This is an optimization exercise on Yosys and OpenROAD, whose aim is small area and a short achievable clock period, not a production implementation.
At most, simulation tests tie the RTL to the original design; equivalence was not proved.
The series may have gaps, and a smaller design here may also do less where the tests do not look.
Function not checked in runs 5 and 6: the RTL went through the layout flow alone.
Power is estimated from default activity; no workload was simulated.

--- run.sh ---
#!/bin/bash
# synth_recipe.tcl (not shown) runs the flow's synth.tcl, then flattens the netlist and writes it again
# the make line also repeats each setting of config.mk as NAME=value (left out here)
make -C /OpenROAD-flow-scripts/flow DESIGN_CONFIG=/design/flow/config.mk WORK_HOME=/design/flow/orfs CLKGATE_MAP_FILE= SYNTH_SCRIPT=/design/flow/synth_recipe.tcl finish
--- config.mk ---
export PLATFORM = sky130hd
export DESIGN_NAME = badicecream
export DESIGN_NICKNAME = badicecream
export VERILOG_FILES = /design/flow/design.v
export SDC_FILE = /design/flow/constraint.sdc
export NUM_CORES = 4
export LEC_CHECK = 0
export CAP_MARGIN = 20
export CORE_MARGIN = 2
export CORE_UTILIZATION = 40
export SETUP_SLACK_MARGIN = 0.2
export SLEW_MARGIN = 20
--- constraint.sdc ---
create_clock -name core_clock -period 8.0 [get_ports {Clk}]
set_input_delay 1.6000 -clock core_clock [delete_from_list [all_inputs] [get_ports {Clk}]]
set_output_delay 1.6000 -clock core_clock [all_outputs]
set_load 0.01 [all_outputs]
--- design.v ---
module badicecream(input         Clk,                 
                             Reset,               
                             frame_clk,           
                input [10:0]   DrawX, DrawY ,    
				input [15:0]   keycode,				  
               	output logic is_BI	,			 
				output logic [10:0] BI_X, BI_Y,
				input logic up_wall, down_wall , left_wall, right_wall,
				output logic [10:0] BI_X_Pos, BI_Y_Pos,
				output logic [5:0] BI_BlkX_Pos, BI_BlkY_Pos
              );
	enum logic[2:0] { 
					 right=3'b000, 
					 left=3'b001,
					 up=3'b010,
					 down=3'b011,
					 Halted=3'b100} Dir, Dir_in, Dir_delayed, Dir_delayed_in;
    parameter [10:0] BI_X_Corner = 11'd64;   
    parameter [10:0] BI_Y_Corner = 11'd95;   
    parameter [5:0] BI_Blk_X_Corner = 6'd1;   
    parameter [5:0] BI_Blk_Y_Corner = 6'd1;   
    parameter [10:0] BI_X_Step = 10'd1;       
    parameter [10:0] BI_Y_Step = 10'd1;       
    parameter  BI_sizeX = 6'd32;         
	parameter  BI_sizeY = 6'd48;
	logic [5:0] frame_counter, per_frame_counter;   
	logic [5:0] frame_counter_in, per_frame_counter_in;
	logic [5:0] pace_counter, pace_counter_in;
    logic [10:0] BI_X_Motion, BI_Y_Motion;
    logic [10:0] BI_X_Pos_in, BI_X_Motion_in, BI_Y_Pos_in, BI_Y_Motion_in;
	logic [5:0] BI_BlkX_Pos_in, BI_BlkY_Pos_in;
	logic [2:0] health;
	assign health = 3'd1;    
    logic frame_clk_delayed, frame_clk_rising_edge;
   always_ff @ (posedge Clk) 
	begin
        frame_clk_delayed <= frame_clk;
        frame_clk_rising_edge <= (frame_clk == 1'b1) && (frame_clk_delayed == 1'b0);
		if (Reset)
		begin
			frame_counter <= 6'b0;
			per_frame_counter <= 6'b0;
		end
		else
		begin
			frame_counter <= frame_counter_in;
			per_frame_counter <=  per_frame_counter_in;
		end
    end
	always_comb
	begin
		frame_counter_in = frame_counter;
		per_frame_counter_in = per_frame_counter;
		if (frame_clk_rising_edge)    
		begin
		per_frame_counter_in = per_frame_counter+6'b1;
		if((per_frame_counter) == 6'b000111)  
			begin
				per_frame_counter_in=6'b0;
				frame_counter_in = frame_counter+6'b1;
				if((frame_counter ) == 6'b100)  
				begin
					frame_counter_in=6'b0;
				end
			end
		end
	end
    always_ff @ (posedge Clk)
    begin
        if (Reset)
        begin
            BI_X_Pos <= BI_X_Corner;
            BI_Y_Pos <= BI_Y_Corner;
			BI_BlkX_Pos <= BI_Blk_X_Corner;
			BI_BlkY_Pos <= BI_Blk_Y_Corner;
            BI_X_Motion <= 10'd0;
            BI_Y_Motion <= 10'd0;
			pace_counter <= 6'd0;
				Dir <= Halted;
				Dir_delayed <= down;
        end
        else
        begin
			pace_counter <= pace_counter_in;
            BI_X_Pos <= BI_X_Pos_in;
            BI_Y_Pos <= BI_Y_Pos_in;
            BI_X_Motion <= BI_X_Motion_in;
            BI_Y_Motion <= BI_Y_Motion_in;
			BI_BlkX_Pos <= BI_BlkX_Pos_in;
			BI_BlkY_Pos <= BI_BlkY_Pos_in;
			Dir <= Dir_in;
			Dir_delayed <= Dir_delayed_in;
        end
    end
    always_comb
    begin
		pace_counter_in = pace_counter;
        BI_X_Pos_in = BI_X_Pos;
        BI_Y_Pos_in = BI_Y_Pos;
		BI_X_Motion_in = BI_X_Motion;
		BI_Y_Motion_in = BI_Y_Motion;
        BI_BlkX_Pos_in = BI_BlkX_Pos;    
        BI_BlkY_Pos_in = BI_BlkY_Pos;
		Dir_in = Dir;
		Dir_delayed_in = Dir_delayed;
		if(health != 0)
		begin
			if (frame_clk_rising_edge)
			begin
            	BI_X_Pos_in = BI_X_Pos + BI_X_Motion_in;
            	BI_Y_Pos_in = BI_Y_Pos + BI_Y_Motion_in;
				if (Dir == Halted)  
				begin
					if ((keycode[7:0] == 8'd26) || ((keycode[15:8] == 8'd26 )))  
					begin
						Dir_delayed_in = up;
						if(up_wall)
						begin
							BI_Y_Motion_in = 0;
							BI_X_Motion_in = 0;
							Dir_in = Halted;
						end
						else
						begin
							BI_Y_Motion_in = -BI_Y_Step;
							BI_X_Motion_in = 0;
							Dir_in = up;	
						end
					end
					else if (((keycode[7:0] == 8'd4) || keycode[15:8] == 8'd4 ))  
						begin
							Dir_delayed_in = left;
							if (left_wall)			
							begin
								BI_X_Motion_in = 0;
								BI_Y_Motion_in = 0;
								Dir_in = Halted;
							end
							else
							begin
								BI_Y_Motion_in = 0;
								BI_X_Motion_in = -BI_X_Step;
								Dir_in = left;
							end
						end
					else if((keycode[7:0] == 8'd22) || ((keycode[15:8] == 8'd22 )))  
						begin
							Dir_delayed_in = down;
							if (down_wall) 
							begin
								BI_Y_Motion_in = 0;
								BI_X_Motion_in = 0;
							Dir_in = Halted;
							end
							else
							begin
								BI_Y_Motion_in = BI_Y_Step;
								BI_X_Motion_in = 0;
								Dir_in = down;
							end
						end
					else if (((keycode[7:0]) == 8'd7) || ((keycode[15:8]) == 8'd7))  
						begin
							Dir_delayed_in = right;
							if(right_wall) 
							begin
								BI_X_Motion_in = 0;
								BI_Y_Motion_in = 0;
								Dir_in = Halted;
							end
							else
							begin
								BI_Y_Motion_in = 0;
								BI_X_Motion_in = BI_X_Step;
								Dir_in = right;	
							end
						end
					else
						begin              
						end
				end
				else  
				begin
					pace_counter_in = pace_counter + 6'd1;
					if(pace_counter == 6'd31)
					begin
						pace_counter_in = 6'd0;
						case(Dir)
							left:
							begin
								BI_BlkX_Pos_in = BI_BlkX_Pos -1;
							end
							right:
							begin
								BI_BlkX_Pos_in = BI_BlkX_Pos +1;
							end
							up:
							begin
								BI_BlkY_Pos_in = BI_BlkY_Pos -1;
							end
							down:
							begin
								BI_BlkY_Pos_in = BI_BlkY_Pos +1;
							end
							default:
							begin
								BI_BlkY_Pos_in = 0;  
							end
						endcase
						Dir_in = Halted;
						BI_Y_Motion_in = 0;
						BI_X_Motion_in = 0;						
					end
				end
			end
        end
    end
    int DistX, DistY, Size;
    assign DistX = DrawX - BI_X_Pos;
    assign DistY = DrawY - BI_Y_Pos;
    always_comb begin
		   if (DistX < BI_sizeX && DistX >= 0 && DistY<=0 && -DistY < BI_sizeY)
		  begin
        is_BI = 1'b1;
				BI_X = DrawX - BI_X_Pos+({5'b0, frame_counter}*32);
				BI_Y = DrawY - BI_Y_Pos+BI_sizeY-1+ Dir_delayed_in*48;
		  end
        else
		  begin
        is_BI = 1'b0;
				BI_X = 0;
				BI_Y = 0;
        end
    end
endmodule
==> flow_metrics.py, run 1 <==
metrics = {
    "run_status": {
        "status": "timing/DRC/antenna clean",
    },
    "synth": {
        "synthArstFlopShare_pct": 0,
        "yosysTopAreaCell": "dfxtp_1",
        "ys_types": 68,
        "synth_compound_area_share_pct": 20.1,
        "yosys_warnings": 1,
        "yosys.area_share.adder_pct": 20.3,
        "synthSimpleGateAreaFrac_pct": 21.6,
        "synth-xor-area-share_pct": 8.10,
        "ys_ff_latch": 63,
        "yosysMostFrequentCell": "ha_1",
        "synth_top_area_share_pct": 20.8,
        "synth_top_family_by_area": "simple AND/OR/NAND/NOR gates",
        "synthMuxAreaShare_pct": 3.20,
        "yosysSeqAreaShare_pct": 20.8,
    },
    "clocking": {
        "clkTransAtPathRegs_ns": 0.06,
        "cts_buffers": 9,
        "clk_latency_ns": 0.34,
        "clock-root-buffer": "clkbuf_16",
        "ctsResizeCount": 98,
        "clock_path_buffers": 2,
        "post_cts_buffers": 7,
        "cts_tree": "done",
    },
    "placement": {
        "dp_slack_ns": -0.580,
        "place_area_um2": 7570,
        "hpwl_mm": 12.2,
        "port_buffers": 101,
    },
    "critical_path": {
        "rr_worst_depth": 10,
        "rr_endpoint": "BI_X_Pos[10]$_SDFFE_PP0P_",
        "cp_slowest_cell": "or4_4",
        "start_kind": "input pin",
        "path_cells": "clkdlybuf4s50_1, ha_2, nor2_4, a2111oi_4, buf_4, or3_4, and2_4, or3_4, nor2_4, nand3_2, ha_4, nor2_2, nand3_1, or4_4, a2111oi_4, o2111ai_1, a221o_2, buf_12, nor2_1, clkdlybuf4s15_2",
        "rr_startpoint": "BI_X_Motion[9]$_SDFFE_PP0P_",
        "critical_path.max_fanout": 8,
        "r2r_setup_slack_ns": 5.04,
        "arrival_ns": 6.07,
        "worstSetupPathType": "in2out",
    },
    "floorplanning": {
        "taps": 184,
        "coreArea_um2": 14600,
        "die-area_um2": 16100,
        "die_w_um": 127,
        "row_count": 44,
    },
    "timing": {
        "period_needed_ns": 7.67,
        "hold_viol_final": 0,
        "whs_ns": 0.382,
        "max-slew-margin-rel_pct": 58.4,
        "rsz0062_at_grt": "no",
        "finalSetupTns_ns": 0,
        "clock_skew_ns": 0.00553,
        "maxSlewViolCount": 0,
    },
    "finish": {
        "syn2layout_area_growth_pct": 35.3,
        "inverters_excl_clock": 72,
        "fill_cells": 1356,
        "multiInputGateArea_um2": 4720,
        "drive_above_1_share_pct": 18.2,
        "multi_input_area_share_pct": 57.6,
        "final_net_count": 1047,
        "finalInstanceArea_um2": 8190,
        "seq-cell-share_pct": 15.4,
        "ff_latch_area_um2": 1260,
    },
    "global_routing": {
        "grt_pass1_vias": 5610,
        "met3_usage_pct": 3.35,
        "grt_overflow": 0,
        "use_met2_pct": 33.9,
        "grt_use_total_pct": 19.3,
        "grt.busiest_layer": "met2",
        "grt_max_degree": 59,
    },
    "worst_hold_path": {
        "hold_depth": 1,
        "hp-start": "frame_clk_delayed$_DFF_P_",
        "hp-class": "reg2reg",
    },
    "route": {
        "dr.pass1.iters": 4,
        "drt_iter0_markers": 332,
        "wl_met3_um": 586,
        "met2WireLength_mm": 7.73,
        "antenna_left": 0,
    },
    "pwr": {
        "ir_worst_vdd_v": 0.0000786,
    },
}
[run 1: critical path, delay by kind of cell]
family	cells	cell delay [ns]
buffers and inverters	4	1.01
adders and majority gates	2	0.51
AOI/OAI and AO/OA	4	0.86
and+or+nand+nor	10	2.06
[run 1: sequential cells by signal (all words and copies together), names as in the netlist]
register	flops
BI_Y_Pos	11
frame_counter	6
Dir_delayed	3
BI_X_Pos	11
BI_X_Motion	2
BI_BlkY_Pos	6
frame_clk_rising_edge	1
per_frame_counter	6
frame_clk_delayed	1
pace_counter	6
Dir	3
BI_BlkX_Pos	6
BI_Y_Motion	1
[run 1: report_power, final]
| group | switching (W) | leakage (nW) | total, W | internal, W |
|---|---|---|---|---|
| logic | 0.000148 | 2.86 | 0.000289 | 0.000140 |
| registers | 0.00000389 | 0.510 | 0.000321 | 0.000317 |
| clock network | 0.000156 | 0.124 | 0.000365 | 0.000209 |
[run 1: cells by family after synthesis]
kind of cell | count (synthesis)
flops | 63
fa+ha+maj | 93
buf+inv | 89
xor+xnor | 56
simple gates | 262
mux | 19
compound gates | 175
Figure 1. Clock network drawn from the DEF (run 1).
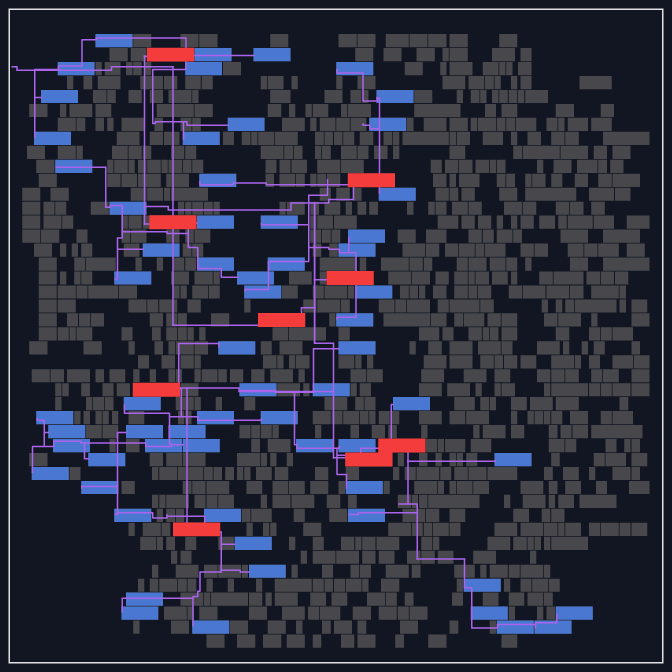
legend:
  clock drivers:
    colour: red
    count: 9
  flip-flops:
    colour: blue
    count: 63
  clock wires:
    colour: purple
    length: 1,050 um
routed clock nets: 10

Figure 2. IR drop over the die (run 1).
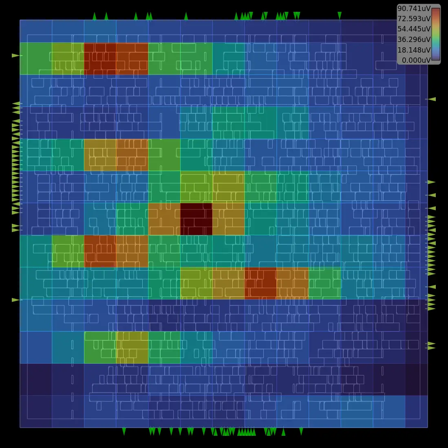
Sw Pwr: 0.000308 W
Final Power: 0.000975 W
PwrDens: 119 nW/um2

Figure 3. Close-up of the layout (run 1).
Window x 44 to 84, y 44 to 84 um. Cells in grey, sequential cells in the stronger grey; small squares are vias.
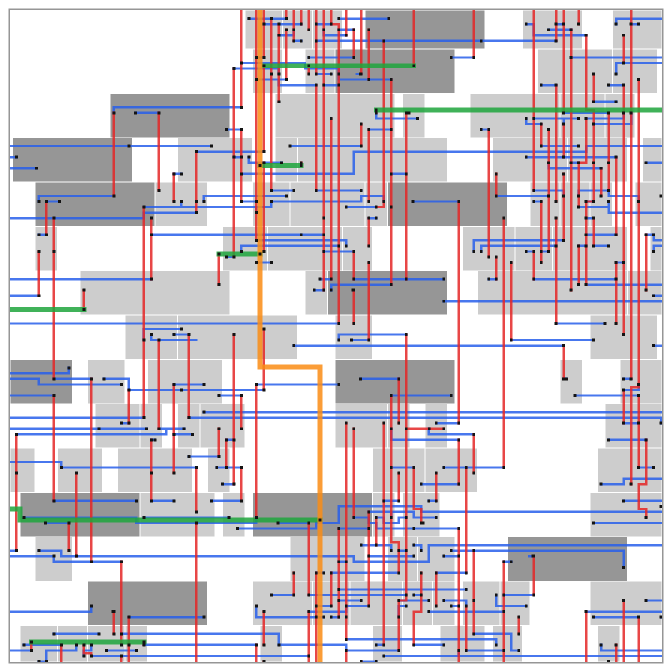
legend:
  metal 4:
    colour: orange
  metal 3:
    colour: green
  metal 1:
    colour: blue
  metal 2:
    colour: red
sequential cells in the window: 13
most frequent: ha_1 (14), dfxtp_1 (13)
cells with their middle in the window: 100
netlist names of flops here include: BI_Y_Pos (4), per_frame_counter (4), Dir_delayed (2)

Figure 4. Wires at chosen ports, followed through buffers (run 1).
The bar under the picture is 50 um long.
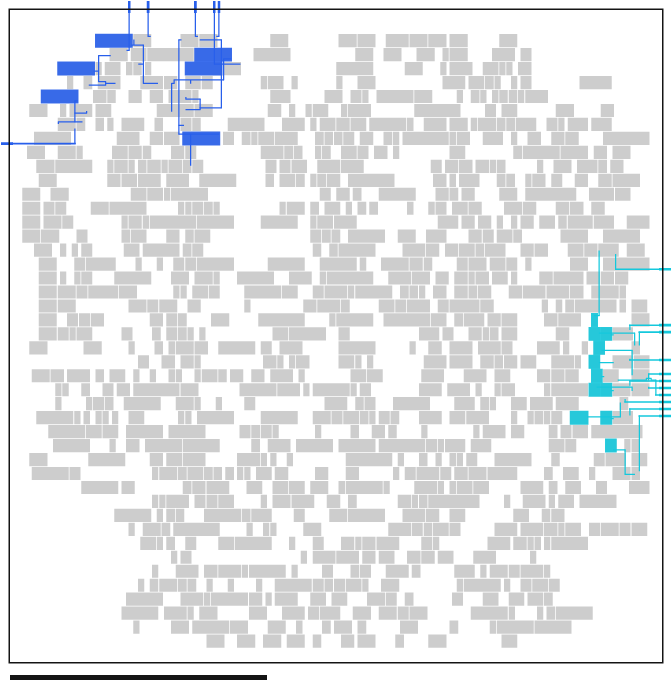

--- run 2 (diff from run 1) ---
==> design.v (replaced) <==
module badicecream(input         Clk,                 
                             Reset,               
                             frame_clk,           
                input [10:0]   DrawX, DrawY ,    
				input [15:0]   keycode,				  
               	output logic is_BI	,			 
				output logic [10:0] BI_X, BI_Y,
				input logic up_wall, down_wall , left_wall, right_wall,
				output logic [10:0] BI_X_Pos, BI_Y_Pos,
				output logic [5:0] BI_BlkX_Pos, BI_BlkY_Pos
              );
	localparam [1:0] RIGHT = 2'd0, LEFT = 2'd1, UP = 2'd2, DOWN = 2'd3;
	logic frame_clk_delayed, frame_clk_rising_edge;
	logic [2:0] per_frame_counter;    
	logic [2:0] frame_counter;        
	logic       walking;
	logic [1:0] facing;
	always_ff @(posedge Clk) begin
		frame_clk_delayed     <= frame_clk;
		frame_clk_rising_edge <= frame_clk & ~frame_clk_delayed;
	end
	wire kW = (keycode[7:0] == 8'd26) | (keycode[15:8] == 8'd26);
	wire kA = (keycode[7:0] == 8'd4)  | (keycode[15:8] == 8'd4);
	wire kS = (keycode[7:0] == 8'd22) | (keycode[15:8] == 8'd22);
	wire kD = (keycode[7:0] == 8'd7)  | (keycode[15:8] == 8'd7);
	wire anykey = kW | kA | kS | kD;
	logic [1:0] key_dir;
	logic       key_wall;
	always_comb begin
		if (kW)      begin key_dir = UP;    key_wall = up_wall;    end
		else if (kA) begin key_dir = LEFT;  key_wall = left_wall;  end
		else if (kS) begin key_dir = DOWN;  key_wall = down_wall;  end
		else         begin key_dir = RIGHT; key_wall = right_wall; end
	end
	wire turn = frame_clk_rising_edge & ~walking & anykey;
	wire [1:0] facing_in = turn ? key_dir : facing;
	logic walk_end;
	always_comb begin
		case (facing)
			RIGHT: walk_end = (BI_X_Pos[4:0] == 5'd31);
			LEFT:  walk_end = (BI_X_Pos[4:0] == 5'd1);
			UP:    walk_end = (BI_Y_Pos[4:0] == 5'd0);
			DOWN:  walk_end = (BI_Y_Pos[4:0] == 5'd30);
		endcase
	end
	always_ff @(posedge Clk) begin
		if (Reset) begin
			per_frame_counter <= 3'd0;
			frame_counter     <= 3'd0;
			BI_X_Pos          <= 11'd64;
			BI_Y_Pos          <= 11'd95;
			walking           <= 1'b0;
			facing            <= DOWN;
		end else if (frame_clk_rising_edge) begin
			per_frame_counter <= per_frame_counter + 3'd1;
			if (per_frame_counter == 3'd7)
				frame_counter <= frame_counter[2] ? 3'd0 : frame_counter + 3'd1;
			if (!walking) begin
				if (anykey) begin
					facing  <= key_dir;
					walking <= ~key_wall;
				end
			end else begin
				case (facing)
					RIGHT: BI_X_Pos <= BI_X_Pos + 11'd1;
					LEFT:  BI_X_Pos <= BI_X_Pos - 11'd1;
					UP:    BI_Y_Pos <= BI_Y_Pos - 11'd1;
					DOWN:  BI_Y_Pos <= BI_Y_Pos + 11'd1;
				endcase
				if (walk_end)
					walking <= 1'b0;
			end
		end
	end
	wire xoff = (facing == LEFT) & (|BI_X_Pos[4:0]);
	wire yoff = (facing == DOWN) & ~(&BI_Y_Pos[4:0]);
	assign BI_BlkX_Pos = BI_X_Pos[10:5] - {5'd0, ~xoff};
	assign BI_BlkY_Pos = BI_Y_Pos[10:5] - {4'd0, yoff, ~yoff};
	wire [11:0] dx = {1'b0, DrawX} - {1'b0, BI_X_Pos};
	wire [11:0] dy = {1'b0, BI_Y_Pos} - {1'b0, DrawY};
	wire inX = (dx[11:5] == 7'd0);
	wire inY = ~dy[11] & (dy[10:0] <= 11'd47);
	wire [5:0] t = DrawY[5:0] - BI_Y_Pos[5:0] + 6'd47;
	wire [3:0] row = {2'b00, t[5:4]} + {1'b0, facing_in, 1'b0} + {2'b00, facing_in};
	assign is_BI = inX & inY;
	assign BI_X = is_BI ? {3'b000, frame_counter, dx[4:0]} : 11'd0;
	assign BI_Y = is_BI ? {3'b000, row, t[3:0]} : 11'd0;
endmodule
--- a/config.mk
+++ b/config.mk
@@ -9,4 +9,4 @@
 export CORE_MARGIN = 2
 export CORE_UTILIZATION = 40
-export SETUP_SLACK_MARGIN = 0.2
+export SETUP_SLACK_MARGIN = 4
 export SLEW_MARGIN = 20
Figure 5. Wires at chosen ports, followed through buffers (run 2).
The bar under the picture is 20 um long.
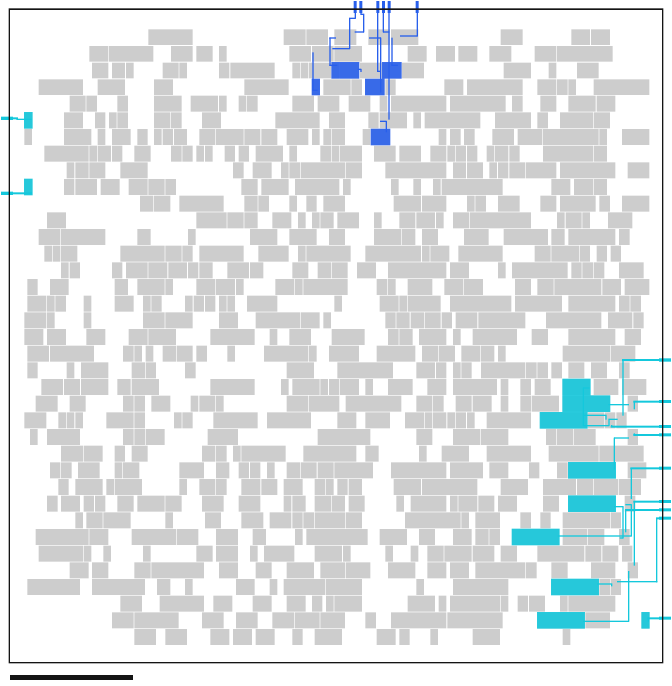
legend:
  BI_BlkX_Pos:
    colour: blue
    bits: 6
    direction: output
    edge: top
    end_cells: 6
    buffers: 6
    wire: 86.5 um
  BI_Y:
    colour: cyan
    bits: 11
    direction: output
    edge: 9 right, 2 left
    end_cells: 11
    buffers: 8
    wire: 165 um

==> run 2 against run 1 <==
Flip-flop and latch count shrank 30; combinational power fell by 46%; final area shrank 21%; critical path type unchanged; critical endpoint is now BI_Y[6].
==> flow_metrics.py, run 2 <==
metrics = {
    "timing": {
        "whs_ns": 0.389,
        "setup_viol": 0,
        "clock_skew_ns": 0.0107,
        "finalSetupTns_ns": 0,
        "rsz0062_at_grt": "yes",
        "max-slew-margin-rel_pct": 50.6,
        "hold_viol_final": 0,
        "worst_slew_pin_slew_ns": 0.738,
        "maxSlewViolCount": 0,
        "fmax_mhz": 158,
        "finalWorstSetupSlack_ns": 1.65,
        "period_needed_ns": 6.35,
    },
    "synth": {
        "synthFlopType": "dfxtp_1",
        "synth_compound_area_share_pct": 21.3,
        "yosysSeqAreaShare_pct": 15.7,
        "syn_area_um2": 4200,
        "syn_area_per_cell_um2": 7.80,
        "synthSimpleGateAreaFrac_pct": 25.8,
        "yosysTopAreaCell": "ha_1",
        "synthCells": 538,
        "synthArstFlopShare_pct": 0,
        "synthMuxAreaShare_pct": 1.43,
        "synth_top_area_share_pct": 17.0,
        "yosysMostFrequentCell": "ha_1",
        "yosys_warnings": 1,
        "yosys.area_share.adder_pct": 21.0,
        "synth_top_family_by_area": "simple AND/OR/NAND/NOR gates",
        "ys_ff_latch": 33,
        "synth-xor-area-share_pct": 6.68,
        "ys_types": 73,
    },
    "critical_path": {
        "worstSetupPathType": "in2out",
        "r2r_setup_slack_ns": 5.15,
        "rr_worst_depth": 11,
        "worstSetupEndpoint": "BI_Y[6]",
        "rr_endpoint": "BI_X_Pos[10]$_SDFFE_PP0P_",
        "arrival_ns": 4.75,
        "rr_startpoint": "facing[1]$_SDFFE_PP1N_",
        "crit_family": "adder cells",
        "path_cells": "buf_6, or3_4, or3_4, o32ai_4, nand2b_4, nand2_2, a22o_4, fa_1, ha_2, fa_2, nand3_2, nor4_4, buf_2",
        "cp.depth": 13,
        "cp_slowest_cell": "fa_2",
        "start_kind": "input pin",
        "critical_path.max_fanout": 3,
        "critPathCaptureType": "output port",
        "critPathBufInv": 2,
        "required_ns": 6.40,
    },
    "route": {
        "highest_layer": "met4",
        "dr.pass1.iters": 4,
        "wl_met3_um": 470,
        "vias_per_cell": 5.42,
        "met2WireLength_mm": 6.63,
        "wl_per_cell_um": 16.0,
        "drt_iter0_markers": 178,
        "antenna_left": 0,
    },
    "pwr": {
        "p_comb_share_pct": 34.9,
        "power.total_w": 0.000445,
        "sequentialPowerShare_pct": 37.2,
        "seq_power_w": 0.000165,
        "p_switching_w": 0.000148,
        "comb_power_w": 0.000155,
        "powerClk_w": 0.000125,
        "power.density_nw_per_um2": 68.8,
        "ir_worst_vdd_v": 0.0000492,
        "switching_share_pct": 33.2,
        "maxPowerGroup": "registers",
        "p_int_w": 0.000298,
        "power.share.clock_pct": 28.0,
    },
    "global_routing": {
        "grt_overflow": 0,
        "grt.busiest_layer": "met2",
        "met3_usage_pct": 2.82,
        "grt_max_degree": 31,
        "grt_pass1_wl_mm": 21.2,
        "grt_use_met1_pct": 28.6,
        "grt_pass1_vias": 4401,
        "grt_use_total_pct": 22.9,
        "use_met2_pct": 41.8,
    },
    "finish": {
        "finalInstanceArea_um2": 6470,
        "mostFrequentLayoutCell": "clkdlybuf4s50_1",
        "syn2layout_area_growth_pct": 54.3,
        "drive_above_1_share_pct": 31.4,
        "reg.largest.list": "BI_X_Pos (11), BI_Y_Pos (11)",
        "final_cell_mix": "clkdlybuf4s50_1, buf_4, inv_1",
        "final_net_count": 785,
        "stdcell_count": 813,
    },
    "clocking": {
        "clk_latency_ns": 0.29,
        "clkTransAtPathRegs_ns": 0.07,
        "cts_buffers": 5,
        "htreeDepth": 2,
        "clock-root-buffer": "clkbuf_8",
        "cts_tree": "done",
        "clock_path_buffers": 2,
    },
    "worst_hold_path": {
        "hp-start": "frame_clk_delayed$_DFF_P_",
        "hold_depth": 1,
        "min_to": "frame_clk_rising_edge$_DFF_P_",
        "hp-class": "reg2reg",
    },
    "floorplanning": {
        "coreArea_um2": 10300,
        "die_w_um": 106,
        "fp.dieH_um": 106,
        "io_pins": 102,
        "die-area_um2": 11300,
        "row_count": 37,
        "start_util_pct": 40.8,
    },
    "placement": {
        "dp_slack_ns": 0.781,
        "place_area_um2": 5600,
        "hpwl_mm": 9.43,
        "port_buffers": 95,
    },
    "run_status": {
        "status": "timing/DRC/antenna clean",
    },
}
Figure 6. Close-up of the layout (run 2).
Window x 33 to 73, y 33 to 73 um. Cells in grey, sequential cells in the stronger grey; small squares are vias.
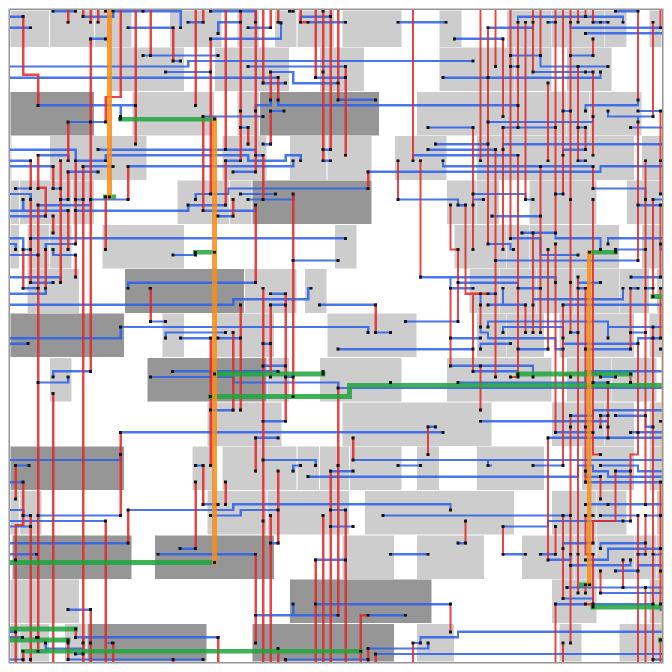
legend:
  metal 3:
    colour: green
  metal 2:
    colour: red
  metal 1:
    colour: blue
  metal 4:
    colour: orange
netlist names of flops here include: BI_Y_Pos (4), per_frame_counter (3), BI_X_Pos (2)
most frequent: nor2_1 (12), dfxtp_1 (10), nand2_1 (7)
cells with their middle in the window: 109
sequential cells in the window: 12

==> run 2: cell types whose count changed after synthesis, sizes merged, moves of 14 or more <==
| cell | before | now |
|---|---|---|
| ha | 84 | 57 |
| nor2 | 97 | 29 |
| a21o | 22 | 6 |
| nor4 | 4 | 22 |
| nand3 | 17 | 31 |
| dfxtp | 63 | 33 |
| inv | 72 | 52 |
| xor2 | 32 | 12 |
| or3 | 21 | 4 |
==> run 2: repair_timing <==
item / CTS / global route
gates resized for setup: 176 / 56
endpoints found under the setup margin: 29 / 23
cloned: 1 / 0
pin swaps: 29 / 21
setup buffers: 42 / 10
==> run 2: final cells by class <==
type                            count  area [um2]
Antenna cell                        1        2.50
Clock buffer                        6        72.6
Clock inverter                      2        10.0
Fill cell                         931        3800
Inverter                           53         214
Multi-Input combinational cell    431        3970
Sequential cell                    33         683
Tap cell                          136         170
Timing Repair Buffer              151        1350
==> run 2: cell families (layout without fill, tap and decap cells) <==
| kind of cell | Yosys count | after routing |
|---|---|---|
| other cells | 1 | 7 |
| fa+ha+maj | 66 | 66 |
| mux | 6 | 6 |
| flops | 33 | 33 |
| compound gates | 130 | 130 |
| buf+inv | 79 | 212 |
| simple gates | 191 | 191 |
| xor+xnor | 32 | 32 |
Figure 7. Clock network drawn from the DEF (run 2).
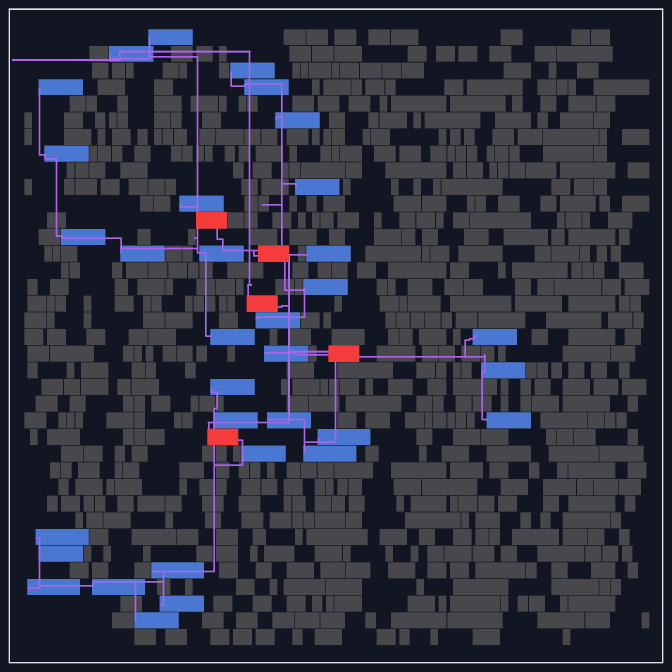

--- run 3 (diff from run 2) ---
--- a/config.mk
+++ b/config.mk
@@ -9,4 +9,4 @@
 export CORE_MARGIN = 2
 export CORE_UTILIZATION = 40
-export SETUP_SLACK_MARGIN = 4
+export SETUP_SLACK_MARGIN = 0.2
 export SLEW_MARGIN = 20
Figure 8. Clock network drawn from the DEF (run 3).
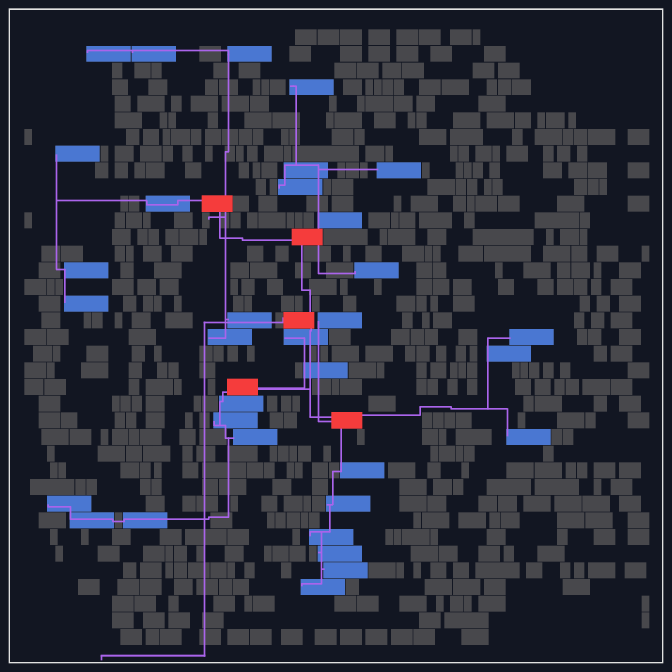
legend:
  flip-flops:
    colour: blue
    count: 33
  clock drivers:
    colour: red
    count: 5
  clock wires:
    colour: purple
    length: 534 um
routed clock nets: 6

==> run 3 against run 2 <==
Largest cell class unchanged; highest routed layer unchanged; flip-flop and latch count is the same; clock-buffer cell count grew 1; combinational power shrank about 30%; clock skew grew 0.0030 ns; power shrank 1.1%; sequential share of layout area grew 1.8 points; synthesized cell count is the same; critical path depth is the same; non-clock buffer count shrank 53; register-to-register slack lost 0.35 ns; synthesized area is the same.
==> flow_metrics.py, run 3 <==
metrics = {
    "finish": {
        "syn2layout_area_growth_pct": 27.3,
        "reg.largest.list": "BI_X_Pos (11), BI_Y_Pos (11)",
        "finalInstanceArea_um2": 5340,
        "antenna_cells": 0,
        "stdcell_count": 759,
        "final_cell_mix": "clkdlybuf4s50_1, ha_1, inv_1",
        "drive_above_1_share_pct": 5.62,
        "mostFrequentLayoutCell": "clkdlybuf4s50_1",
        "final_net_count": 732,
    },
    "pwr": {
        "sequentialPowerShare_pct": 38.0,
        "p_comb_share_pct": 24.6,
        "p_switching_w": 0.000122,
        "switching_share_pct": 27.8,
        "power.total_w": 0.000440,
        "powerClk_w": 0.000165,
        "comb_power_w": 0.000108,
        "maxPowerGroup": "registers",
        "ir_worst_vdd_v": 0.0000530,
        "power.density_nw_per_um2": 82.4,
        "seq_power_w": 0.000167,
        "power.share.clock_pct": 37.4,
        "p_int_w": 0.000318,
    },
    "global_routing": {
        "met3_usage_pct": 2.08,
        "grt.busiest_layer": "met2",
        "grt_pass1_wl_mm": 19.3,
        "grt_use_met1_pct": 27.5,
        "grt_overflow": 0,
        "grt_pass1_vias": 4092,
        "grt_max_degree": 31,
        "grt_use_total_pct": 20.7,
        "use_met2_pct": 35.3,
    },
    "synth": {
        "yosysSeqAreaShare_pct": 15.7,
        "ys_ff_latch": 33,
        "syn_area_per_cell_um2": 7.80,
        "yosys_warnings": 1,
        "ys_top_cells_by_count": "ha_1, inv_1, nand2_1, a21oi_1, dfxtp_1",
        "synthFlopType": "dfxtp_1",
        "synthArstFlopShare_pct": 0,
        "synthMuxAreaShare_pct": 1.43,
        "ys_types": 73,
        "yosysMostFrequentCell": "ha_1",
        "synth-xor-area-share_pct": 6.68,
        "synthCells": 538,
        "synthSimpleGateAreaFrac_pct": 25.8,
        "syn_area_um2": 4200,
        "yosysTopAreaCell": "ha_1",
        "yosys.area_share.adder_pct": 21.0,
        "synth_top_family_by_area": "simple AND/OR/NAND/NOR gates",
        "synth_compound_area_share_pct": 21.3,
        "synth_top_area_share_pct": 17.0,
    },
    "placement": {
        "port_buffers": 95,
        "dp_slack_ns": 0.528,
        "dp_cells": 751,
        "place_area_um2": 5230,
        "hpwl_mm": 9.21,
    },
    "timing": {
        "rsz0062_at_grt": "no",
        "clock_skew_ns": 0.0137,
        "worst_slew_pin_slew_ns": 0.994,
        "max-slew-margin-rel_pct": 33.7,
        "maxSlewViolCount": 0,
        "hold_viol_final": 0,
        "fmax_mhz": 134,
        "finalSetupTns_ns": 0,
        "finalWorstSetupSlack_ns": 0.550,
        "setup_viol": 0,
        "whs_ns": 0.385,
        "period_needed_ns": 7.45,
    },
    "critical_path": {
        "arrival_ns": 5.85,
        "worstSetupPathType": "in2out",
        "required_ns": 6.40,
        "start_kind": "input pin",
        "critical_path.max_fanout": 5,
        "critPathCaptureType": "output port",
    },
    "clocking": {
        "hold_buffers": 0,
        "clkTransAtPathRegs_ns": 0.07,
        "post_cts_buffers": 0,
        "cts_tree": "done",
        "clock-root-buffer": "clkbuf_8",
        "cts_buffers": 5,
        "clk_latency_ns": 0.28,
        "clock_path_buffers": 2,
        "ctsResizeCount": 0,
        "htreeDepth": 2,
    },
    "floorplanning": {
        "io_pins": 102,
        "row_count": 37,
        "fp.dieH_um": 106,
        "die_w_um": 106,
        "start_util_pct": 40.8,
        "coreArea_um2": 10300,
        "die-area_um2": 11300,
    },
    "route": {
        "drt_iter0_markers": 200,
        "wl_met3_um": 397,
        "highest_layer": "met4",
        "vias_per_cell": 5.51,
        "dr.pass1.iters": 4,
        "wl_per_cell_um": 15.1,
        "met2WireLength_mm": 5.39,
        "antenna_left": 0,
    },
    "job": {
        "cap_viol_max_count": 0,
    },
    "worst_hold_path": {
        "hp-class": "reg2reg",
    },
    "run_status": {
        "status": "timing/DRC/antenna clean",
    },
}
Figure 9. Where the registers sit (run 3).
Other sequential cells in the stronger grey, the rest of the logic in the fainter grey.
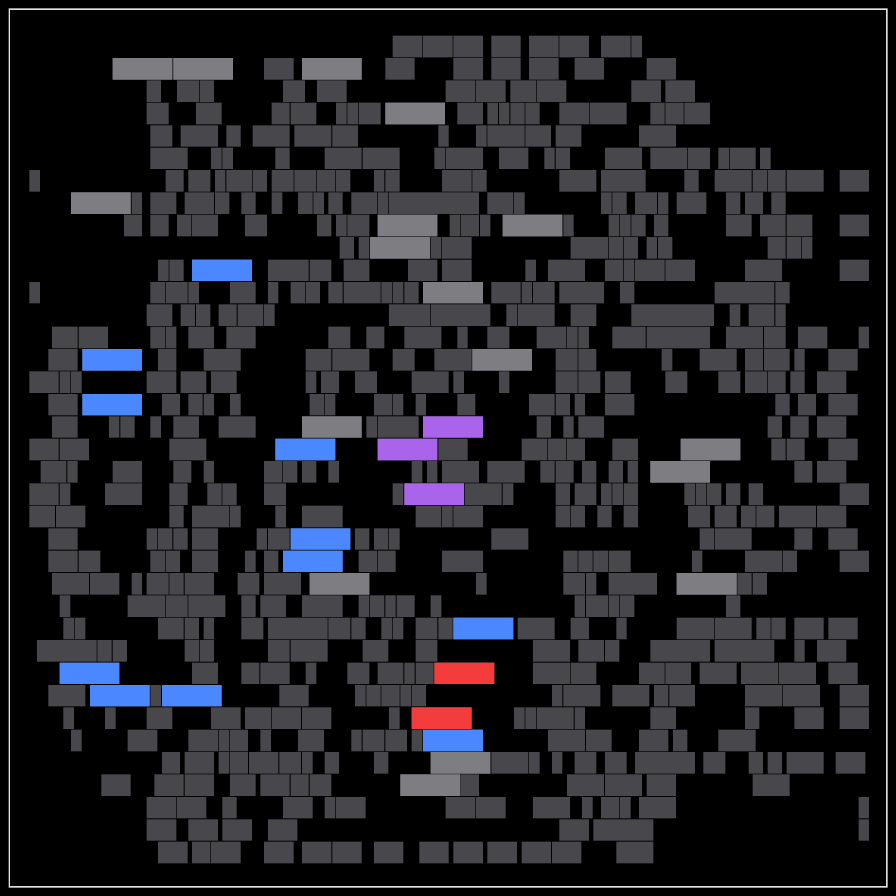
legend:
  per_frame_counter:
    colour: purple
    flops: 3
  BI_Y_Pos:
    colour: blue
    flops: 11
  facing:
    colour: red
    flops: 2

## run 3: path summary, 6_finish.rpt
| check | slack, ns | to | start | depth (start not counted) |
|---|---|---|---|---|
| max | 0.55 | BI_Y[6] | keycode[15] | 13 |
| min | 0.39 | frame_clk_rising_edge$_DFF_P_ | frame_clk_delayed$_DFF_P_ | 1 |
| max reg2reg | 4.80 | BI_X_Pos[10]$_SDFFE_PP0P_ | facing[0]$_SDFFE_PP1N_ | 10 |
| min reg2reg | 0.39 | frame_clk_rising_edge$_DFF_P_ | frame_clk_delayed$_DFF_P_ | 1 |
## run 3: critical path, cell delays in order
cell	delay, ns
clkdlybuf4s50_1	0.39
or3_1	0.38
or3_1	0.38
o32ai_1	0.50
nand2b_1	0.18
nand2_1	0.06
a22o_1	0.31
fa_1	0.50
ha_1	0.22
fa_1	0.48
nand3_1	0.09
nor4_2	0.19
clkdlybuf4s50_1	0.57
## run 3: layout make-up
type                            instances  area, um2
Fill cell                            1018       4930
Clock buffer                            7       86.3
Timing Repair Buffer                   98        973
Multi-Input combinational cell        431       3220
Tap cell                              136        170
Clock inverter                          1       30.0
Sequential cell                        33        661
Inverter                               53        199
Figure 10. IR drop over the die (run 3).
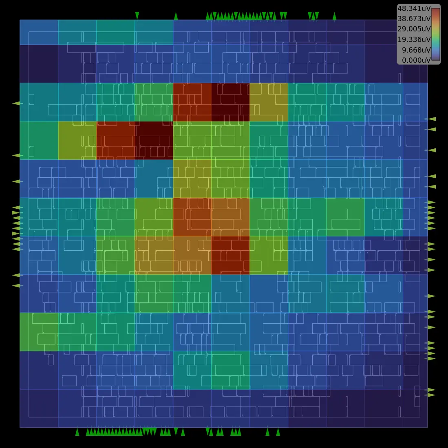

--- run 4 (diff from run 3) ---
==> flow/run.sh (new file) <==
#!/bin/bash
# Standard ORFS layout, with the smallest buffer on every input and output port.
set -euo pipefail
export BUFFER_PORTS_ARGS="-buffer_cell sky130_fd_sc_hd__buf_1"
bash standard.sh > standard.log 2>&1
==> standard.sh (new file) <==
#!/bin/bash
# synth_recipe.tcl (not shown) runs the flow's synth.tcl, then flattens the netlist and writes it again
# the make line also repeats each setting of config.mk as NAME=value (left out here)
make -C /OpenROAD-flow-scripts/flow DESIGN_CONFIG=/design/flow/config.mk WORK_HOME=/design/flow/orfs CLKGATE_MAP_FILE= SYNTH_SCRIPT=/design/flow/synth_recipe.tcl "${@:-finish}"
--- a/config.mk
+++ b/config.mk
@@ -9,4 +9,4 @@
 export CORE_MARGIN = 2
 export CORE_UTILIZATION = 40
-export SETUP_SLACK_MARGIN = 0.2
+export SETUP_SLACK_MARGIN = 4
 export SLEW_MARGIN = 20
removed: run.sh
Figure 11. IR drop over the die (run 4).
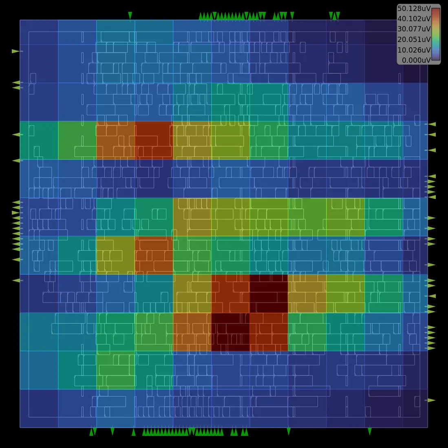
Final Power: 0.000464 W
Pint: 0.000316 W
PwrDens: 80.0 nW/um2
Sw Pwr: 0.000148 W

==> run 4 against run 3 <==
Still clean on timing, DRC and antenna; maximum frequency increased by 16%; utilization increased by 4.4 points; setup slack improved by 1.0 ns; sequential power about the same; routed wire length increased by 4.2%; global-route usage about the same; synthesized cell count unchanged; final area increased by 8.5%; worst hold slack improved by 0.0076 ns; combinational power increased by 25%; first-iteration DRC count decreased by 19%; largest cell class unchanged.
==> flow_metrics.py, run 4 <==
metrics = {
    "synth": {
        "synth-xor-area-share_pct": 6.68,
        "synth_area_leaders": "ha_1, dfxtp_1, a21oi_1",
        "synthCells": 538,
        "synthSimpleGateAreaFrac_pct": 25.8,
        "yosysTopAreaCell": "ha_1",
        "ys_ff_latch": 33,
        "syn_area_per_cell_um2": 7.80,
        "yosysMostFrequentCell": "ha_1",
        "ys_top_cells_by_count": "ha_1, inv_1, nand2_1, a21oi_1, dfxtp_1",
        "synthArstFlopShare_pct": 0,
        "synth_top_area_share_pct": 17.0,
        "yosys_warnings": 1,
        "syn_area_um2": 4200,
        "synthFlopType": "dfxtp_1",
        "synth_top_family_by_area": "simple AND/OR/NAND/NOR gates",
        "synthMuxAreaShare_pct": 1.43,
        "ys_types": 73,
        "yosysSeqAreaShare_pct": 15.7,
        "synth-edff-count": 0,
        "synth_compound_area_share_pct": 21.3,
        "yosys.area_share.adder_pct": 21.0,
    },
    "floorplanning": {
        "coreArea_um2": 10300,
        "row_count": 37,
        "die-area_um2": 11300,
        "io_pins": 102,
        "start_util_pct": 40.8,
        "die_w_um": 106,
        "fp.dieH_um": 106,
    },
    "route": {
        "antenna_left": 0,
        "vias_per_cell": 5.51,
        "via_count": 4358,
        "finalWirelength_mm": 11.9,
        "drc_errors": 0,
        "wl_per_cell_um": 15.1,
        "drt_iter0_markers": 163,
        "dr.pass1.iters": 4,
    },
    "finish": {
        "drive_above_1_share_pct": 24.3,
        "final_cell_mix": "buf_1, inv_1, ha_1",
        "reg.largest.list": "BI_X_Pos (11), BI_Y_Pos (11)",
        "ff_latch_area_um2": 673,
        "finalInstanceArea_um2": 5800,
        "fin_util_pct": 56.4,
        "fill_cells": 945,
        "multiInputGateArea_um2": 3810,
        "antenna_cells": 0,
        "stdcell_count": 791,
        "final_net_count": 764,
        "mostFrequentLayoutCell": "buf_1",
        "syn2layout_area_growth_pct": 38.1,
    },
    "critical_path": {
        "required_ns": 6.40,
        "max_stage_delay_ns": 0.49,
        "critPathCaptureType": "output port",
        "cp_slowest_cell": "fa_1",
        "critPathBufInv": 2,
        "critical_path.max_fanout": 3,
        "worstSetupPathType": "in2out",
        "arrival_ns": 4.81,
        "crit_family": "simple AND/OR/NAND/NOR gates",
        "start_kind": "input pin",
        "path_cells": "buf_1, or3_4, or3_4, o32ai_4, nand2b_4, nand2_2, a22o_4, fa_1, ha_4, fa_1, nand3_2, nor4_4, buf_2",
    },
    "timing": {
        "min_period_over_period_pct": 80.1,
        "max-slew-margin-rel_pct": 40.1,
        "clock_skew_ns": 0.00915,
        "hold_viol_final": 0,
        "setup_viol": 0,
        "finalWorstSetupSlack_ns": 1.59,
        "worst_slew_pin_slew_ns": 0.898,
        "maxSlewViolCount": 0,
        "fmax_mhz": 156,
        "finalSetupTns_ns": 0,
        "rsz0062_at_grt": "yes",
        "whs_ns": 0.393,
        "period_needed_ns": 6.41,
    },
    "pwr": {
        "seq_power_w": 0.000167,
        "switching_share_pct": 31.9,
        "power.share.clock_pct": 34.9,
        "p_leak_nw": 2.40,
        "powerClk_w": 0.000162,
        "maxPowerGroup": "registers",
        "comb_power_w": 0.000135,
        "sequentialPowerShare_pct": 35.9,
        "ir_worst_vdd_v": 0.0000610,
        "p_comb_share_pct": 29.2,
    },
    "clocking": {
        "ctsResizeCount": 54,
        "clock_path_buffers": 2,
        "clkTransAtPathRegs_ns": 0.08,
        "hold_buffers": 0,
        "clock-root-buffer": "clkbuf_8",
        "post_cts_buffers": 20,
        "clock-sinks": 33,
        "cts_tree": "done",
        "clk_latency_ns": 0.29,
        "htreeDepth": 2,
        "cts_buffers": 5,
    },
    "placement": {
        "port_buffers": 95,
        "dp_slack_ns": 1.53,
        "gp_congestion": 0.915,
        "hpwl_mm": 8.90,
        "dp_cells": 751,
        "place_area_um2": 5000,
    },
    "global_routing": {
        "grt_max_degree": 31,
        "antenna_found_initial": 0,
        "grt_pass1_wl_mm": 19.4,
        "grt_overflow": 0,
        "grt_pass1_vias": 4170,
        "grt_use_total_pct": 20.7,
    },
    "run_status": {
        "status": "timing/DRC/antenna clean",
    },
    "worst_hold_path": {
        "hp-class": "reg2reg",
    },
    "job": {
        "cap_viol_max_count": 0,
    },
}
Figure 12. Wires at chosen ports, followed through buffers (run 4).
The bar under the picture is 20 um long.
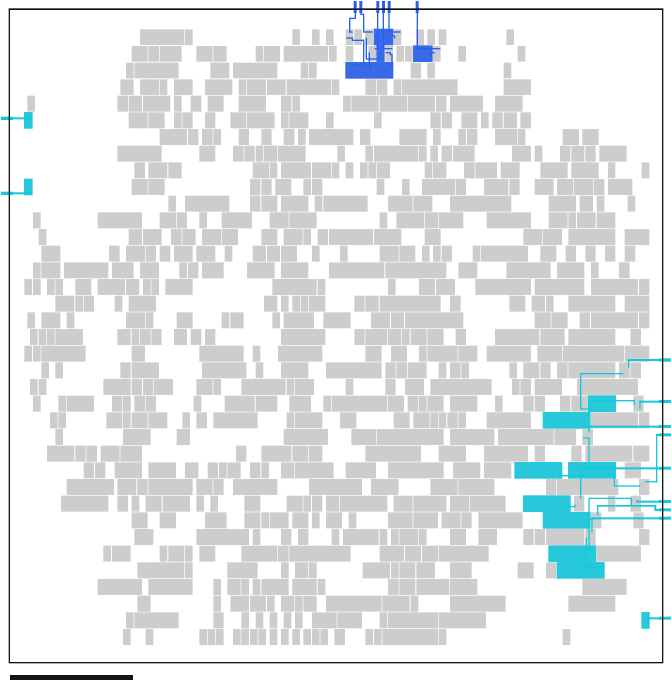
legend:
  BI_BlkX_Pos:
    colour: blue
    bits: 6
    direction: output
    edge: top
    end_cells: 6
    buffers: 6
    wire: 62.1 um
  BI_Y:
    colour: cyan
    bits: 11
    direction: output
    edge: 9 right, 2 left
    end_cells: 11
    buffers: 8
    wire: 160 um

-- run 4: cell counts after synthesis --
Identical to the previous run, type by type.
-- run 4: layout make-up --
cell class	instances	share of cell area, %
sequential	33	11.6
tap	136	2.94
multi-input combinational	431	65.8
clock buffer	5	1.19
timing repair buffer	130	14.1
clock inverter	3	0.799
inverter	53	3.65
-- run 4: per-layer routing --
| layer | global-route usage (%) | vias up | wire length [um] |
|---|---|---|---|
| met5 | 0 | - | 0 |
| met1 | 26.4 | 2080 | 5510 |
| li1 | - | 2188 | - |
| met3 | 2.82 | 14 | 365 |
| met2 | 36.5 | 76 | 5890 |
| met4 | 5.38 | 0 | 141 |
-- run 4: worst paths after layout --
path                             startpoint                       endpoint  slack, ns  depth (start not counted)
hold / removal    frame_clk_delayed$_DFF_P_  frame_clk_rising_edge$_DFF_P_       0.39                          1
setup / recovery                keycode[15]                        BI_Y[6]       1.59                         13
hold reg to reg   frame_clk_delayed$_DFF_P_  frame_clk_rising_edge$_DFF_P_       0.39                          1
setup reg to reg     facing[1]$_SDFFE_PP1N_      BI_X_Pos[10]$_SDFFE_PP0P_       5.08                         10
Figure 13. Close-up of the layout (run 4).
Window x 33 to 73, y 33 to 73 um. Cells in grey, sequential cells in the stronger grey; small squares are vias.
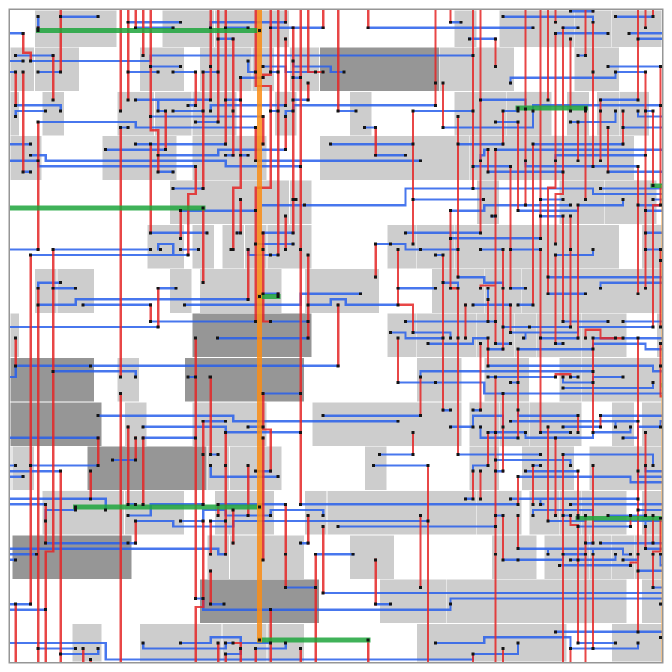

--- run 5 (diff from run 4) ---
--- a/design.v
+++ b/design.v
@@ -16,4 +16,6 @@
 	logic       walking;
 	logic [1:0] facing;
+	logic [5:0] x_hi, y_hi;
+	logic [4:0] off;
 	always_ff @(posedge Clk) begin
 		frame_clk_delayed     <= frame_clk;
@@ -35,19 +37,18 @@
 	wire turn = frame_clk_rising_edge & ~walking & anykey;
 	wire [1:0] facing_in = turn ? key_dir : facing;
-	logic walk_end;
-	always_comb begin
-		case (facing)
-			RIGHT: walk_end = (BI_X_Pos[4:0] == 5'd31);
-			LEFT:  walk_end = (BI_X_Pos[4:0] == 5'd1);
-			UP:    walk_end = (BI_Y_Pos[4:0] == 5'd0);
-			DOWN:  walk_end = (BI_Y_Pos[4:0] == 5'd30);
-		endcase
-	end
+	wire off_up  = ~facing[0];
+	wire [4:0] off_next = off_up ? off + 5'd1 : off - 5'd1;
+	wire off_wrap = off_up ? (off == 5'd31) : (off == 5'd0);
+	wire walk_end = off_up ? (off == 5'd31) : (off == 5'd1);
+	wire hi_up = ~(facing[0] ^ facing[1]);
+	wire [5:0] hi_cur  = facing[1] ? y_hi : x_hi;
+	wire [5:0] hi_next = hi_up ? hi_cur + 6'd1 : hi_cur - 6'd1;
 	always_ff @(posedge Clk) begin
 		if (Reset) begin
 			per_frame_counter <= 3'd0;
 			frame_counter     <= 3'd0;
-			BI_X_Pos          <= 11'd64;
-			BI_Y_Pos          <= 11'd95;
+			x_hi              <= 6'd2;     
+			y_hi              <= 6'd2;     
+			off               <= 5'd0;
 			walking           <= 1'b0;
 			facing            <= DOWN;
@@ -62,10 +63,9 @@
 				end
 			end else begin
-				case (facing)
-					RIGHT: BI_X_Pos <= BI_X_Pos + 11'd1;
-					LEFT:  BI_X_Pos <= BI_X_Pos - 11'd1;
-					UP:    BI_Y_Pos <= BI_Y_Pos - 11'd1;
-					DOWN:  BI_Y_Pos <= BI_Y_Pos + 11'd1;
-				endcase
+				off <= off_next;
+				if (off_wrap) begin
+					if (facing[1]) y_hi <= hi_next;
+					else           x_hi <= hi_next;
+				end
 				if (walk_end)
 					walking <= 1'b0;
@@ -73,8 +73,13 @@
 		end
 	end
-	wire xoff = (facing == LEFT) & (|BI_X_Pos[4:0]);
-	wire yoff = (facing == DOWN) & ~(&BI_Y_Pos[4:0]);
-	assign BI_BlkX_Pos = BI_X_Pos[10:5] - {5'd0, ~xoff};
-	assign BI_BlkY_Pos = BI_Y_Pos[10:5] - {4'd0, yoff, ~yoff};
+	wire [4:0] x_lo = off & {5{~facing[1]}};
+	wire [4:0] y_lo = ~(off & {5{facing[1]}});
+	assign BI_X_Pos = {x_hi, x_lo};
+	assign BI_Y_Pos = {y_hi, y_lo};
+	wire moved = |off;
+	wire xadj = moved & (facing == LEFT);
+	wire yadj = moved & (facing == DOWN);
+	assign BI_BlkX_Pos = x_hi - {5'd0, ~xadj};
+	assign BI_BlkY_Pos = y_hi - {4'd0, yadj, ~yadj};
 	wire [11:0] dx = {1'b0, DrawX} - {1'b0, BI_X_Pos};
 	wire [11:0] dy = {1'b0, BI_Y_Pos} - {1'b0, DrawY};
==> flow/run.sh (replaced) <==
#!/bin/bash
# Standard ORFS layout, with the smallest buffer on every input and output port
# and without mapping adders to the library's half/full adder cells.
set -euo pipefail
export BUFFER_PORTS_ARGS="-buffer_cell sky130_fd_sc_hd__buf_1"
export ADDER_MAP_FILE=
bash standard.sh > standard.log 2>&1
Figure 14. Close-up of the layout (run 5).
Window x 31 to 71, y 31 to 71 um. Cells in grey, sequential cells in the stronger grey; small squares are vias.
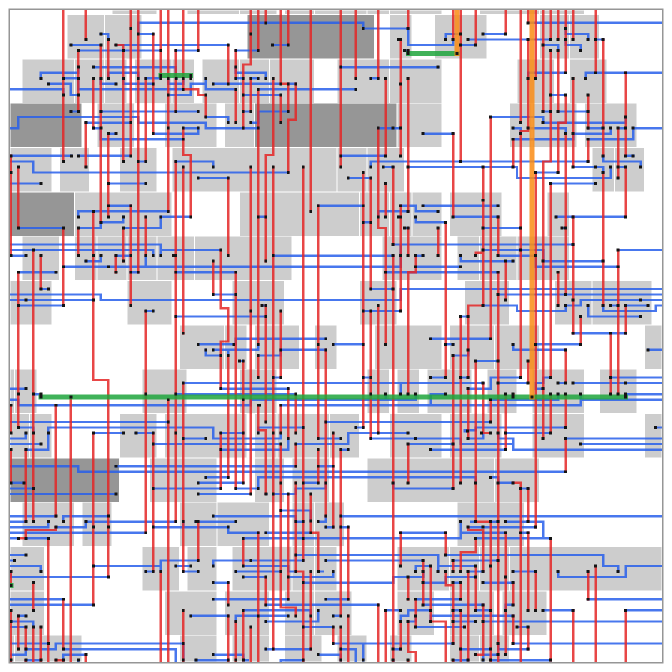
legend:
  metal 4:
    colour: orange
  metal 3:
    colour: green
  metal 2:
    colour: red
  metal 1:
    colour: blue
most frequent: nor2_1 (10), xnor2_1 (9), a21oi_1 (8)
sequential cells in the window: 5
netlist names of flops here include: off (4), x_hi (1)
cells with their middle in the window: 127

Figure 15. Clock network drawn from the DEF (run 5).
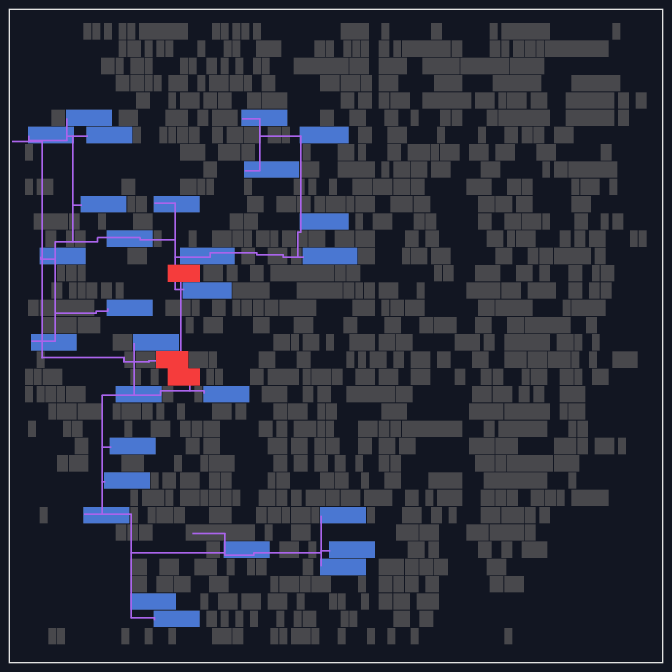
legend:
  flip-flops:
    colour: blue
    count: 28
  clock drivers:
    colour: red
    count: 3
  clock wires:
    colour: purple
    length: 366 um
routed clock nets: 4

==> run 5 against run 4 <==
Clock-buffer cell count is 2 lower; power is 19% lower; combinational power is about 10% lower; still clean; critical path depth is 1 lower; final area is 14% lower; utilization is 4.3 points lower.
==> flow_metrics.py, run 5 <==
metrics = {
    "run_status": {
        "status": "timing/DRC/antenna clean",
    },
    "job": {
        "cap_viol_max_count": 0,
    },
    "finish": {
        "seq_cells": 28,
        "final-clk-cell-share_pct": 1.43,
        "fill_cells": 972,
        "multi_input_area_share_pct": 68.9,
        "clock_buffers": 3,
        "largestClassByArea": "multi-input combinational cells",
        "multiInputGateArea_um2": 3440,
        "inverters_excl_clock": 20,
        "mostFrequentLayoutCell": "buf_1",
        "stdcell_count": 764,
        "n_all_buffers": 118,
        "final_net_count": 677,
        "multi_input_cells": 461,
        "ff_latch_area_um2": 576,
        "antenna_cells": 0,
        "seq-cell-share_pct": 11.5,
        "reg.largest.list": "x_hi (6), y_hi (6), off (5)",
        "final_cell_mix": "buf_1, nor2_1, xnor2_1",
    },
    "global_routing": {
        "met3_usage_pct": 0.881,
        "grt_pass1_wl_mm": 18.2,
        "grt.busiest_layer": "met2",
        "grt_overflow": 0,
        "grt_max_degree": 37,
        "grt_pass1_vias": 3772,
        "grt_use_total_pct": 21.2,
        "antenna_found_initial": 0,
    },
    "clocking": {
        "clkTransAtPathRegs_ns": 0.10,
        "clock_path_buffers": 2,
        "clock-sinks": 28,
        "cts_tree": "done",
        "post_cts_buffers": 16,
        "htreeDepth": 1,
        "clk_latency_ns": 0.27,
        "clock-root-buffer": "clkbuf_8",
        "cts_buffers": 3,
    },
    "timing": {
        "finalSetupTns_ns": 0,
        "rsz0062_at_grt": "yes",
        "worst_slew_pin_slew_ns": 0.601,
        "fmax_mhz": 180,
        "clock_skew_ns": 0.00789,
        "hold_viol_final": 0,
        "whs_ns": 0.389,
        "max-slew-margin-rel_pct": 59.9,
        "setup_viol": 0,
    },
    "floorplanning": {
        "die_w_um": 103,
        "taps": 133,
        "coreArea_um2": 9590,
        "fp.dieH_um": 103,
        "start_util_pct": 40.6,
        "die-area_um2": 10500,
        "io_pins": 102,
    },
    "synth": {
        "syn_area_um2": 3890,
        "yosys_warnings": 1,
        "synth_top_area_share_pct": 14.4,
        "yosysMostFrequentCell": "nor2_1",
        "ys_types": 80,
        "yosysSeqAreaShare_pct": 14.4,
        "synthCells": 548,
        "synthFlopType": "dfxtp_1",
        "synth-edff-count": 0,
        "yosysTopAreaCell": "dfxtp_1",
    },
    "placement": {
        "dp_slack_ns": 1.62,
        "dp_cells": 740,
        "port_buffers": 95,
        "gp_congestion": 0.876,
    },
    "critical_path": {
        "worstSetupEndpoint": "BI_Y[3]",
        "rr_endpoint": "y_hi[1]$_SDFFE_PP1P_",
        "max_stage_delay_ns": 0.34,
        "rr_worst_depth": 7,
        "cp_slowest_cell": "a211o_1",
        "required_ns": 6.40,
        "worstSetupPathType": "in2out",
        "arrival_ns": 3.97,
        "crit_family": "compound AO/OA/AOI/OAI gates",
        "r2r_setup_slack_ns": 5.41,
        "cp.depth": 12,
        "critPathBufInv": 4,
        "start_kind": "input pin",
        "critical_path.max_fanout": 8,
        "rr_startpoint": "facing[0]$_SDFFE_PP1N_",
        "startpoint": "DrawX[2]",
    },
    "route": {
        "met2WireLength_mm": 5.66,
        "vias_per_cell": 5.58,
        "wl_met3_um": 324,
        "via_count": 4265,
        "finalWirelength_mm": 11.6,
        "antenna_left": 0,
        "highest_layer": "met4",
        "dr.pass1.iters": 4,
        "drt_iter0_markers": 174,
        "wl_per_cell_um": 15.2,
    },
    "worst_hold_path": {
        "min_to": "frame_clk_rising_edge$_DFF_P_",
        "hold_depth": 1,
        "hp-class": "reg2reg",
        "hp-start": "frame_clk_delayed$_DFF_P_",
    },
    "pwr": {
        "ir_worst_vdd_v": 0.0000597,
        "power.density_nw_per_um2": 75.2,
        "p_leak_nw": 1.80,
        "power.total_w": 0.000376,
    },
}
## run 5: changes by cell type after synthesis, sizes merged, moves of 7 or more
cell	delta
ha	-57
or3	+8
fa	-8
nor2b	+11
nand2b	+16
o21ai	+7
nand3	-17
buf	+8
clkbuf	+10
xnor2	+26
nor2	+20
inv	-35
## run 5: report_power, final
| part | leakage, nW | switching, W | internal [W] |
|---|---|---|---|
| Combinational | 1.54 | 0.0000715 | 0.0000498 |
| Sequential | 0.230 | 0.00000215 | 0.000140 |
| Clock | 0.0357 | 0.0000456 | 0.0000670 |
## run 5: cell families (layout without fill, tap and decap cells)
group                    count (synthesis)  after routing  share of synthesized area, %
AO/OA/AOI/OAI                          146            146                          25.9
XOR/XNOR                                62             62                          14.3
adder cells (fa/ha/maj)                  6              6                          1.61
buffers and inverters                   64            142                          7.59
flip-flops                              28             28                          14.4
multiplexers                             6              6                          1.54
other                                    1              6                        0.0963
AND/OR/NAND/NOR                        235            235                          34.5
## run 5: metrics by stage
stage                     area [um2]  util, %
after floorplan                 4170        -
after global placement          4470     46.5
after detailed placement        4470     46.5
after CTS                       4870     50.8
after global routing            5000     52.1
final                           5000     52.1
Figure 16. IR drop over the die (run 5).
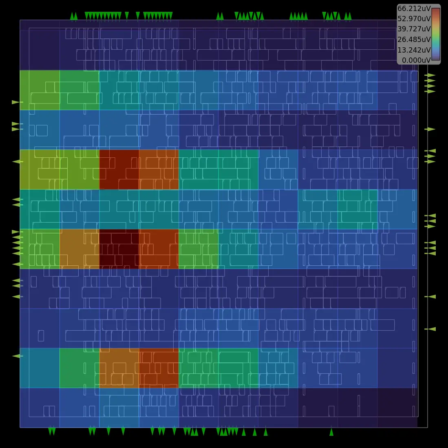

--- run 6 (diff from run 5) ---
==> flow/run.sh (replaced) <==
#!/bin/bash
# Standard ORFS layout, with the smallest buffer on every input and output port.
set -euo pipefail
export BUFFER_PORTS_ARGS="-buffer_cell sky130_fd_sc_hd__buf_1"
bash standard.sh > standard.log 2>&1
Figure 17. IR drop over the die (run 6).
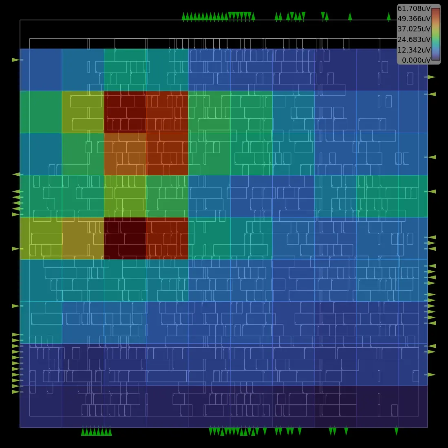
Pint: 0.000247 W
Sw Pwr: 0.0000960 W
Final Power: 0.000343 W

==> run 6 against run 5 <==
Sequential share of layout area up 0.59 points; worst hold slack better by 0.0023 ns; clock-buffer cell count unchanged; non-clock buffer count up 2; cell count down 13%; synthesized cell count down 18%; register-to-register slack worse by 0.05 ns; die area down 11%.
==> flow_metrics.py, run 6 <==
metrics = {
    "synth": {
        "synthSimpleGateAreaFrac_pct": 23.5,
        "synth_top_area_share_pct": 17.4,
        "synthFlopType": "dfxtp_1",
        "synth_area_leaders": "ha_1, dfxtp_1, inv_1",
        "synthCells": 450,
        "synth-xor-area-share_pct": 7.36,
        "ys_top_cells_by_count": "ha_1, inv_1, nand2_1, nor2_1, dfxtp_1",
        "ys_ff_latch": 28,
        "yosys_warnings": 1,
        "yosysSeqAreaShare_pct": 16.2,
        "synthMuxAreaShare_pct": 2.90,
        "yosys.area_share.adder_pct": 21.5,
        "syn_area_per_cell_um2": 7.67,
        "synthArstFlopShare_pct": 0,
        "syn_area_um2": 3450,
        "yosysTopAreaCell": "ha_1",
        "ys_types": 63,
        "synth-edff-count": 0,
    },
    "critical_path": {
        "crit_path_frequent_cell": "or3_4",
        "critPathCaptureType": "output port",
        "path_cells": "buf_1, or3_4, or3_4, or3_4, o31ai_4, o21ai_1, a22o_1, fa_1, ha_2, fa_1, and3_4, buf_6",
        "rr_startpoint": "facing[1]$_SDFFE_PP1N_",
        "cp.depth": 12,
        "worstSetupEndpoint": "BI_Y[6]",
        "required_ns": 6.40,
        "critPathBufInv": 2,
        "r2r_setup_slack_ns": 5.36,
        "crit_family": "simple AND/OR/NAND/NOR gates",
        "cp_slowest_cell": "fa_1",
        "arrival_ns": 4.56,
        "start_kind": "input pin",
        "max_stage_delay_ns": 0.48,
        "worstSetupPathType": "in2out",
        "critical_path.max_fanout": 4,
        "startpoint": "keycode[15]",
        "rr_endpoint": "x_hi[5]$_SDFFE_PP0P_",
    },
    "finish": {
        "multi_input_cells": 359,
        "seq-cell-share_pct": 12.1,
        "mostFrequentLayoutCell": "buf_1",
        "finalInstanceArea_um2": 4690,
        "fill_cells": 782,
        "inverters_excl_clock": 48,
        "buf_share_pct": 16.0,
        "final_cell_mix": "buf_1, nand2_1, nor2_1, inv_1, ha_1",
        "multiInputGateArea_um2": 2970,
        "largestClassByArea": "multi-input combinational cells",
        "drive_above_1_share_pct": 23.4,
        "clock_buffers": 3,
        "seq_cells": 28,
        "multi_input_area_share_pct": 63.4,
        "antenna_cells": 0,
    },
    "route": {
        "via_count": 3529,
        "wirelength_met1_mm": 4.51,
        "dr.pass1.iters": 4,
        "vias_per_cell": 5.31,
        "met2WireLength_mm": 4.69,
        "finalWirelength_mm": 9.54,
        "wl_met3_um": 301,
        "antenna_left": 0,
        "highest_layer": "met4",
    },
    "clocking": {
        "clock-sinks": 28,
        "cts_buffers": 3,
        "clock_path_buffers": 2,
        "post_cts_buffers": 19,
        "ctsResizeCount": 76,
        "clock-root-buffer": "clkbuf_8",
        "cts_tree": "done",
        "clkTransAtPathRegs_ns": 0.10,
    },
    "timing": {
        "period_needed_ns": 6.16,
        "whs_ns": 0.392,
        "finalSetupTns_ns": 0,
        "min_period_over_period_pct": 77.0,
        "finalWorstSetupSlack_ns": 1.84,
        "fmax_mhz": 162,
        "maxSlewViolCount": 0,
        "worst_slew_pin_slew_ns": 0.710,
        "max-slew-margin-rel_pct": 52.6,
        "rsz0062_at_grt": "yes",
        "hold_viol_final": 0,
    },
    "placement": {
        "dp_slack_ns": 1.65,
        "place_area_um2": 4020,
        "port_buffers": 95,
        "gp_congestion": 0.887,
        "hpwl_mm": 7.30,
    },
    "pwr": {
        "p_comb_share_pct": 26.1,
        "maxPowerGroup": "registers",
        "sequentialPowerShare_pct": 41.4,
        "p_leak_nw": 2.06,
        "switching_share_pct": 27.9,
        "comb_power_w": 0.0000896,
        "power.density_nw_per_um2": 73.3,
        "ir_worst_vdd_v": 0.0000761,
        "seq_power_w": 0.000142,
    },
    "global_routing": {
        "grt_use_total_pct": 19.3,
        "grt_pass1_vias": 3307,
        "grt_pass1_wl_mm": 15.4,
        "grt_overflow": 0,
        "grt_use_met1_pct": 26.0,
        "grt_max_degree": 27,
        "grt.busiest_layer": "met2",
        "antenna_found_initial": 0,
        "use_met2_pct": 34.5,
    },
    "floorplanning": {
        "die_w_um": 96.9,
        "io_pins": 102,
        "die-area_um2": 9380,
        "taps": 105,
        "fp.dieH_um": 96.9,
    },
    "run_status": {
        "status": "timing/DRC/antenna clean",
    },
}
Figure 18. Clock network drawn from the DEF (run 6).
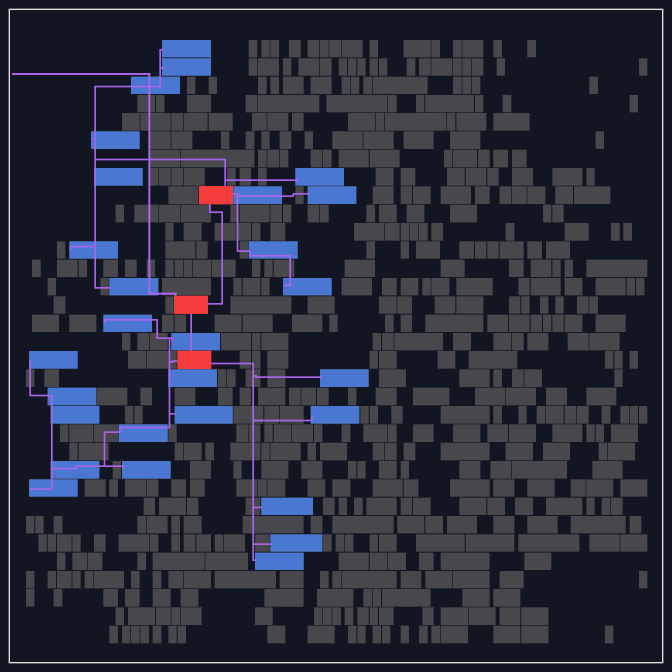
P_clk: 0.000112 W
Clock Latency Late Sink: 0.28 ns
skew final: 0.00862 ns
Clk pwr share: 32.5%

-- run 6: changes by cell type after synthesis, moves of 8 or more --
cell      delta
nor2b_1     -16
xnor2_1     -27
buf_2        -8
clkbuf_1    -12
nand2b_1    -13
nor4_2       -9
nor3_1      -12
o21ai_0     -15
ha_1        +48
inv_1       +31
and3_1      +11
-- run 6: through the flow --
step	instances	utilization (%)
floorplan	455	-
global placement	636	48.4
detailed placement	636	48.4
CTS	659	54.9
global route	664	56.5
finish	664	56.5
-- run 6: worst min-delay path by stage --
stage / to / start / slack [ns]
2_1_floorplan: frame_clk_rising_edge$_DFF_P_ / frame_clk_delayed$_DFF_P_ / 0.37
3_3_place_gp: frame_clk_rising_edge$_DFF_P_ / frame_clk_delayed$_DFF_P_ / 0.37
3_5_place_dp: frame_clk_rising_edge$_DFF_P_ / frame_clk_delayed$_DFF_P_ / 0.38
4_1_cts: frame_clk_rising_edge$_DFF_P_ / frame_clk_delayed$_DFF_P_ / 0.40
5_1_grt: frame_clk_rising_edge$_DFF_P_ / frame_clk_delayed$_DFF_P_ / 0.42
6_report: frame_clk_rising_edge$_DFF_P_ / frame_clk_delayed$_DFF_P_ / 0.39
Figure 19. Wires at chosen ports, followed through buffers (run 6).
The bar under the picture is 20 um long.
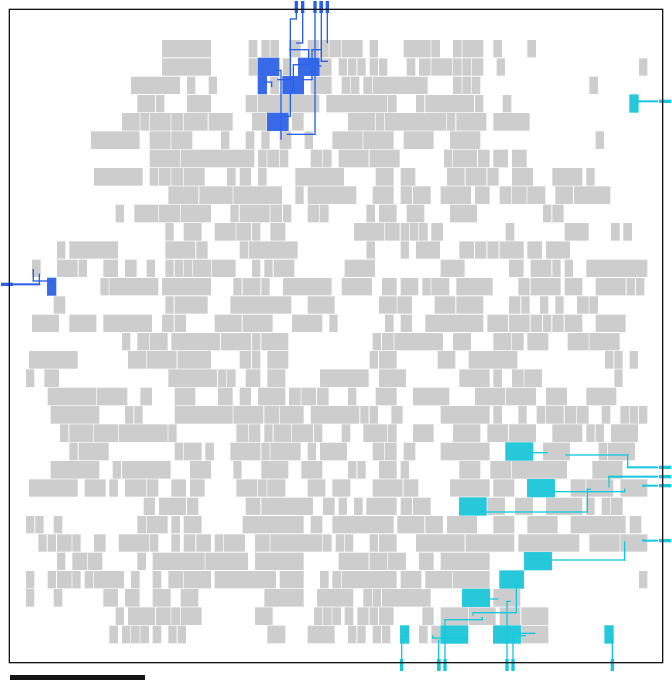

--- run 7 (diff from run 6) ---
--- a/design.v
+++ b/design.v
@@ -82,12 +82,28 @@
 	assign BI_BlkX_Pos = x_hi - {5'd0, ~xadj};
 	assign BI_BlkY_Pos = y_hi - {4'd0, yadj, ~yadj};
-	wire [11:0] dx = {1'b0, DrawX} - {1'b0, BI_X_Pos};
-	wire [11:0] dy = {1'b0, BI_Y_Pos} - {1'b0, DrawY};
-	wire inX = (dx[11:5] == 7'd0);
-	wire inY = ~dy[11] & (dy[10:0] <= 11'd47);
-	wire [5:0] t = DrawY[5:0] - BI_Y_Pos[5:0] + 6'd47;
-	wire [3:0] row = {2'b00, t[5:4]} + {1'b0, facing_in, 1'b0} + {2'b00, facing_in};
+	wire [4:0] ox = off & {5{~facing[1]}};
+	wire [4:0] oy = off & {5{facing[1]}};
+	wire [5:0] xl = {1'b0, DrawX[4:0]} - {1'b0, ox};
+	wire [5:0] yl = {1'b0, DrawY[4:0]} + {1'b0, oy};
+	wire bx = xl[5];
+	wire by = yl[5];
+	wire [5:0] xa = DrawX[10:5];
+	wire [5:0] xb = ~x_hi;
+	wire [5:0] xp = xa ^ xb;
+	wire [5:0] xq = xa | xb;
+	wire inX = (xp[0] == ~bx) & (xp[5:1] == xq[4:0]) & xq[5];
+	wire [5:0] ya = y_hi;
+	wire [5:0] yb = ~DrawY[10:5];
+	wire [5:0] yp = ya ^ yb;
+	wire [5:0] yq = ya | yb;
+	wire [5:0] yg = ya & yb;
+	wire yu = (yp[5:2] == yq[4:1]) & yq[5];
+	wire hd0 = (yp[0] == ~by) & (yp[1] == yq[0]);
+	wire hd1 = (yp[0] == by) & (yp[1] == yg[0]);
+	wire inY = yu & (hd0 | (hd1 & yl[4]));
+	wire [1:0] t54 = hd0 ? {yl[4], ~yl[4]} : 2'b00;
+	wire [3:0] row = {2'b00, t54} + {1'b0, facing_in, 1'b0} + {2'b00, facing_in};
 	assign is_BI = inX & inY;
-	assign BI_X = is_BI ? {3'b000, frame_counter, dx[4:0]} : 11'd0;
-	assign BI_Y = is_BI ? {3'b000, row, t[3:0]} : 11'd0;
+	assign BI_X = is_BI ? {3'b000, frame_counter, xl[4:0]} : 11'd0;
+	assign BI_Y = is_BI ? {3'b000, row, yl[3:0]} : 11'd0;
 endmodule
==> flow/run.sh (replaced) <==
#!/bin/bash
# Standard ORFS layout, with the smallest buffer on every input and output port
# and without mapping adders to the library's half/full adder cells.
set -euo pipefail
export BUFFER_PORTS_ARGS="-buffer_cell sky130_fd_sc_hd__buf_1"
export ADDER_MAP_FILE=
bash standard.sh > standard.log 2>&1
--- a/config.mk
+++ b/config.mk
@@ -9,4 +9,4 @@
 export CORE_MARGIN = 2
 export CORE_UTILIZATION = 40
-export SETUP_SLACK_MARGIN = 4
+export SETUP_SLACK_MARGIN = 3.5
 export SLEW_MARGIN = 20
Figure 20. Wires at chosen ports, followed through buffers (run 7).
The bar under the picture is 20 um long.
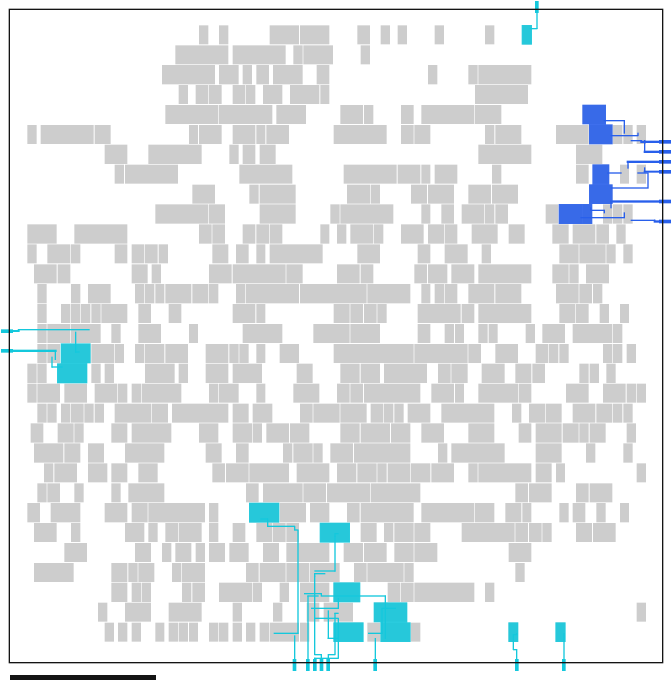
legend:
  BI_BlkX_Pos:
    colour: blue
    bits: 6
    direction: output
    edge: right
    end_cells: 6
    buffers: 6
    wire: 55.1 um
  BI_Y:
    colour: cyan
    bits: 11
    direction: output
    edge: 8 bottom, 2 left, 1 top
    end_cells: 11
    buffers: 8
    wire: 151 um

==> run 7 against run 6 <==
Synthesized cell count shrank 9.8%; utilization shrank 2.6 points; maximum frequency grew 21%; routed wire length shrank 17%; register-to-register slack gained 0.15 ns; critical path type unchanged; largest power group unchanged.
==> flow_metrics.py, run 7 <==
metrics = {
    "timing": {
        "hold_viol_final": 0,
        "setup_viol": 0,
        "maxSlewViolCount": 0,
        "finalSetupTns_ns": 0,
        "max-slew-margin-rel_pct": 58.8,
        "worst_slew_pin_slew_ns": 0.617,
        "clock_skew_ns": 0.00387,
        "rsz0062_at_grt": "yes",
        "finalWorstSetupSlack_ns": 2.91,
        "fmax_mhz": 196,
        "min_period_over_period_pct": 63.7,
        "period_needed_ns": 5.09,
    },
    "synth": {
        "ys_ff_latch": 28,
        "yosys_warnings": 1,
        "synth-edff-count": 0,
        "synthArstFlopShare_pct": 0,
        "synthCells": 406,
        "synth_area_leaders": "dfxtp_1, xnor2_1, nor2_1",
        "yosysMostFrequentCell": "nor2_1",
        "yosysSeqAreaShare_pct": 19.4,
        "synth-xor-area-share_pct": 16.9,
        "syn_area_per_cell_um2": 7.13,
        "synthFlopType": "dfxtp_1",
        "synthMuxAreaShare_pct": 3.80,
        "ys_types": 66,
        "ys_top_cells_by_count": "nor2_1, xnor2_1, dfxtp_1, o21ai_0, nand2_1",
        "synthSimpleGateAreaFrac_pct": 31.6,
        "synth_compound_area_share_pct": 20.0,
        "synth_top_area_share_pct": 19.4,
        "yosysTopAreaCell": "dfxtp_1",
    },
    "run_status": {
        "status": "timing/DRC/antenna clean",
    },
    "job": {
        "cap_viol_max_count": 0,
    },
    "clocking": {
        "clock-root-buffer": "clkbuf_8",
        "hold_buffers": 0,
        "ctsResizeCount": 24,
        "clock_path_buffers": 2,
        "clock-sinks": 28,
        "clkTransAtPathRegs_ns": 0.10,
        "clk_latency_ns": 0.27,
        "post_cts_buffers": 7,
        "htreeDepth": 1,
        "cts_buffers": 3,
    },
    "worst_hold_path": {
        "hp-start": "frame_clk_delayed$_DFF_P_",
        "hp-class": "reg2reg",
        "hold_depth": 1,
        "min_to": "frame_clk_rising_edge$_DFF_P_",
    },
    "critical_path": {
        "crit_family": "compound AO/OA/AOI/OAI gates",
        "worstSetupPathType": "in2out",
        "start_kind": "input pin",
        "rr_startpoint": "facing[1]$_SDFFE_PP1N_",
        "max_stage_delay_ns": 0.32,
        "path_cells": "buf_6, o211ai_4, a311oi_2, buf_4, o21a_4, o31a_1, or2_2, o21ai_0, nor3b_2, buf_2",
        "critical_path.max_fanout": 4,
        "rr_worst_depth": 8,
        "cp_slowest_cell": "o31a_1",
        "cp.depth": 10,
        "startpoint": "DrawY[1]",
        "arrival_ns": 3.49,
        "worstSetupEndpoint": "BI_Y[4]",
        "required_ns": 6.40,
        "rr_endpoint": "y_hi[5]$_SDFFE_PP0P_",
        "r2r_setup_slack_ns": 5.51,
        "critPathCaptureType": "output port",
    },
    "finish": {
        "fill_cells": 706,
        "final_cell_mix": "buf_1, nor2_1, xnor2_1",
        "antenna_cells": 0,
        "mostFrequentLayoutCell": "buf_1",
        "syn2layout_area_growth_pct": 32.7,
        "drive_above_1_share_pct": 20.0,
        "final_net_count": 541,
        "finalInstanceArea_um2": 3840,
        "reg.largest.list": "x_hi (6), y_hi (6), off (5)",
    },
    "route": {
        "drc_errors": 0,
        "highest_layer": "met4",
        "dr.pass1.iters": 4,
        "met2WireLength_mm": 4.06,
        "antenna_left": 0,
        "finalWirelength_mm": 7.95,
        "wirelength_met1_mm": 3.56,
        "via_count": 3037,
        "wl_per_cell_um": 13.4,
        "wl_met3_um": 294,
        "drt_iter0_markers": 97,
        "vias_per_cell": 5.11,
    },
    "floorplanning": {
        "fp.dieH_um": 89.1,
        "row_count": 31,
        "die_w_um": 89.1,
        "start_util_pct": 40.6,
        "die-area_um2": 7930,
        "io_pins": 102,
        "coreArea_um2": 7140,
    },
    "global_routing": {
        "grt_max_degree": 27,
        "grt_overflow": 0,
        "grt_use_total_pct": 18.7,
        "antenna_found_initial": 0,
        "grt_pass1_wl_mm": 11.9,
    },
    "placement": {
        "hpwl_mm": 5.66,
        "dp_slack_ns": 2.18,
        "place_area_um2": 3350,
        "port_buffers": 95,
        "gp_congestion": 0.833,
    },
    "pwr": {
        "ir_worst_vdd_v": 0.0000845,
        "p_leak_nw": 1.45,
    },
}
Figure 21. IR drop over the die (run 7).
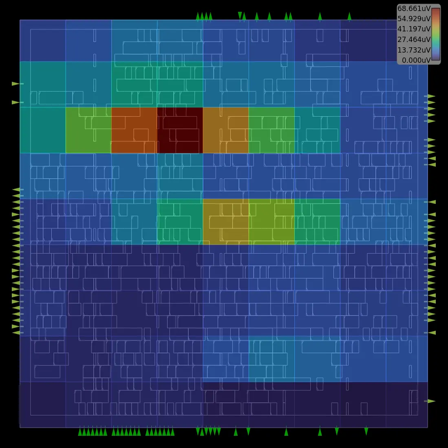
Pint: 0.000231 W
PwrDens: 79.8 nW/um2
Sw Pwr: 0.0000760 W

## run 7: changes by cell type after synthesis, moves of 11 or more
cell     before  now
xor2_1       10   23
o21ai_0      13   28
and3_1       14    3
inv_1        48   11
xnor2_1      19   33
nand2_1      42   27
ha_1         48    0
nor2_1       42   65
## run 7: routing by layer
layer / track usage [%] / vias to the layer above
li1: - / 1555
met1: 23.0 / 1405
met2: 35.5 / 71
met3: 1.94 / 6
met4: 2.85 / 0
met5: 0 / -
## run 7: where the power goes
part           internal, W  switching (W)
clock            0.0000670      0.0000453
combinational    0.0000230      0.0000290
sequential        0.000141     0.00000170
total             0.000231      0.0000760
## run 7: cell type report
class                   count  area (um2)  area share (%)
multi-input cells         340        2430            63.3
inverters                  13        48.8            1.27
flip-flops and latches     28         561            14.6
clock inverters             1        30.0           0.782
clock buffers               3        41.3            1.07
repair buffers            110         607            15.8
well taps                  99         124            3.22
## run 7: metrics by stage
step	std cells	power, W	hold WS (ns)	util, %
2_1_floorplan	411	0.000174	0.367	-
3_3_place_gp	577	0.000188	0.371	46.9
3_5_place_dp	577	0.000189	0.379	46.9
4_1_cts	588	0.000304	0.394	50.3
5_1_grt	594	0.000319	0.408	53.8
6_report	594	0.000307	0.392	53.8
Figure 22. Placement view (run 7).
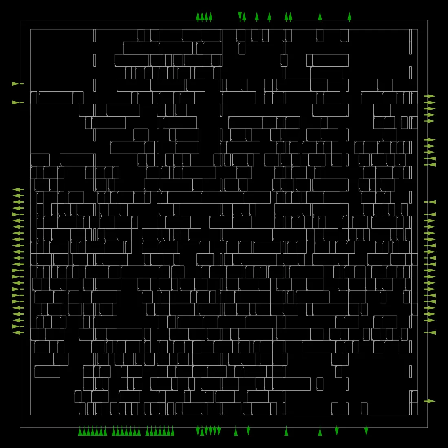

--- run 8 (diff from run 7) ---
--- a/config.mk
+++ b/config.mk
@@ -9,4 +9,4 @@
 export CORE_MARGIN = 2
 export CORE_UTILIZATION = 40
-export SETUP_SLACK_MARGIN = 3.5
+export SETUP_SLACK_MARGIN = 3.0
 export SLEW_MARGIN = 20
Figure 23. Placement view (run 8).
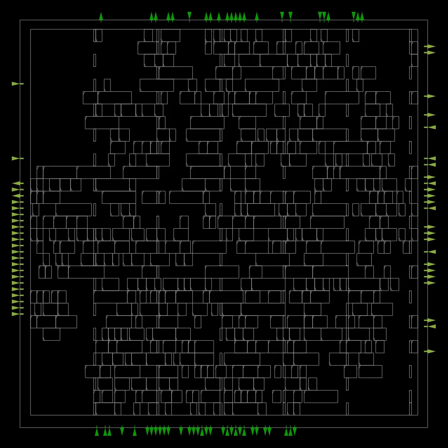
site row count: 31
fin cells: 591
Seq Cell Count: 28
# fillers: 724

==> run 8 against run 7 <==
Still clean; synthesized area unchanged; flip-flop and latch count unchanged; critical path depth rose by 2; register-to-register slack worse by 0.30 ns; via count shrank 0.82%; combinational power is 5.4% lower; critical endpoint is now BI_Y[1].
==> flow_metrics.py, run 8 <==
metrics = {
    "synth": {
        "synthMuxAreaShare_pct": 3.80,
        "ys_ff_latch": 28,
        "synth_top_area_share_pct": 19.4,
        "ys_types": 66,
        "yosysSeqAreaShare_pct": 19.4,
        "synth_compound_area_share_pct": 20.0,
        "yosysTopAreaCell": "dfxtp_1",
        "syn_area_um2": 2900,
        "synthFlopType": "dfxtp_1",
        "synth_area_leaders": "dfxtp_1, xnor2_1, nor2_1",
        "ys_top_cells_by_count": "nor2_1, xnor2_1, dfxtp_1, o21ai_0, nand2_1",
        "synthCells": 406,
        "yosysMostFrequentCell": "nor2_1",
        "yosys.area_share.adder_pct": 0.735,
        "syn_area_per_cell_um2": 7.13,
        "synth-xor-area-share_pct": 16.9,
        "synthArstFlopShare_pct": 0,
        "synth_top_family_by_area": "simple AND/OR/NAND/NOR gates",
    },
    "pwr": {
        "powerClk_w": 0.0000760,
        "power.density_nw_per_um2": 72.3,
        "maxPowerGroup": "registers",
        "power.share.clock_pct": 28.4,
        "comb_power_w": 0.0000492,
        "ir_worst_vdd_v": 0.0000744,
        "p_int_w": 0.000196,
        "sequentialPowerShare_pct": 53.2,
        "p_leak_nw": 1.42,
    },
    "global_routing": {
        "grt_use_total_pct": 17.9,
        "antenna_found_initial": 0,
        "grt_pass1_vias": 2595,
        "grt_overflow": 0,
        "grt_pass1_wl_mm": 11.6,
        "grt_max_degree": 27,
    },
    "critical_path": {
        "max_stage_delay_ns": 0.32,
        "cp_slowest_cell": "a311oi_2",
        "rr_worst_depth": 8,
        "start_kind": "input pin",
        "worstSetupPathType": "in2out",
        "path_cells": "buf_8, o211ai_4, o211ai_1, a311oi_2, buf_4, nand2_1, o21ai_1, a221o_2, nand4_4, buf_12, nor2_1, buf_2",
        "critPathBufInv": 4,
        "arrival_ns": 3.50,
        "rr_endpoint": "y_hi[5]$_SDFFE_PP0P_",
        "cp.depth": 12,
        "critical_path.max_fanout": 8,
        "worstSetupEndpoint": "BI_Y[1]",
    },
    "placement": {
        "hpwl_mm": 5.41,
        "dp_slack_ns": 2.43,
        "place_area_um2": 3240,
        "port_buffers": 95,
    },
    "finish": {
        "finalInstanceArea_um2": 3700,
        "final_net_count": 539,
        "drive_above_1_share_pct": 18.7,
        "antenna_cells": 0,
        "syn2layout_area_growth_pct": 27.8,
        "mostFrequentLayoutCell": "buf_1",
        "final_cell_mix": "buf_1, nor2_1, xnor2_1",
    },
    "route": {
        "wl_per_cell_um": 12.4,
        "via_count": 3012,
        "vias_per_cell": 5.10,
        "drc_errors": 0,
        "dr.pass1.iters": 4,
        "drt_iter0_markers": 182,
    },
    "floorplanning": {
        "fp.dieH_um": 89.1,
        "die-area_um2": 7930,
        "start_util_pct": 40.6,
        "coreArea_um2": 7140,
        "io_pins": 102,
        "die_w_um": 89.1,
    },
    "timing": {
        "worst_slew_pin_slew_ns": 0.917,
        "whs_ns": 0.386,
        "fmax_mhz": 196,
        "maxSlewViolCount": 0,
        "hold_viol_final": 0,
        "min_period_over_period_pct": 63.7,
        "period_needed_ns": 5.10,
        "setup_viol": 0,
        "finalWorstSetupSlack_ns": 2.90,
    },
    "clocking": {
        "clock-sinks": 28,
        "cts_buffers": 3,
        "clk_latency_ns": 0.27,
        "clock_path_buffers": 2,
        "clkTransAtPathRegs_ns": 0.09,
        "cts_tree": "done",
    },
    "run_status": {
        "status": "timing/DRC/antenna clean",
    },
    "worst_hold_path": {
        "min_to": "frame_clk_rising_edge$_DFF_P_",
        "hp-start": "frame_clk_delayed$_DFF_P_",
        "hold_depth": 1,
    },
    "job": {
        "cap_viol_max_count": 0,
    },
}
Figure 24. Where the registers sit (run 8).
Other sequential cells in the stronger grey, the rest of the logic in the fainter grey.
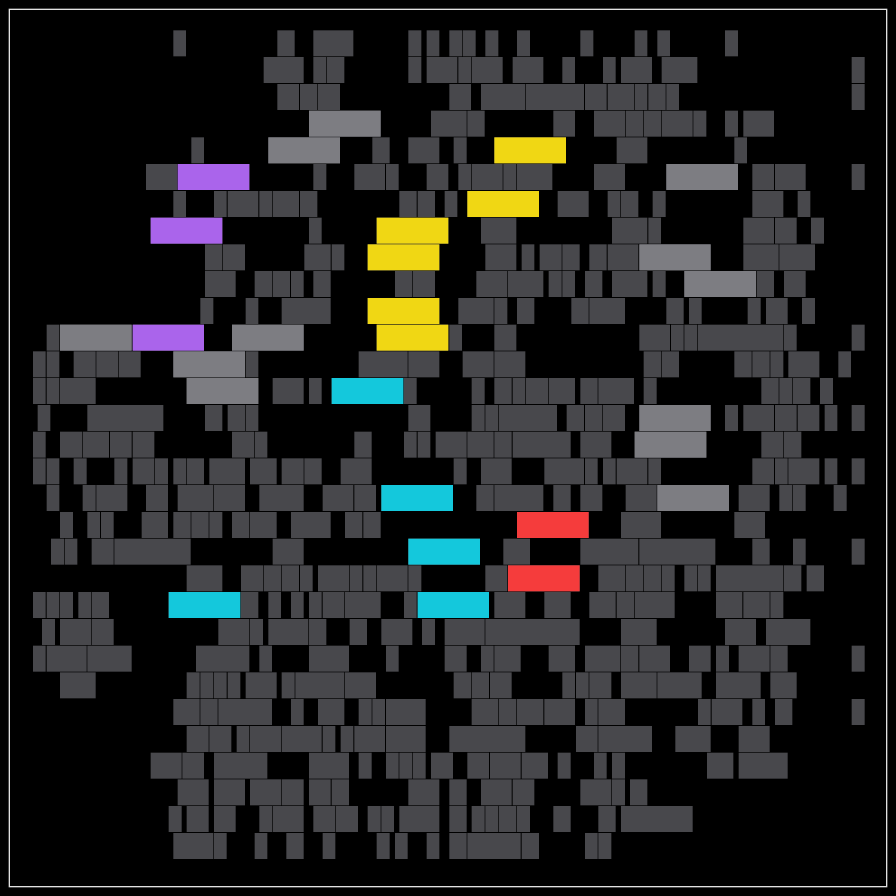
Seq area share: 15.2%
Final Util: 51.8%
seq pwr: 0.000142 W
Reg area: 561 um2

run 8: cell counts after synthesis:
Identical to the previous run, type by type.
run 8: repair_timing:
item	in CTS	in global routing
setup buffers	6	6
endpoints found under the setup margin	17	17
cloned	0	0
resized for setup	45	45
pin swaps	19	27
run 8: area by class of cell:
type | instances | area [um2]
fillers | 724 | 3440
repair buffers | 108 | 549
clock buffers | 3 | 41.3
well taps | 99 | 124
multi-input cells | 340 | 2380
inverters | 13 | 48.8
flip-flops and latches | 28 | 561
run 8: routing by layer:
metal | vias up | global-route usage, % | routed length, um
li1 | 1556 | - | -
met1 | 1368 | 23.3 | 3270
met2 | 82 | 30.4 | 3530
met3 | 6 | 3.97 | 423
met4 | 0 | 3.80 | 78
met5 | - | 0 | 0
run 8: stage by stage:
| stage | total power, W | instances |
|---|---|---|
| detailed placement | 0.000186 | 576 |
| global placement | 0.000185 | 576 |
| floorplan | 0.000173 | 411 |
| CTS | 0.000267 | 585 |
| finish | 0.000268 | 591 |
| global route | 0.000282 | 591 |
run 8: kinds of logic after synthesis:
kind of cell,count (synthesis)
fa+ha+maj,2
compound gates,84
xor+xnor,56
other cells,1
mux,11
buf+inv,43
simple gates,181
flops,28
Figure 25. Clock network drawn from the DEF (run 8).
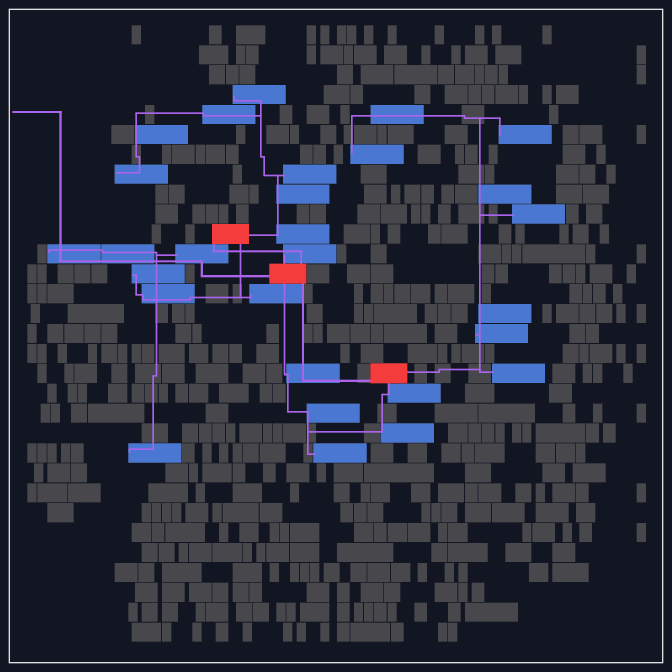

--- run 9 (diff from run 8) ---
--- a/config.mk
+++ b/config.mk
@@ -8,5 +8,5 @@
 export CAP_MARGIN = 20
 export CORE_MARGIN = 2
-export CORE_UTILIZATION = 40
-export SETUP_SLACK_MARGIN = 3.0
+export CORE_UTILIZATION = 70
+export SETUP_SLACK_MARGIN = 2.5
 export SLEW_MARGIN = 20
Figure 26. Clock network drawn from the DEF (run 9).
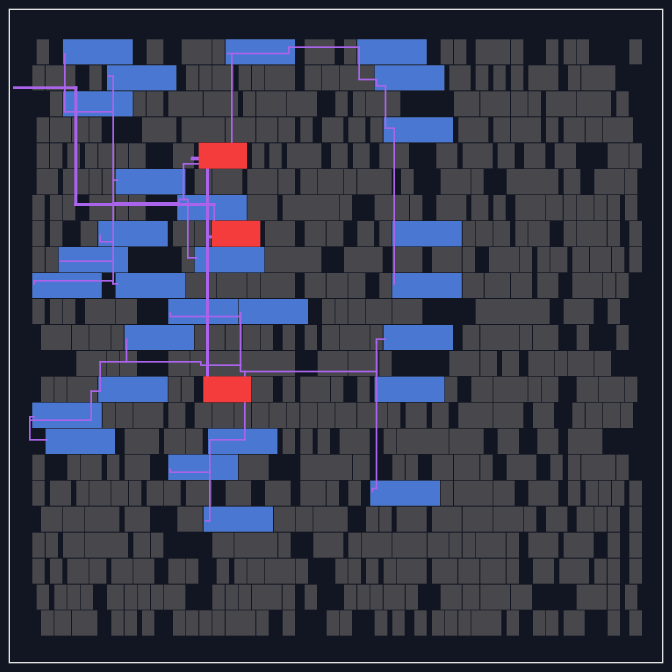
legend:
  clock wires:
    colour: purple
    length: 306 um
  flip-flops:
    colour: blue
    count: 28
  clock drivers:
    colour: red
    count: 3
routed clock nets: 4

==> run 9 against run 8 <==
Synthesized cell count unchanged; final area shrank 12%; combinational power decreased by 15%; worst hold slack better by 0.0053 ns; sequential share of layout area is 2.0 points higher; clock power up 47%; clock skew increased by 0.0030 ns; first-iteration DRC count is 7.1% higher; global-route usage rose by 12 points; critical path depth fell by 2; setup slack got worse by 0.24 ns; critical path type unchanged; highest routed layer unchanged.
==> flow_metrics.py, run 9 <==
metrics = {
    "run_status": {
        "status": "timing/DRC/antenna clean",
    },
    "critical_path": {
        "cp_slowest_cell": "a21oi_1",
        "startpoint": "keycode[7]",
        "critPathBufInv": 2,
        "worstSetupEndpoint": "BI_Y[5]",
        "crit_family": "compound AO/OA/AOI/OAI gates",
        "start_kind": "input pin",
        "r2r_setup_slack_ns": 5.15,
        "cp.depth": 10,
        "worstSetupPathType": "in2out",
        "path_cells": "buf_1, nor3_1, nand3b_1, o21ai_0, o21ai_0, a21oi_1, mux2i_1, xor2_1, nor2_1, buf_1",
    },
    "clocking": {
        "clock_path_buffers": 2,
        "clkTransAtPathRegs_ns": 0.10,
        "clk_latency_ns": 0.28,
        "cts_buffers": 3,
        "cts_tree": "done",
        "htreeDepth": 1,
    },
    "global_routing": {
        "grt_use_total_pct": 29.9,
        "grt_pass1_wl_mm": 10.9,
        "grt_max_degree": 27,
        "use_met2_pct": 54.2,
        "grt_use_met1_pct": 37.8,
        "antenna_found_initial": 0,
    },
    "synth": {
        "synth-edff-count": 0,
        "synth_area_leaders": "dfxtp_1, xnor2_1, nor2_1",
        "synthArstFlopShare_pct": 0,
        "yosysTopAreaCell": "dfxtp_1",
        "syn_area_per_cell_um2": 7.13,
        "ys_top_cells_by_count": "nor2_1, xnor2_1, dfxtp_1, o21ai_0, nand2_1",
        "yosysMostFrequentCell": "nor2_1",
        "syn_area_um2": 2900,
    },
    "placement": {
        "dp_slack_ns": 2.52,
        "gp_congestion": 0.899,
    },
    "finish": {
        "syn2layout_area_growth_pct": 12.8,
        "final_cell_mix": "buf_1, nor2_1, xnor2_1",
        "fin_util_pct": 81.7,
    },
    "route": {
        "antenna_left": 0,
        "via_count": 3082,
        "drt_iter0_markers": 195,
        "dr.pass1.iters": 5,
        "wl_per_cell_um": 13.3,
        "vias_per_cell": 5.80,
        "drc_errors": 0,
    },
    "floorplanning": {
        "start_util_pct": 72.4,
        "row_count": 23,
        "die_w_um": 68.3,
        "fp.dieH_um": 68.3,
    },
    "timing": {
        "finalSetupTns_ns": 0,
        "worst_slew_pin_slew_ns": 0.896,
        "max-slew-margin-rel_pct": 40.2,
        "fmax_mhz": 187,
        "hold_viol_final": 0,
        "whs_ns": 0.391,
        "maxSlewViolCount": 0,
    },
    "pwr": {
        "p_switching_w": 0.0000712,
        "power.total_w": 0.000297,
        "sequentialPowerShare_pct": 48.0,
    },
    "worst_hold_path": {
        "hp-start": "frame_clk_delayed$_DFF_P_",
    },
}
Figure 27. Where the registers sit (run 9).
Other sequential cells in the stronger grey, the rest of the logic in the fainter grey.
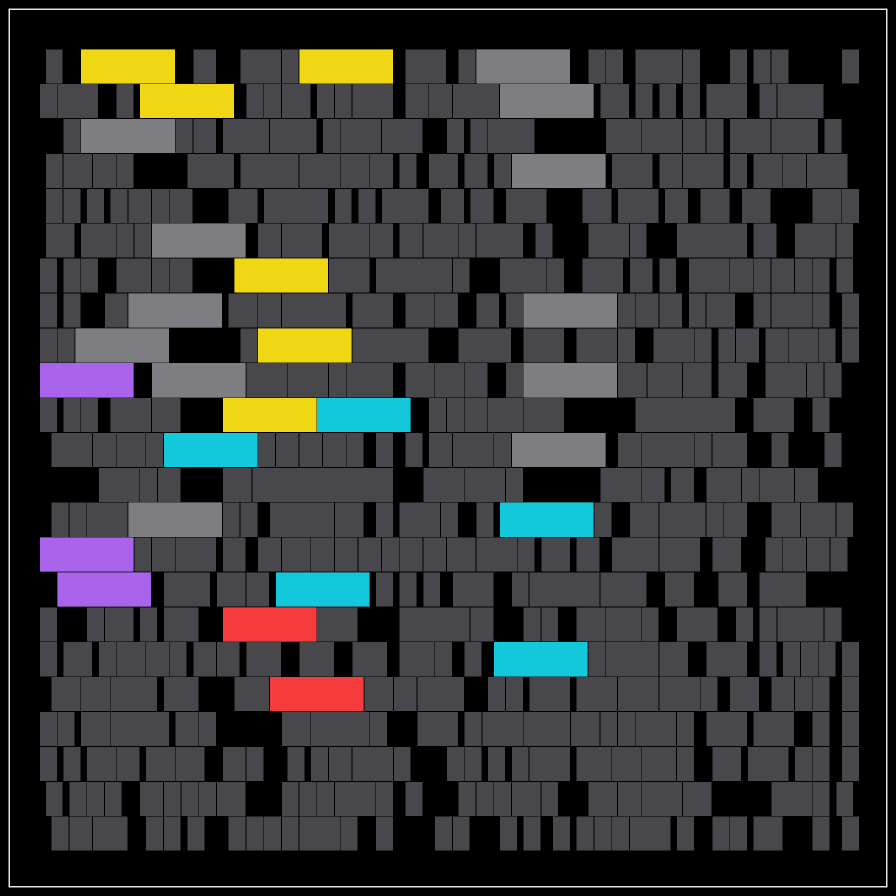
legend:
  off:
    colour: cyan
    flops: 5
  per_frame_counter:
    colour: purple
    flops: 3
  x_hi:
    colour: yellow
    flops: 6
  facing:
    colour: red
    flops: 2
not coloured: 12

## run 9: cell counts after synthesis
No cell type changed its count.
## run 9: kinds of logic (layout without fill, tap and decap cells)
logic type      count (synthesis)  in the layout  share of synthesized area (%)
compound gates                 84             84                           20.0
other cells                     1              6                          0.130
fa+ha+maj                       2              2                          0.735
mux                            11             11                           3.80
simple gates                  181            181                           31.6
buf+inv                        43            113                           7.43
flops                          28             28                           19.4
xor+xnor                       56             56                           16.9
## run 9: layer usage
metal	share of wire, %	up-vias
li1	-	1530
met3	7.4	15
met2	49	140
met4	1.6	0
met1	42	1397
met5	0	-
## run 9: power by group through the flow
stage               Combinational, W  Sequential (W)  Clock [W]
finish                     0.0000420        0.000142   0.000112
global route               0.0000470        0.000143   0.000117
CTS                        0.0000408        0.000142   0.000113
detailed placement         0.0000406        0.000146          0
global placement           0.0000387        0.000146          0
floorplan                  0.0000280        0.000145          0
## run 9: cell type report
cell class                      instances  area (um2)
Sequential cell                        28         561
Timing Repair Buffer                   96         365
Tap cell                               50        62.6
Fill cell                             314         733
Multi-Input combinational cell        340        2160
Clock inverter                          1        30.0
Clock buffer                            3        41.3
Inverter                               13        48.8
Figure 28. IR drop over the die (run 9).
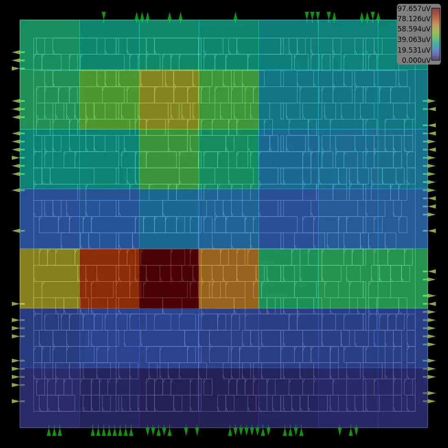

--- run 10 (diff from run 9) ---
--- a/config.mk
+++ b/config.mk
@@ -8,5 +8,6 @@
 export CAP_MARGIN = 20
 export CORE_MARGIN = 2
-export CORE_UTILIZATION = 70
+export CORE_UTILIZATION = 60
+export PLACE_DENSITY = 0.8
 export SETUP_SLACK_MARGIN = 2.5
 export SLEW_MARGIN = 20
Figure 29. IR drop over the die (run 10).
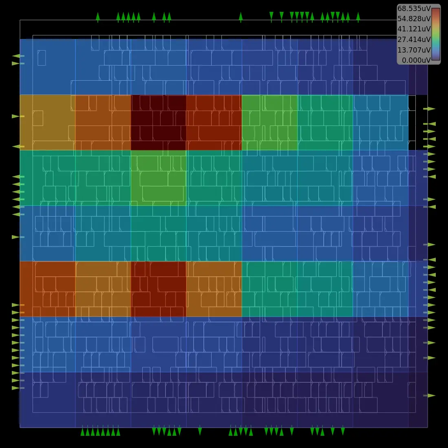
Pint: 0.000203 W
Final Power: 0.000271 W

==> run 10 against run 9 <==
Still clean; register-to-register slack gained 0.03 ns; critical path depth up 1; worst hold slack improved by 0.0026 ns; utilization down 12 points; setup slack better by 0.053 ns; cell count up 1.1%; clock-buffer cell count rose by 1; largest cell class unchanged; highest routed layer unchanged.
==> flow_metrics.py, run 10 <==
metrics = {
    "synth": {
        "yosysSeqAreaShare_pct": 19.4,
        "yosys_warnings": 1,
        "syn_area_per_cell_um2": 7.13,
        "yosysMostFrequentCell": "nor2_1",
        "ys_types": 66,
        "synthFlopType": "dfxtp_1",
        "synth-edff-count": 0,
        "synth-xor-area-share_pct": 16.9,
        "synth_compound_area_share_pct": 20.0,
        "synth_area_leaders": "dfxtp_1, xnor2_1, nor2_1",
        "synth_top_area_share_pct": 19.4,
        "synthArstFlopShare_pct": 0,
        "ys_top_cells_by_count": "nor2_1, xnor2_1, dfxtp_1, o21ai_0, nand2_1",
        "ys_ff_latch": 28,
        "synth_top_family_by_area": "simple AND/OR/NAND/NOR gates",
        "syn_area_um2": 2900,
    },
    "global_routing": {
        "antenna_found_initial": 0,
        "grt.busiest_layer": "met2",
        "grt_max_degree": 27,
        "use_met2_pct": 41.9,
        "grt_use_met1_pct": 33.8,
        "grt_overflow": 0,
    },
    "route": {
        "dr.pass1.iters": 5,
        "via_count": 2996,
        "met2WireLength_mm": 3.29,
        "highest_layer": "met4",
        "antenna_left": 0,
        "drc_errors": 0,
        "vias_per_cell": 5.58,
        "drt_iter0_markers": 222,
        "wl_met3_um": 315,
    },
    "clocking": {
        "clk_latency_ns": 0.27,
        "clock_path_buffers": 2,
        "clock-sinks": 28,
        "htreeDepth": 1,
        "cts_buffers": 3,
        "clock-root-buffer": "clkbuf_8",
    },
    "timing": {
        "fmax_mhz": 189,
        "min_period_over_period_pct": 66.0,
        "hold_viol_final": 0,
        "finalWorstSetupSlack_ns": 2.72,
        "period_needed_ns": 5.28,
        "rsz0062_at_grt": "no",
        "whs_ns": 0.394,
        "max-slew-margin-rel_pct": 39.4,
        "setup_viol": 0,
        "maxSlewViolCount": 0,
        "clock_skew_ns": 0.00547,
        "finalSetupTns_ns": 0,
    },
    "floorplanning": {
        "start_util_pct": 61.7,
        "fp.dieH_um": 73.5,
        "die_w_um": 73.5,
        "row_count": 25,
        "coreArea_um2": 4690,
        "io_pins": 102,
        "die-area_um2": 5400,
    },
    "pwr": {
        "p_leak_nw": 1.21,
        "p_comb_share_pct": 15.2,
        "comb_power_w": 0.0000412,
        "powerClk_w": 0.0000877,
        "switching_share_pct": 25.4,
        "p_switching_w": 0.0000688,
        "power.share.clock_pct": 32.3,
        "maxPowerGroup": "registers",
        "power.density_nw_per_um2": 83.0,
        "ir_worst_vdd_v": 0.000105,
        "seq_power_w": 0.000142,
    },
    "critical_path": {
        "crit_path_frequent_cell": "buf_1",
        "cp_slowest_cell": "a311oi_2",
        "path_cells": "buf_1, nand2_1, a311oi_2, nor3_2, o21ba_1, o21ai_0, a221o_2, nand4_4, buf_4, nor2_1, buf_1",
        "arrival_ns": 3.68,
        "crit_family": "compound AO/OA/AOI/OAI gates",
        "start_kind": "input pin",
        "critPathCaptureType": "output port",
        "max_stage_delay_ns": 0.40,
    },
    "placement": {
        "hpwl_mm": 5.29,
        "place_area_um2": 3180,
        "dp_cells": 531,
        "dp_slack_ns": 2.49,
    },
    "finish": {
        "final_net_count": 529,
        "stdcell_count": 537,
        "antenna_cells": 0,
        "reg.largest.list": "x_hi (6), y_hi (6), off (5)",
        "fin_util_pct": 69.7,
        "final_cell_mix": "buf_1, nor2_1, xnor2_1",
        "mostFrequentLayoutCell": "buf_1",
        "drive_above_1_share_pct": 6.00,
        "syn2layout_area_growth_pct": 12.9,
    },
    "worst_hold_path": {
        "hp-class": "reg2reg",
    },
    "run_status": {
        "status": "timing/DRC/antenna clean",
    },
}
Figure 30. Where the registers sit (run 10).
Other sequential cells in the stronger grey, the rest of the logic in the fainter grey.
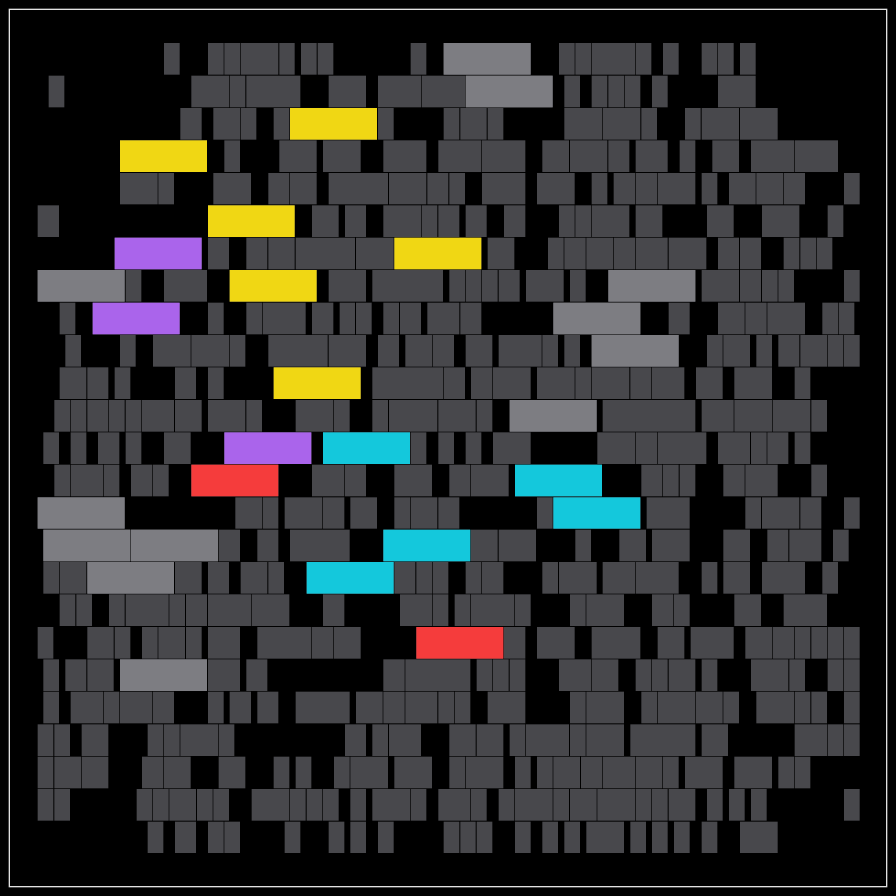
legend:
  x_hi:
    colour: yellow
    flops: 6
  off:
    colour: cyan
    flops: 5
    where: middle
  facing:
    colour: red
    flops: 2
  per_frame_counter:
    colour: purple
    flops: 3
not coloured: 12

run 10: cells by family after synthesis:
group | count (synthesis)
compound gates | 84
xor+xnor | 56
fa+ha+maj | 2
buf+inv | 43
flops | 28
mux | 11
other cells | 1
simple gates | 181
run 10: path summary, 6_finish.rpt:
kind,to,slack [ns],start,cells past startpoint
worst min register to register,frame_clk_rising_edge$_DFF_P_,0.39,frame_clk_delayed$_DFF_P_,1
worst min-delay path,frame_clk_rising_edge$_DFF_P_,0.39,frame_clk_delayed$_DFF_P_,1
worst max register to register,x_hi[5]$_SDFFE_PP0P_,5.18,facing[0]$_SDFFE_PP1N_,8
worst max-delay path,BI_X[3],2.72,DrawY[1],11
run 10: cell type report:
class                   count  area, um2
clock buffers               4       55.1
flip-flops and latches     28        561
repair buffers             98        380
fillers                   437       1420
well taps                  54       67.6
inverters                  13       48.8
multi-input cells         340       2160
run 10: repair_timing:
item	CTS	global route
resized for setup	1	2
cloned	0	0
pin swaps	0	2
hold buffers	0	0
setup buffers	0	2
setup endpoints to repair	1	6
Figure 31. Close-up of the layout (run 10).
Window x 17 to 57, y 17 to 57 um. Cells in grey, sequential cells in the stronger grey; small squares are vias.
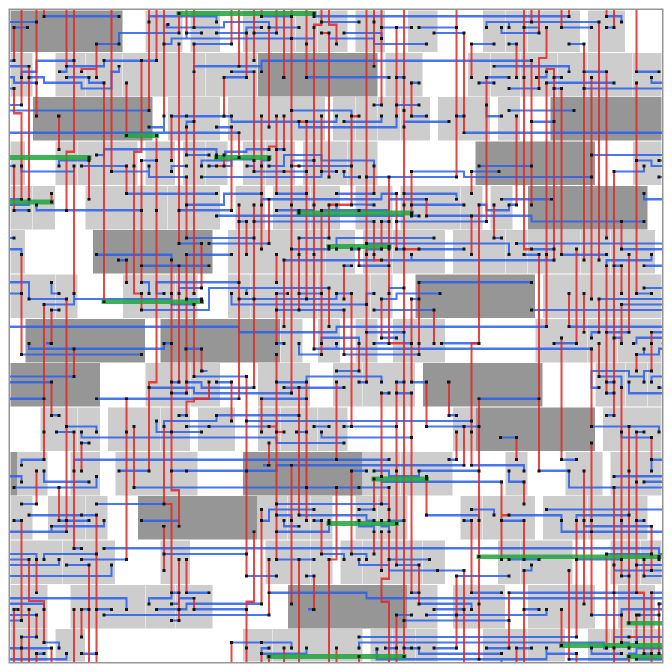

--- run 11 (diff from run 10) ---
--- a/config.mk
+++ b/config.mk
@@ -8,6 +8,5 @@
 export CAP_MARGIN = 20
 export CORE_MARGIN = 2
-export CORE_UTILIZATION = 60
-export PLACE_DENSITY = 0.8
+export CORE_UTILIZATION = 40
 export SETUP_SLACK_MARGIN = 2.5
 export SLEW_MARGIN = 20
Figure 32. Close-up of the layout (run 11).
Window x 25 to 65, y 25 to 65 um. Cells in grey, sequential cells in the stronger grey; small squares are vias.
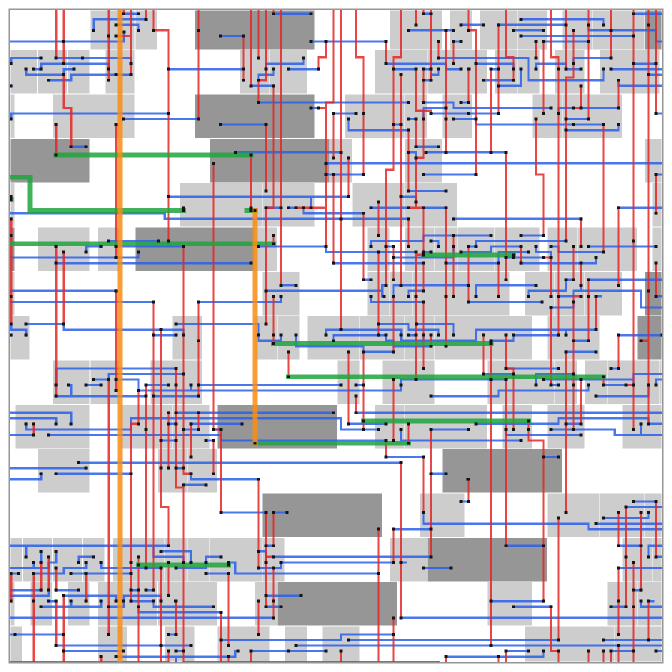
legend:
  metal 1:
    colour: blue
  metal 3:
    colour: green
  metal 4:
    colour: orange
  metal 2:
    colour: red
sequential cells in the window: 10
most frequent: nor2_1 (16)
cells with their middle in the window: 117
netlist names of flops here include: off (4), x_hi (3), facing (2)

Figure 33. Where the registers sit (run 11).
Other sequential cells in the stronger grey, the rest of the logic in the fainter grey.
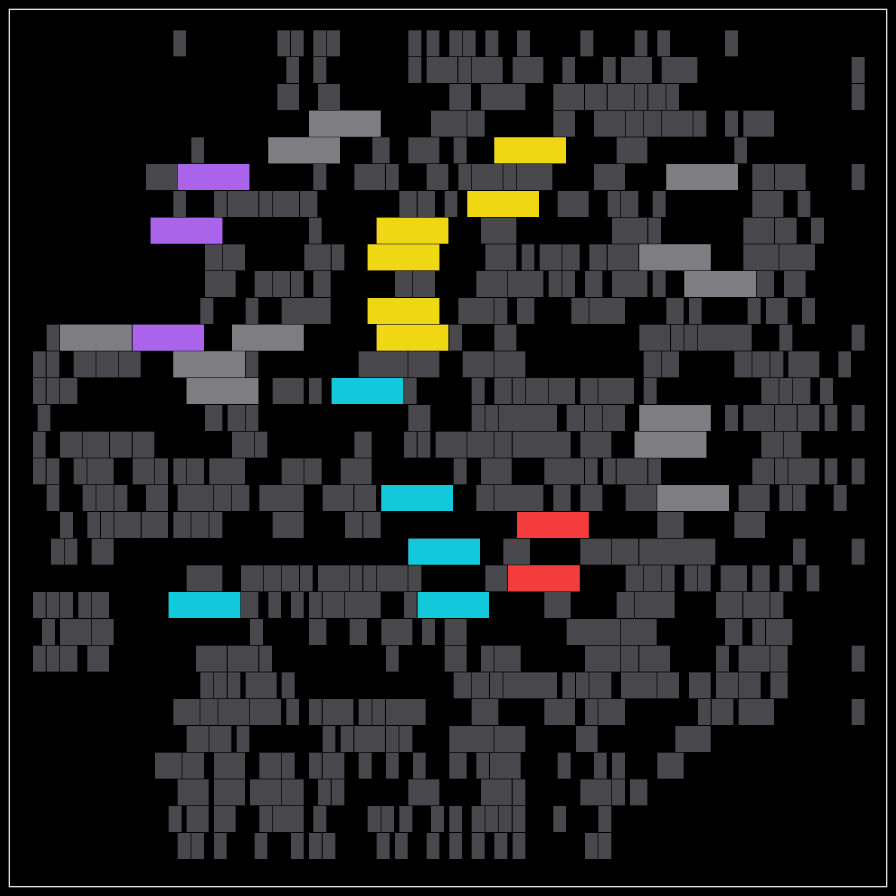
legend:
  per_frame_counter:
    colour: purple
    flops: 3
  off:
    colour: cyan
    flops: 5
  facing:
    colour: red
    flops: 2
  x_hi:
    colour: yellow
    flops: 6
    where: top middle

==> run 11 against run 10 <==
Still clean; maximum frequency hardly changed; worst hold slack worse by 0.0083 ns; utilization is 23 points lower; combinational power hardly changed; first-iteration DRC count is 32% lower; synthesized cell count stayed put; sequential power hardly changed; clock skew is 0.0017 ns lower; routed wire length is 0.36% higher; clock power is 14% lower; register-to-register slack better by 0.06 ns; clock-buffer cell count is 1 lower.
==> flow_metrics.py, run 11 <==
metrics = {
    "pwr": {
        "maxPowerGroup": "registers",
        "p_int_w": 0.000192,
        "ir_worst_vdd_v": 0.0000743,
        "power.density_nw_per_um2": 78.1,
        "switching_share_pct": 25.7,
        "seq_power_w": 0.000142,
        "p_comb_share_pct": 15.8,
        "p_leak_nw": 1.20,
        "powerClk_w": 0.0000756,
        "power.share.clock_pct": 29.2,
        "sequentialPowerShare_pct": 55.0,
        "p_switching_w": 0.0000666,
        "power.total_w": 0.000259,
    },
    "synth": {
        "synth_area_leaders": "dfxtp_1, xnor2_1, nor2_1",
        "ys_top_cells_by_count": "nor2_1, xnor2_1, dfxtp_1, o21ai_0, nand2_1",
        "syn_area_per_cell_um2": 7.13,
        "synth-edff-count": 0,
        "synthFlopType": "dfxtp_1",
        "syn_area_um2": 2900,
        "synth_top_area_share_pct": 19.4,
        "yosysTopAreaCell": "dfxtp_1",
        "synthArstFlopShare_pct": 0,
        "ys_types": 66,
        "yosysMostFrequentCell": "nor2_1",
        "ys_ff_latch": 28,
    },
    "finish": {
        "mostFrequentLayoutCell": "buf_1",
        "final_net_count": 529,
        "fill_cells": 756,
        "antenna_cells": 0,
        "final_cell_mix": "buf_1, nor2_1, xnor2_1",
        "reg.largest.list": "x_hi (6), y_hi (6), off (5)",
    },
    "global_routing": {
        "grt_pass1_vias": 2525,
        "grt_use_met1_pct": 22.9,
        "met3_usage_pct": 3.42,
        "grt_pass1_wl_mm": 11.3,
        "grt_max_degree": 27,
        "grt_overflow": 0,
        "grt_use_total_pct": 17.5,
        "grt.busiest_layer": "met2",
        "antenna_found_initial": 0,
        "use_met2_pct": 29.9,
    },
    "placement": {
        "port_buffers": 95,
        "gp_congestion": 0.783,
        "hpwl_mm": 5.41,
    },
    "critical_path": {
        "max_stage_delay_ns": 0.36,
        "rr_endpoint": "y_hi[5]$_SDFFE_PP0P_",
        "critPathBufInv": 3,
        "cp.depth": 11,
        "rr_worst_depth": 8,
        "crit_path_frequent_cell": "buf_1",
        "arrival_ns": 3.68,
        "worstSetupPathType": "in2out",
        "start_kind": "input pin",
        "required_ns": 6.40,
        "path_cells": "buf_1, nand2b_1, o221ai_1, o2111ai_1, maj3_2, nor2_2, xnor2_1, nand4_4, buf_4, nor2_1, buf_1",
        "crit_family": "simple AND/OR/NAND/NOR gates",
        "r2r_setup_slack_ns": 5.24,
        "cp_slowest_cell": "maj3_2",
        "worstSetupEndpoint": "BI_X[2]",
        "startpoint": "DrawX[0]",
    },
    "timing": {
        "fmax_mhz": 189,
        "rsz0062_at_grt": "yes",
        "worst_slew_pin_slew_ns": 0.899,
        "setup_viol": 0,
        "maxSlewViolCount": 0,
        "min_period_over_period_pct": 66.0,
        "hold_viol_final": 0,
        "finalSetupTns_ns": 0,
        "whs_ns": 0.386,
        "max-slew-margin-rel_pct": 40.0,
        "period_needed_ns": 5.28,
    },
    "clocking": {
        "post_cts_buffers": 0,
        "ctsResizeCount": 1,
        "cts_buffers": 3,
        "htreeDepth": 1,
        "clk_latency_ns": 0.27,
        "hold_buffers": 0,
        "clock_path_buffers": 2,
        "cts_tree": "done",
        "clkTransAtPathRegs_ns": 0.09,
        "clock-sinks": 28,
    },
    "route": {
        "wirelength_met1_mm": 3.15,
        "dr.pass1.iters": 4,
        "wl_per_cell_um": 11.9,
        "met2WireLength_mm": 3.24,
        "vias_per_cell": 5.04,
        "drc_errors": 0,
        "highest_layer": "met4",
        "wl_met3_um": 396,
        "drt_iter0_markers": 151,
        "antenna_left": 0,
        "via_count": 2928,
    },
    "floorplanning": {
        "row_count": 31,
        "io_pins": 102,
        "start_util_pct": 40.6,
        "die_w_um": 89.1,
        "die-area_um2": 7930,
        "coreArea_um2": 7140,
    },
    "run_status": {
        "status": "timing/DRC/antenna clean",
    },
    "job": {
        "cap_viol_max_count": 0,
    },
    "worst_hold_path": {
        "min_to": "frame_clk_rising_edge$_DFF_P_",
        "hp-class": "reg2reg",
    },
}
[run 11: cell counts after synthesis]
Identical to the previous run, type by type.
[run 11: cell type report]
cell class	instances	area (um2)	share of cell area [%]
inverter	13	48.8	1.47
multi-input combinational	340	2160	65.2
tap	99	124	3.73
timing repair buffer	98	380	11.5
sequential	28	561	16.9
clock buffer	3	41.3	1.24
[run 11: logic make-up after synthesis]
| family | after synthesis | synth area share [%] |
|---|---|---|
| AO/OA/AOI/OAI | 84 | 20.0 |
| XOR/XNOR | 56 | 16.9 |
| adder cells (fa/ha/maj) | 2 | 0.735 |
| buffers and inverters | 43 | 7.43 |
| flip-flops | 28 | 19.4 |
| multiplexers | 11 | 3.80 |
| other | 1 | 0.130 |
| AND/OR/NAND/NOR | 181 | 31.6 |
[run 11: through the flow]
step / std cells / instance area [um2] / util, % / setup slack [ns]
6_report: 581 / 3320 / 46.5 / 2.72
3_5_place_dp: 576 / 3240 / 45.3 / 2.43
5_1_grt: 581 / 3320 / 46.5 / 2.49
2_1_floorplan: 411 / 2910 / - / 3.14
3_3_place_gp: 576 / 3240 / 45.3 / 2.51
4_1_cts: 579 / 3290 / 46.0 / 2.54
Figure 34. IR drop over the die (run 11).
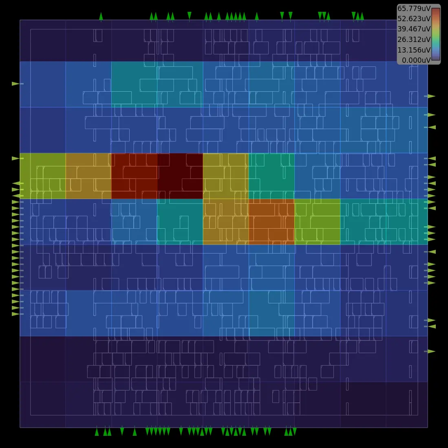

--- run 12 (diff from run 11) ---
==> run.sh (new file) <==
#!/bin/bash
# synth_recipe.tcl (not shown) runs the flow's synth.tcl, then flattens the netlist and writes it again
# the make line also repeats each setting of config.mk as NAME=value (left out here)
make -C /OpenROAD-flow-scripts/flow DESIGN_CONFIG=/design/flow/config.mk WORK_HOME=/design/flow/orfs CLKGATE_MAP_FILE= SYNTH_SCRIPT=/design/flow/synth_recipe.tcl finish
--- a/config.mk
+++ b/config.mk
@@ -9,4 +9,4 @@
 export CORE_MARGIN = 2
 export CORE_UTILIZATION = 40
-export SETUP_SLACK_MARGIN = 2.5
+export SETUP_SLACK_MARGIN = 0.2
 export SLEW_MARGIN = 20
removed: flow/run.sh
removed: standard.sh
Figure 35. IR drop over the die (run 12).
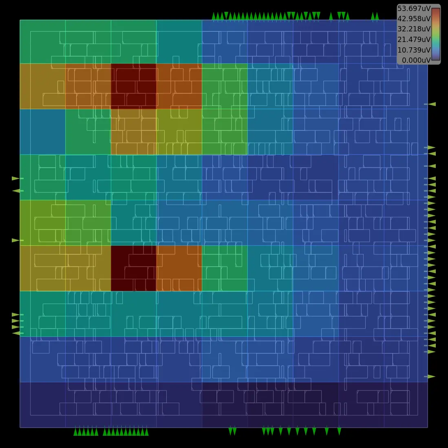
Final Power: 0.000278 W
Sw Pwr: 0.0000691 W
PwrDens: 69.9 nW/um2
Pint: 0.000209 W

Figure 36. Where the registers sit (run 12).
Other sequential cells in the stronger grey, the rest of the logic in the fainter grey.
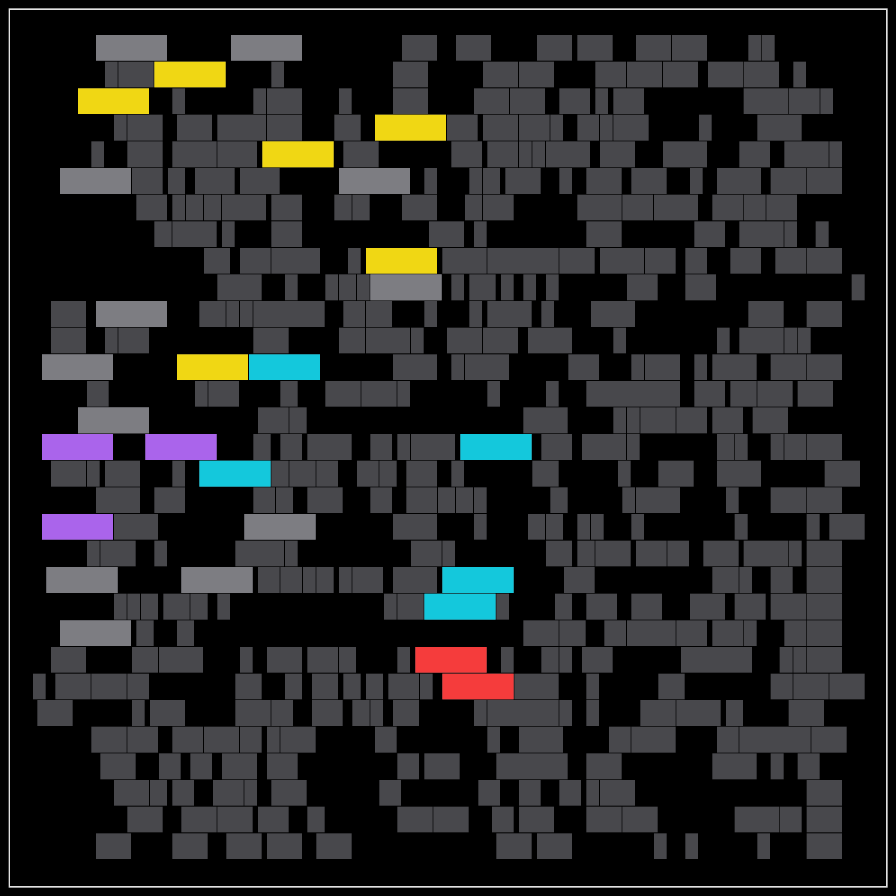
Seq area share: 14.1%
Final Util: 55.5%

==> run 12 against run 11 <==
Still clean; combinational power increased by 45%; utilization up 9.0 points; global-route usage is 0.50 points higher; sequential power barely moved; setup slack worse by 1.8 ns; cell count decreased by 5.7%; critical path depth grew 2; critical path type unchanged.
==> flow_metrics.py, run 12 <==
metrics = {
    "timing": {
        "finalSetupTns_ns": 0,
        "finalWorstSetupSlack_ns": 0.916,
        "clock_skew_ns": 0.00226,
        "max-slew-margin-rel_pct": 46.1,
        "maxSlewViolCount": 0,
        "fmax_mhz": 141,
        "whs_ns": 0.389,
        "period_needed_ns": 7.08,
        "worst_slew_pin_slew_ns": 0.805,
        "setup_viol": 0,
    },
    "synth": {
        "synthCells": 359,
        "synth-edff-count": 0,
        "ys_types": 55,
        "ys_ff_latch": 28,
        "syn_area_um2": 2930,
        "ys_top_cells_by_count": "inv_1, ha_1, nor2_1, dfxtp_1, nand2_1",
        "synth_area_leaders": "dfxtp_1, ha_1, inv_1",
        "synth-xor-area-share_pct": 10.5,
        "yosysTopAreaCell": "dfxtp_1",
        "synthFlopType": "dfxtp_1",
        "synth_top_area_share_pct": 19.1,
        "yosysMostFrequentCell": "inv_1",
    },
    "worst_hold_path": {
        "hp-class": "reg2reg",
    },
    "finish": {
        "reg.largest.list": "x_hi (6), y_hi (6), off (5)",
        "syn2layout_area_growth_pct": 35.9,
        "mostFrequentLayoutCell": "clkdlybuf4s50_1",
        "antenna_cells": 0,
        "finalInstanceArea_um2": 3980,
        "final_net_count": 543,
    },
    "pwr": {
        "maxPowerGroup": "registers",
        "ir_worst_vdd_v": 0.0000766,
        "p_comb_share_pct": 21.4,
        "switching_share_pct": 24.8,
        "comb_power_w": 0.0000595,
        "p_leak_nw": 1.78,
    },
    "clocking": {
        "hold_buffers": 0,
        "htreeDepth": 1,
        "clock_path_buffers": 2,
        "cts_buffers": 3,
        "clock-root-buffer": "clkbuf_8",
    },
    "route": {
        "dr.pass1.iters": 4,
        "finalWirelength_mm": 7.11,
        "wl_per_cell_um": 13.0,
        "antenna_left": 0,
        "drc_errors": 0,
    },
    "critical_path": {
        "crit_family": "adder cells",
        "required_ns": 6.40,
        "max_stage_delay_ns": 0.55,
        "critPathCaptureType": "output port",
        "start_kind": "input pin",
        "cp_slowest_cell": "fa_1",
        "critPathBufInv": 4,
        "path_cells": "clkdlybuf4s50_1, nor3_1, or3b_1, o32a_1, a21oi_1, a2bb2oi_1, inv_1, fa_1, ha_1, inv_1, fa_1, nor2b_1, clkdlybuf4s50_1",
    },
    "placement": {
        "gp_congestion": 0.843,
        "port_buffers": 95,
        "place_area_um2": 3940,
    },
    "global_routing": {
        "grt_use_total_pct": 18.0,
        "antenna_found_initial": 0,
        "grt_pass1_vias": 2513,
        "grt_pass1_wl_mm": 11.4,
    },
    "run_status": {
        "status": "timing/DRC/antenna clean",
    },
    "floorplanning": {
        "io_pins": 102,
        "die-area_um2": 8020,
        "coreArea_um2": 7180,
        "start_util_pct": 40.8,
    },
}
[run 12: area by class of cell]
type / instances / area, um2
fillers: 690 / 3200
multi-input cells: 275 / 2120
repair buffers: 95 / 951
flip-flops and latches: 28 / 561
inverters: 48 / 180
well taps: 99 / 124
clock buffers: 3 / 41.3
[run 12: routing by layer]
| metal | wire, um | vias up | share of wire [%] | GRT usage (%) |
|---|---|---|---|---|
| li1 | - | 1387 | - | - |
| met1 | 3520 | 1217 | 49 | 24.6 |
| met2 | 3260 | 54 | 46 | 30.2 |
| met3 | 250 | 7 | 3.5 | 1.85 |
| met4 | 82 | 0 | 1.2 | 4.48 |
| met5 | 0 | - | 0 | 0 |
[run 12: worst paths after layout]
| check | end | slack [ns] | depth (start not counted) | startpoint |
|---|---|---|---|---|
| setup / recovery | BI_Y[6] | 0.92 | 13 | keycode[15] |
| hold / removal | frame_clk_rising_edge$_DFF_P_ | 0.39 | 1 | frame_clk_delayed$_DFF_P_ |
| setup reg to reg | x_hi[5]$_SDFFE_PP0P_ | 5.03 | 10 | facing[1]$_SDFFE_PP1N_ |
| hold reg to reg | frame_clk_rising_edge$_DFF_P_ | 0.39 | 1 | frame_clk_delayed$_DFF_P_ |

[port drivers added, routing unchanged]
How much do the figures lean on ideal ports? The routed layouts below were timed once more, with nothing changed but the port constraints.
Step 1, drivers: a clkbuf_16 drives Clk and a buf_2 each remaining input, both assumed.
Step 2, shift: input delay + t, output delay - t, t = (earliest + latest rising clock arrival at the registers) / 2. This alone moves slack from input paths to output paths.
Three values: no drivers, after step 1, after step 2; two values: the first two.
| run | t, ns | setup WS [ns] |
|---|---|---|
| run 1 | 0.380 | 0.325 / 0.279 / 0.279 |
| run 2 | 0.314 | 1.652 / 1.619 / 1.619 |
| run 3 | 0.312 | 0.550 / 0.526 / 0.526 |
| run 4 | 0.322 | 1.594 / 1.568 / 1.568 |
| run 5 | 0.297 | 2.432 / 2.393 / 2.393 |
| run 6 | 0.298 | 1.841 / 1.821 / 1.821 |
| run 7 | 0.295 | 2.906 / 2.870 / 2.870 |
| run 8 | 0.296 | 2.902 / 2.864 / 2.864 |
| run 9 | 0.299 | 2.664 / 2.643 / 2.643 |
| run 10 | 0.292 | 2.717 / 2.691 / 2.691 |
| run 11 | 0.295 | 2.716 / 2.697 / 2.697 |
| run 12 | 0.297 | 0.916 / 0.889 / 0.889 |
After both steps setup and hold are still met in every run listed.
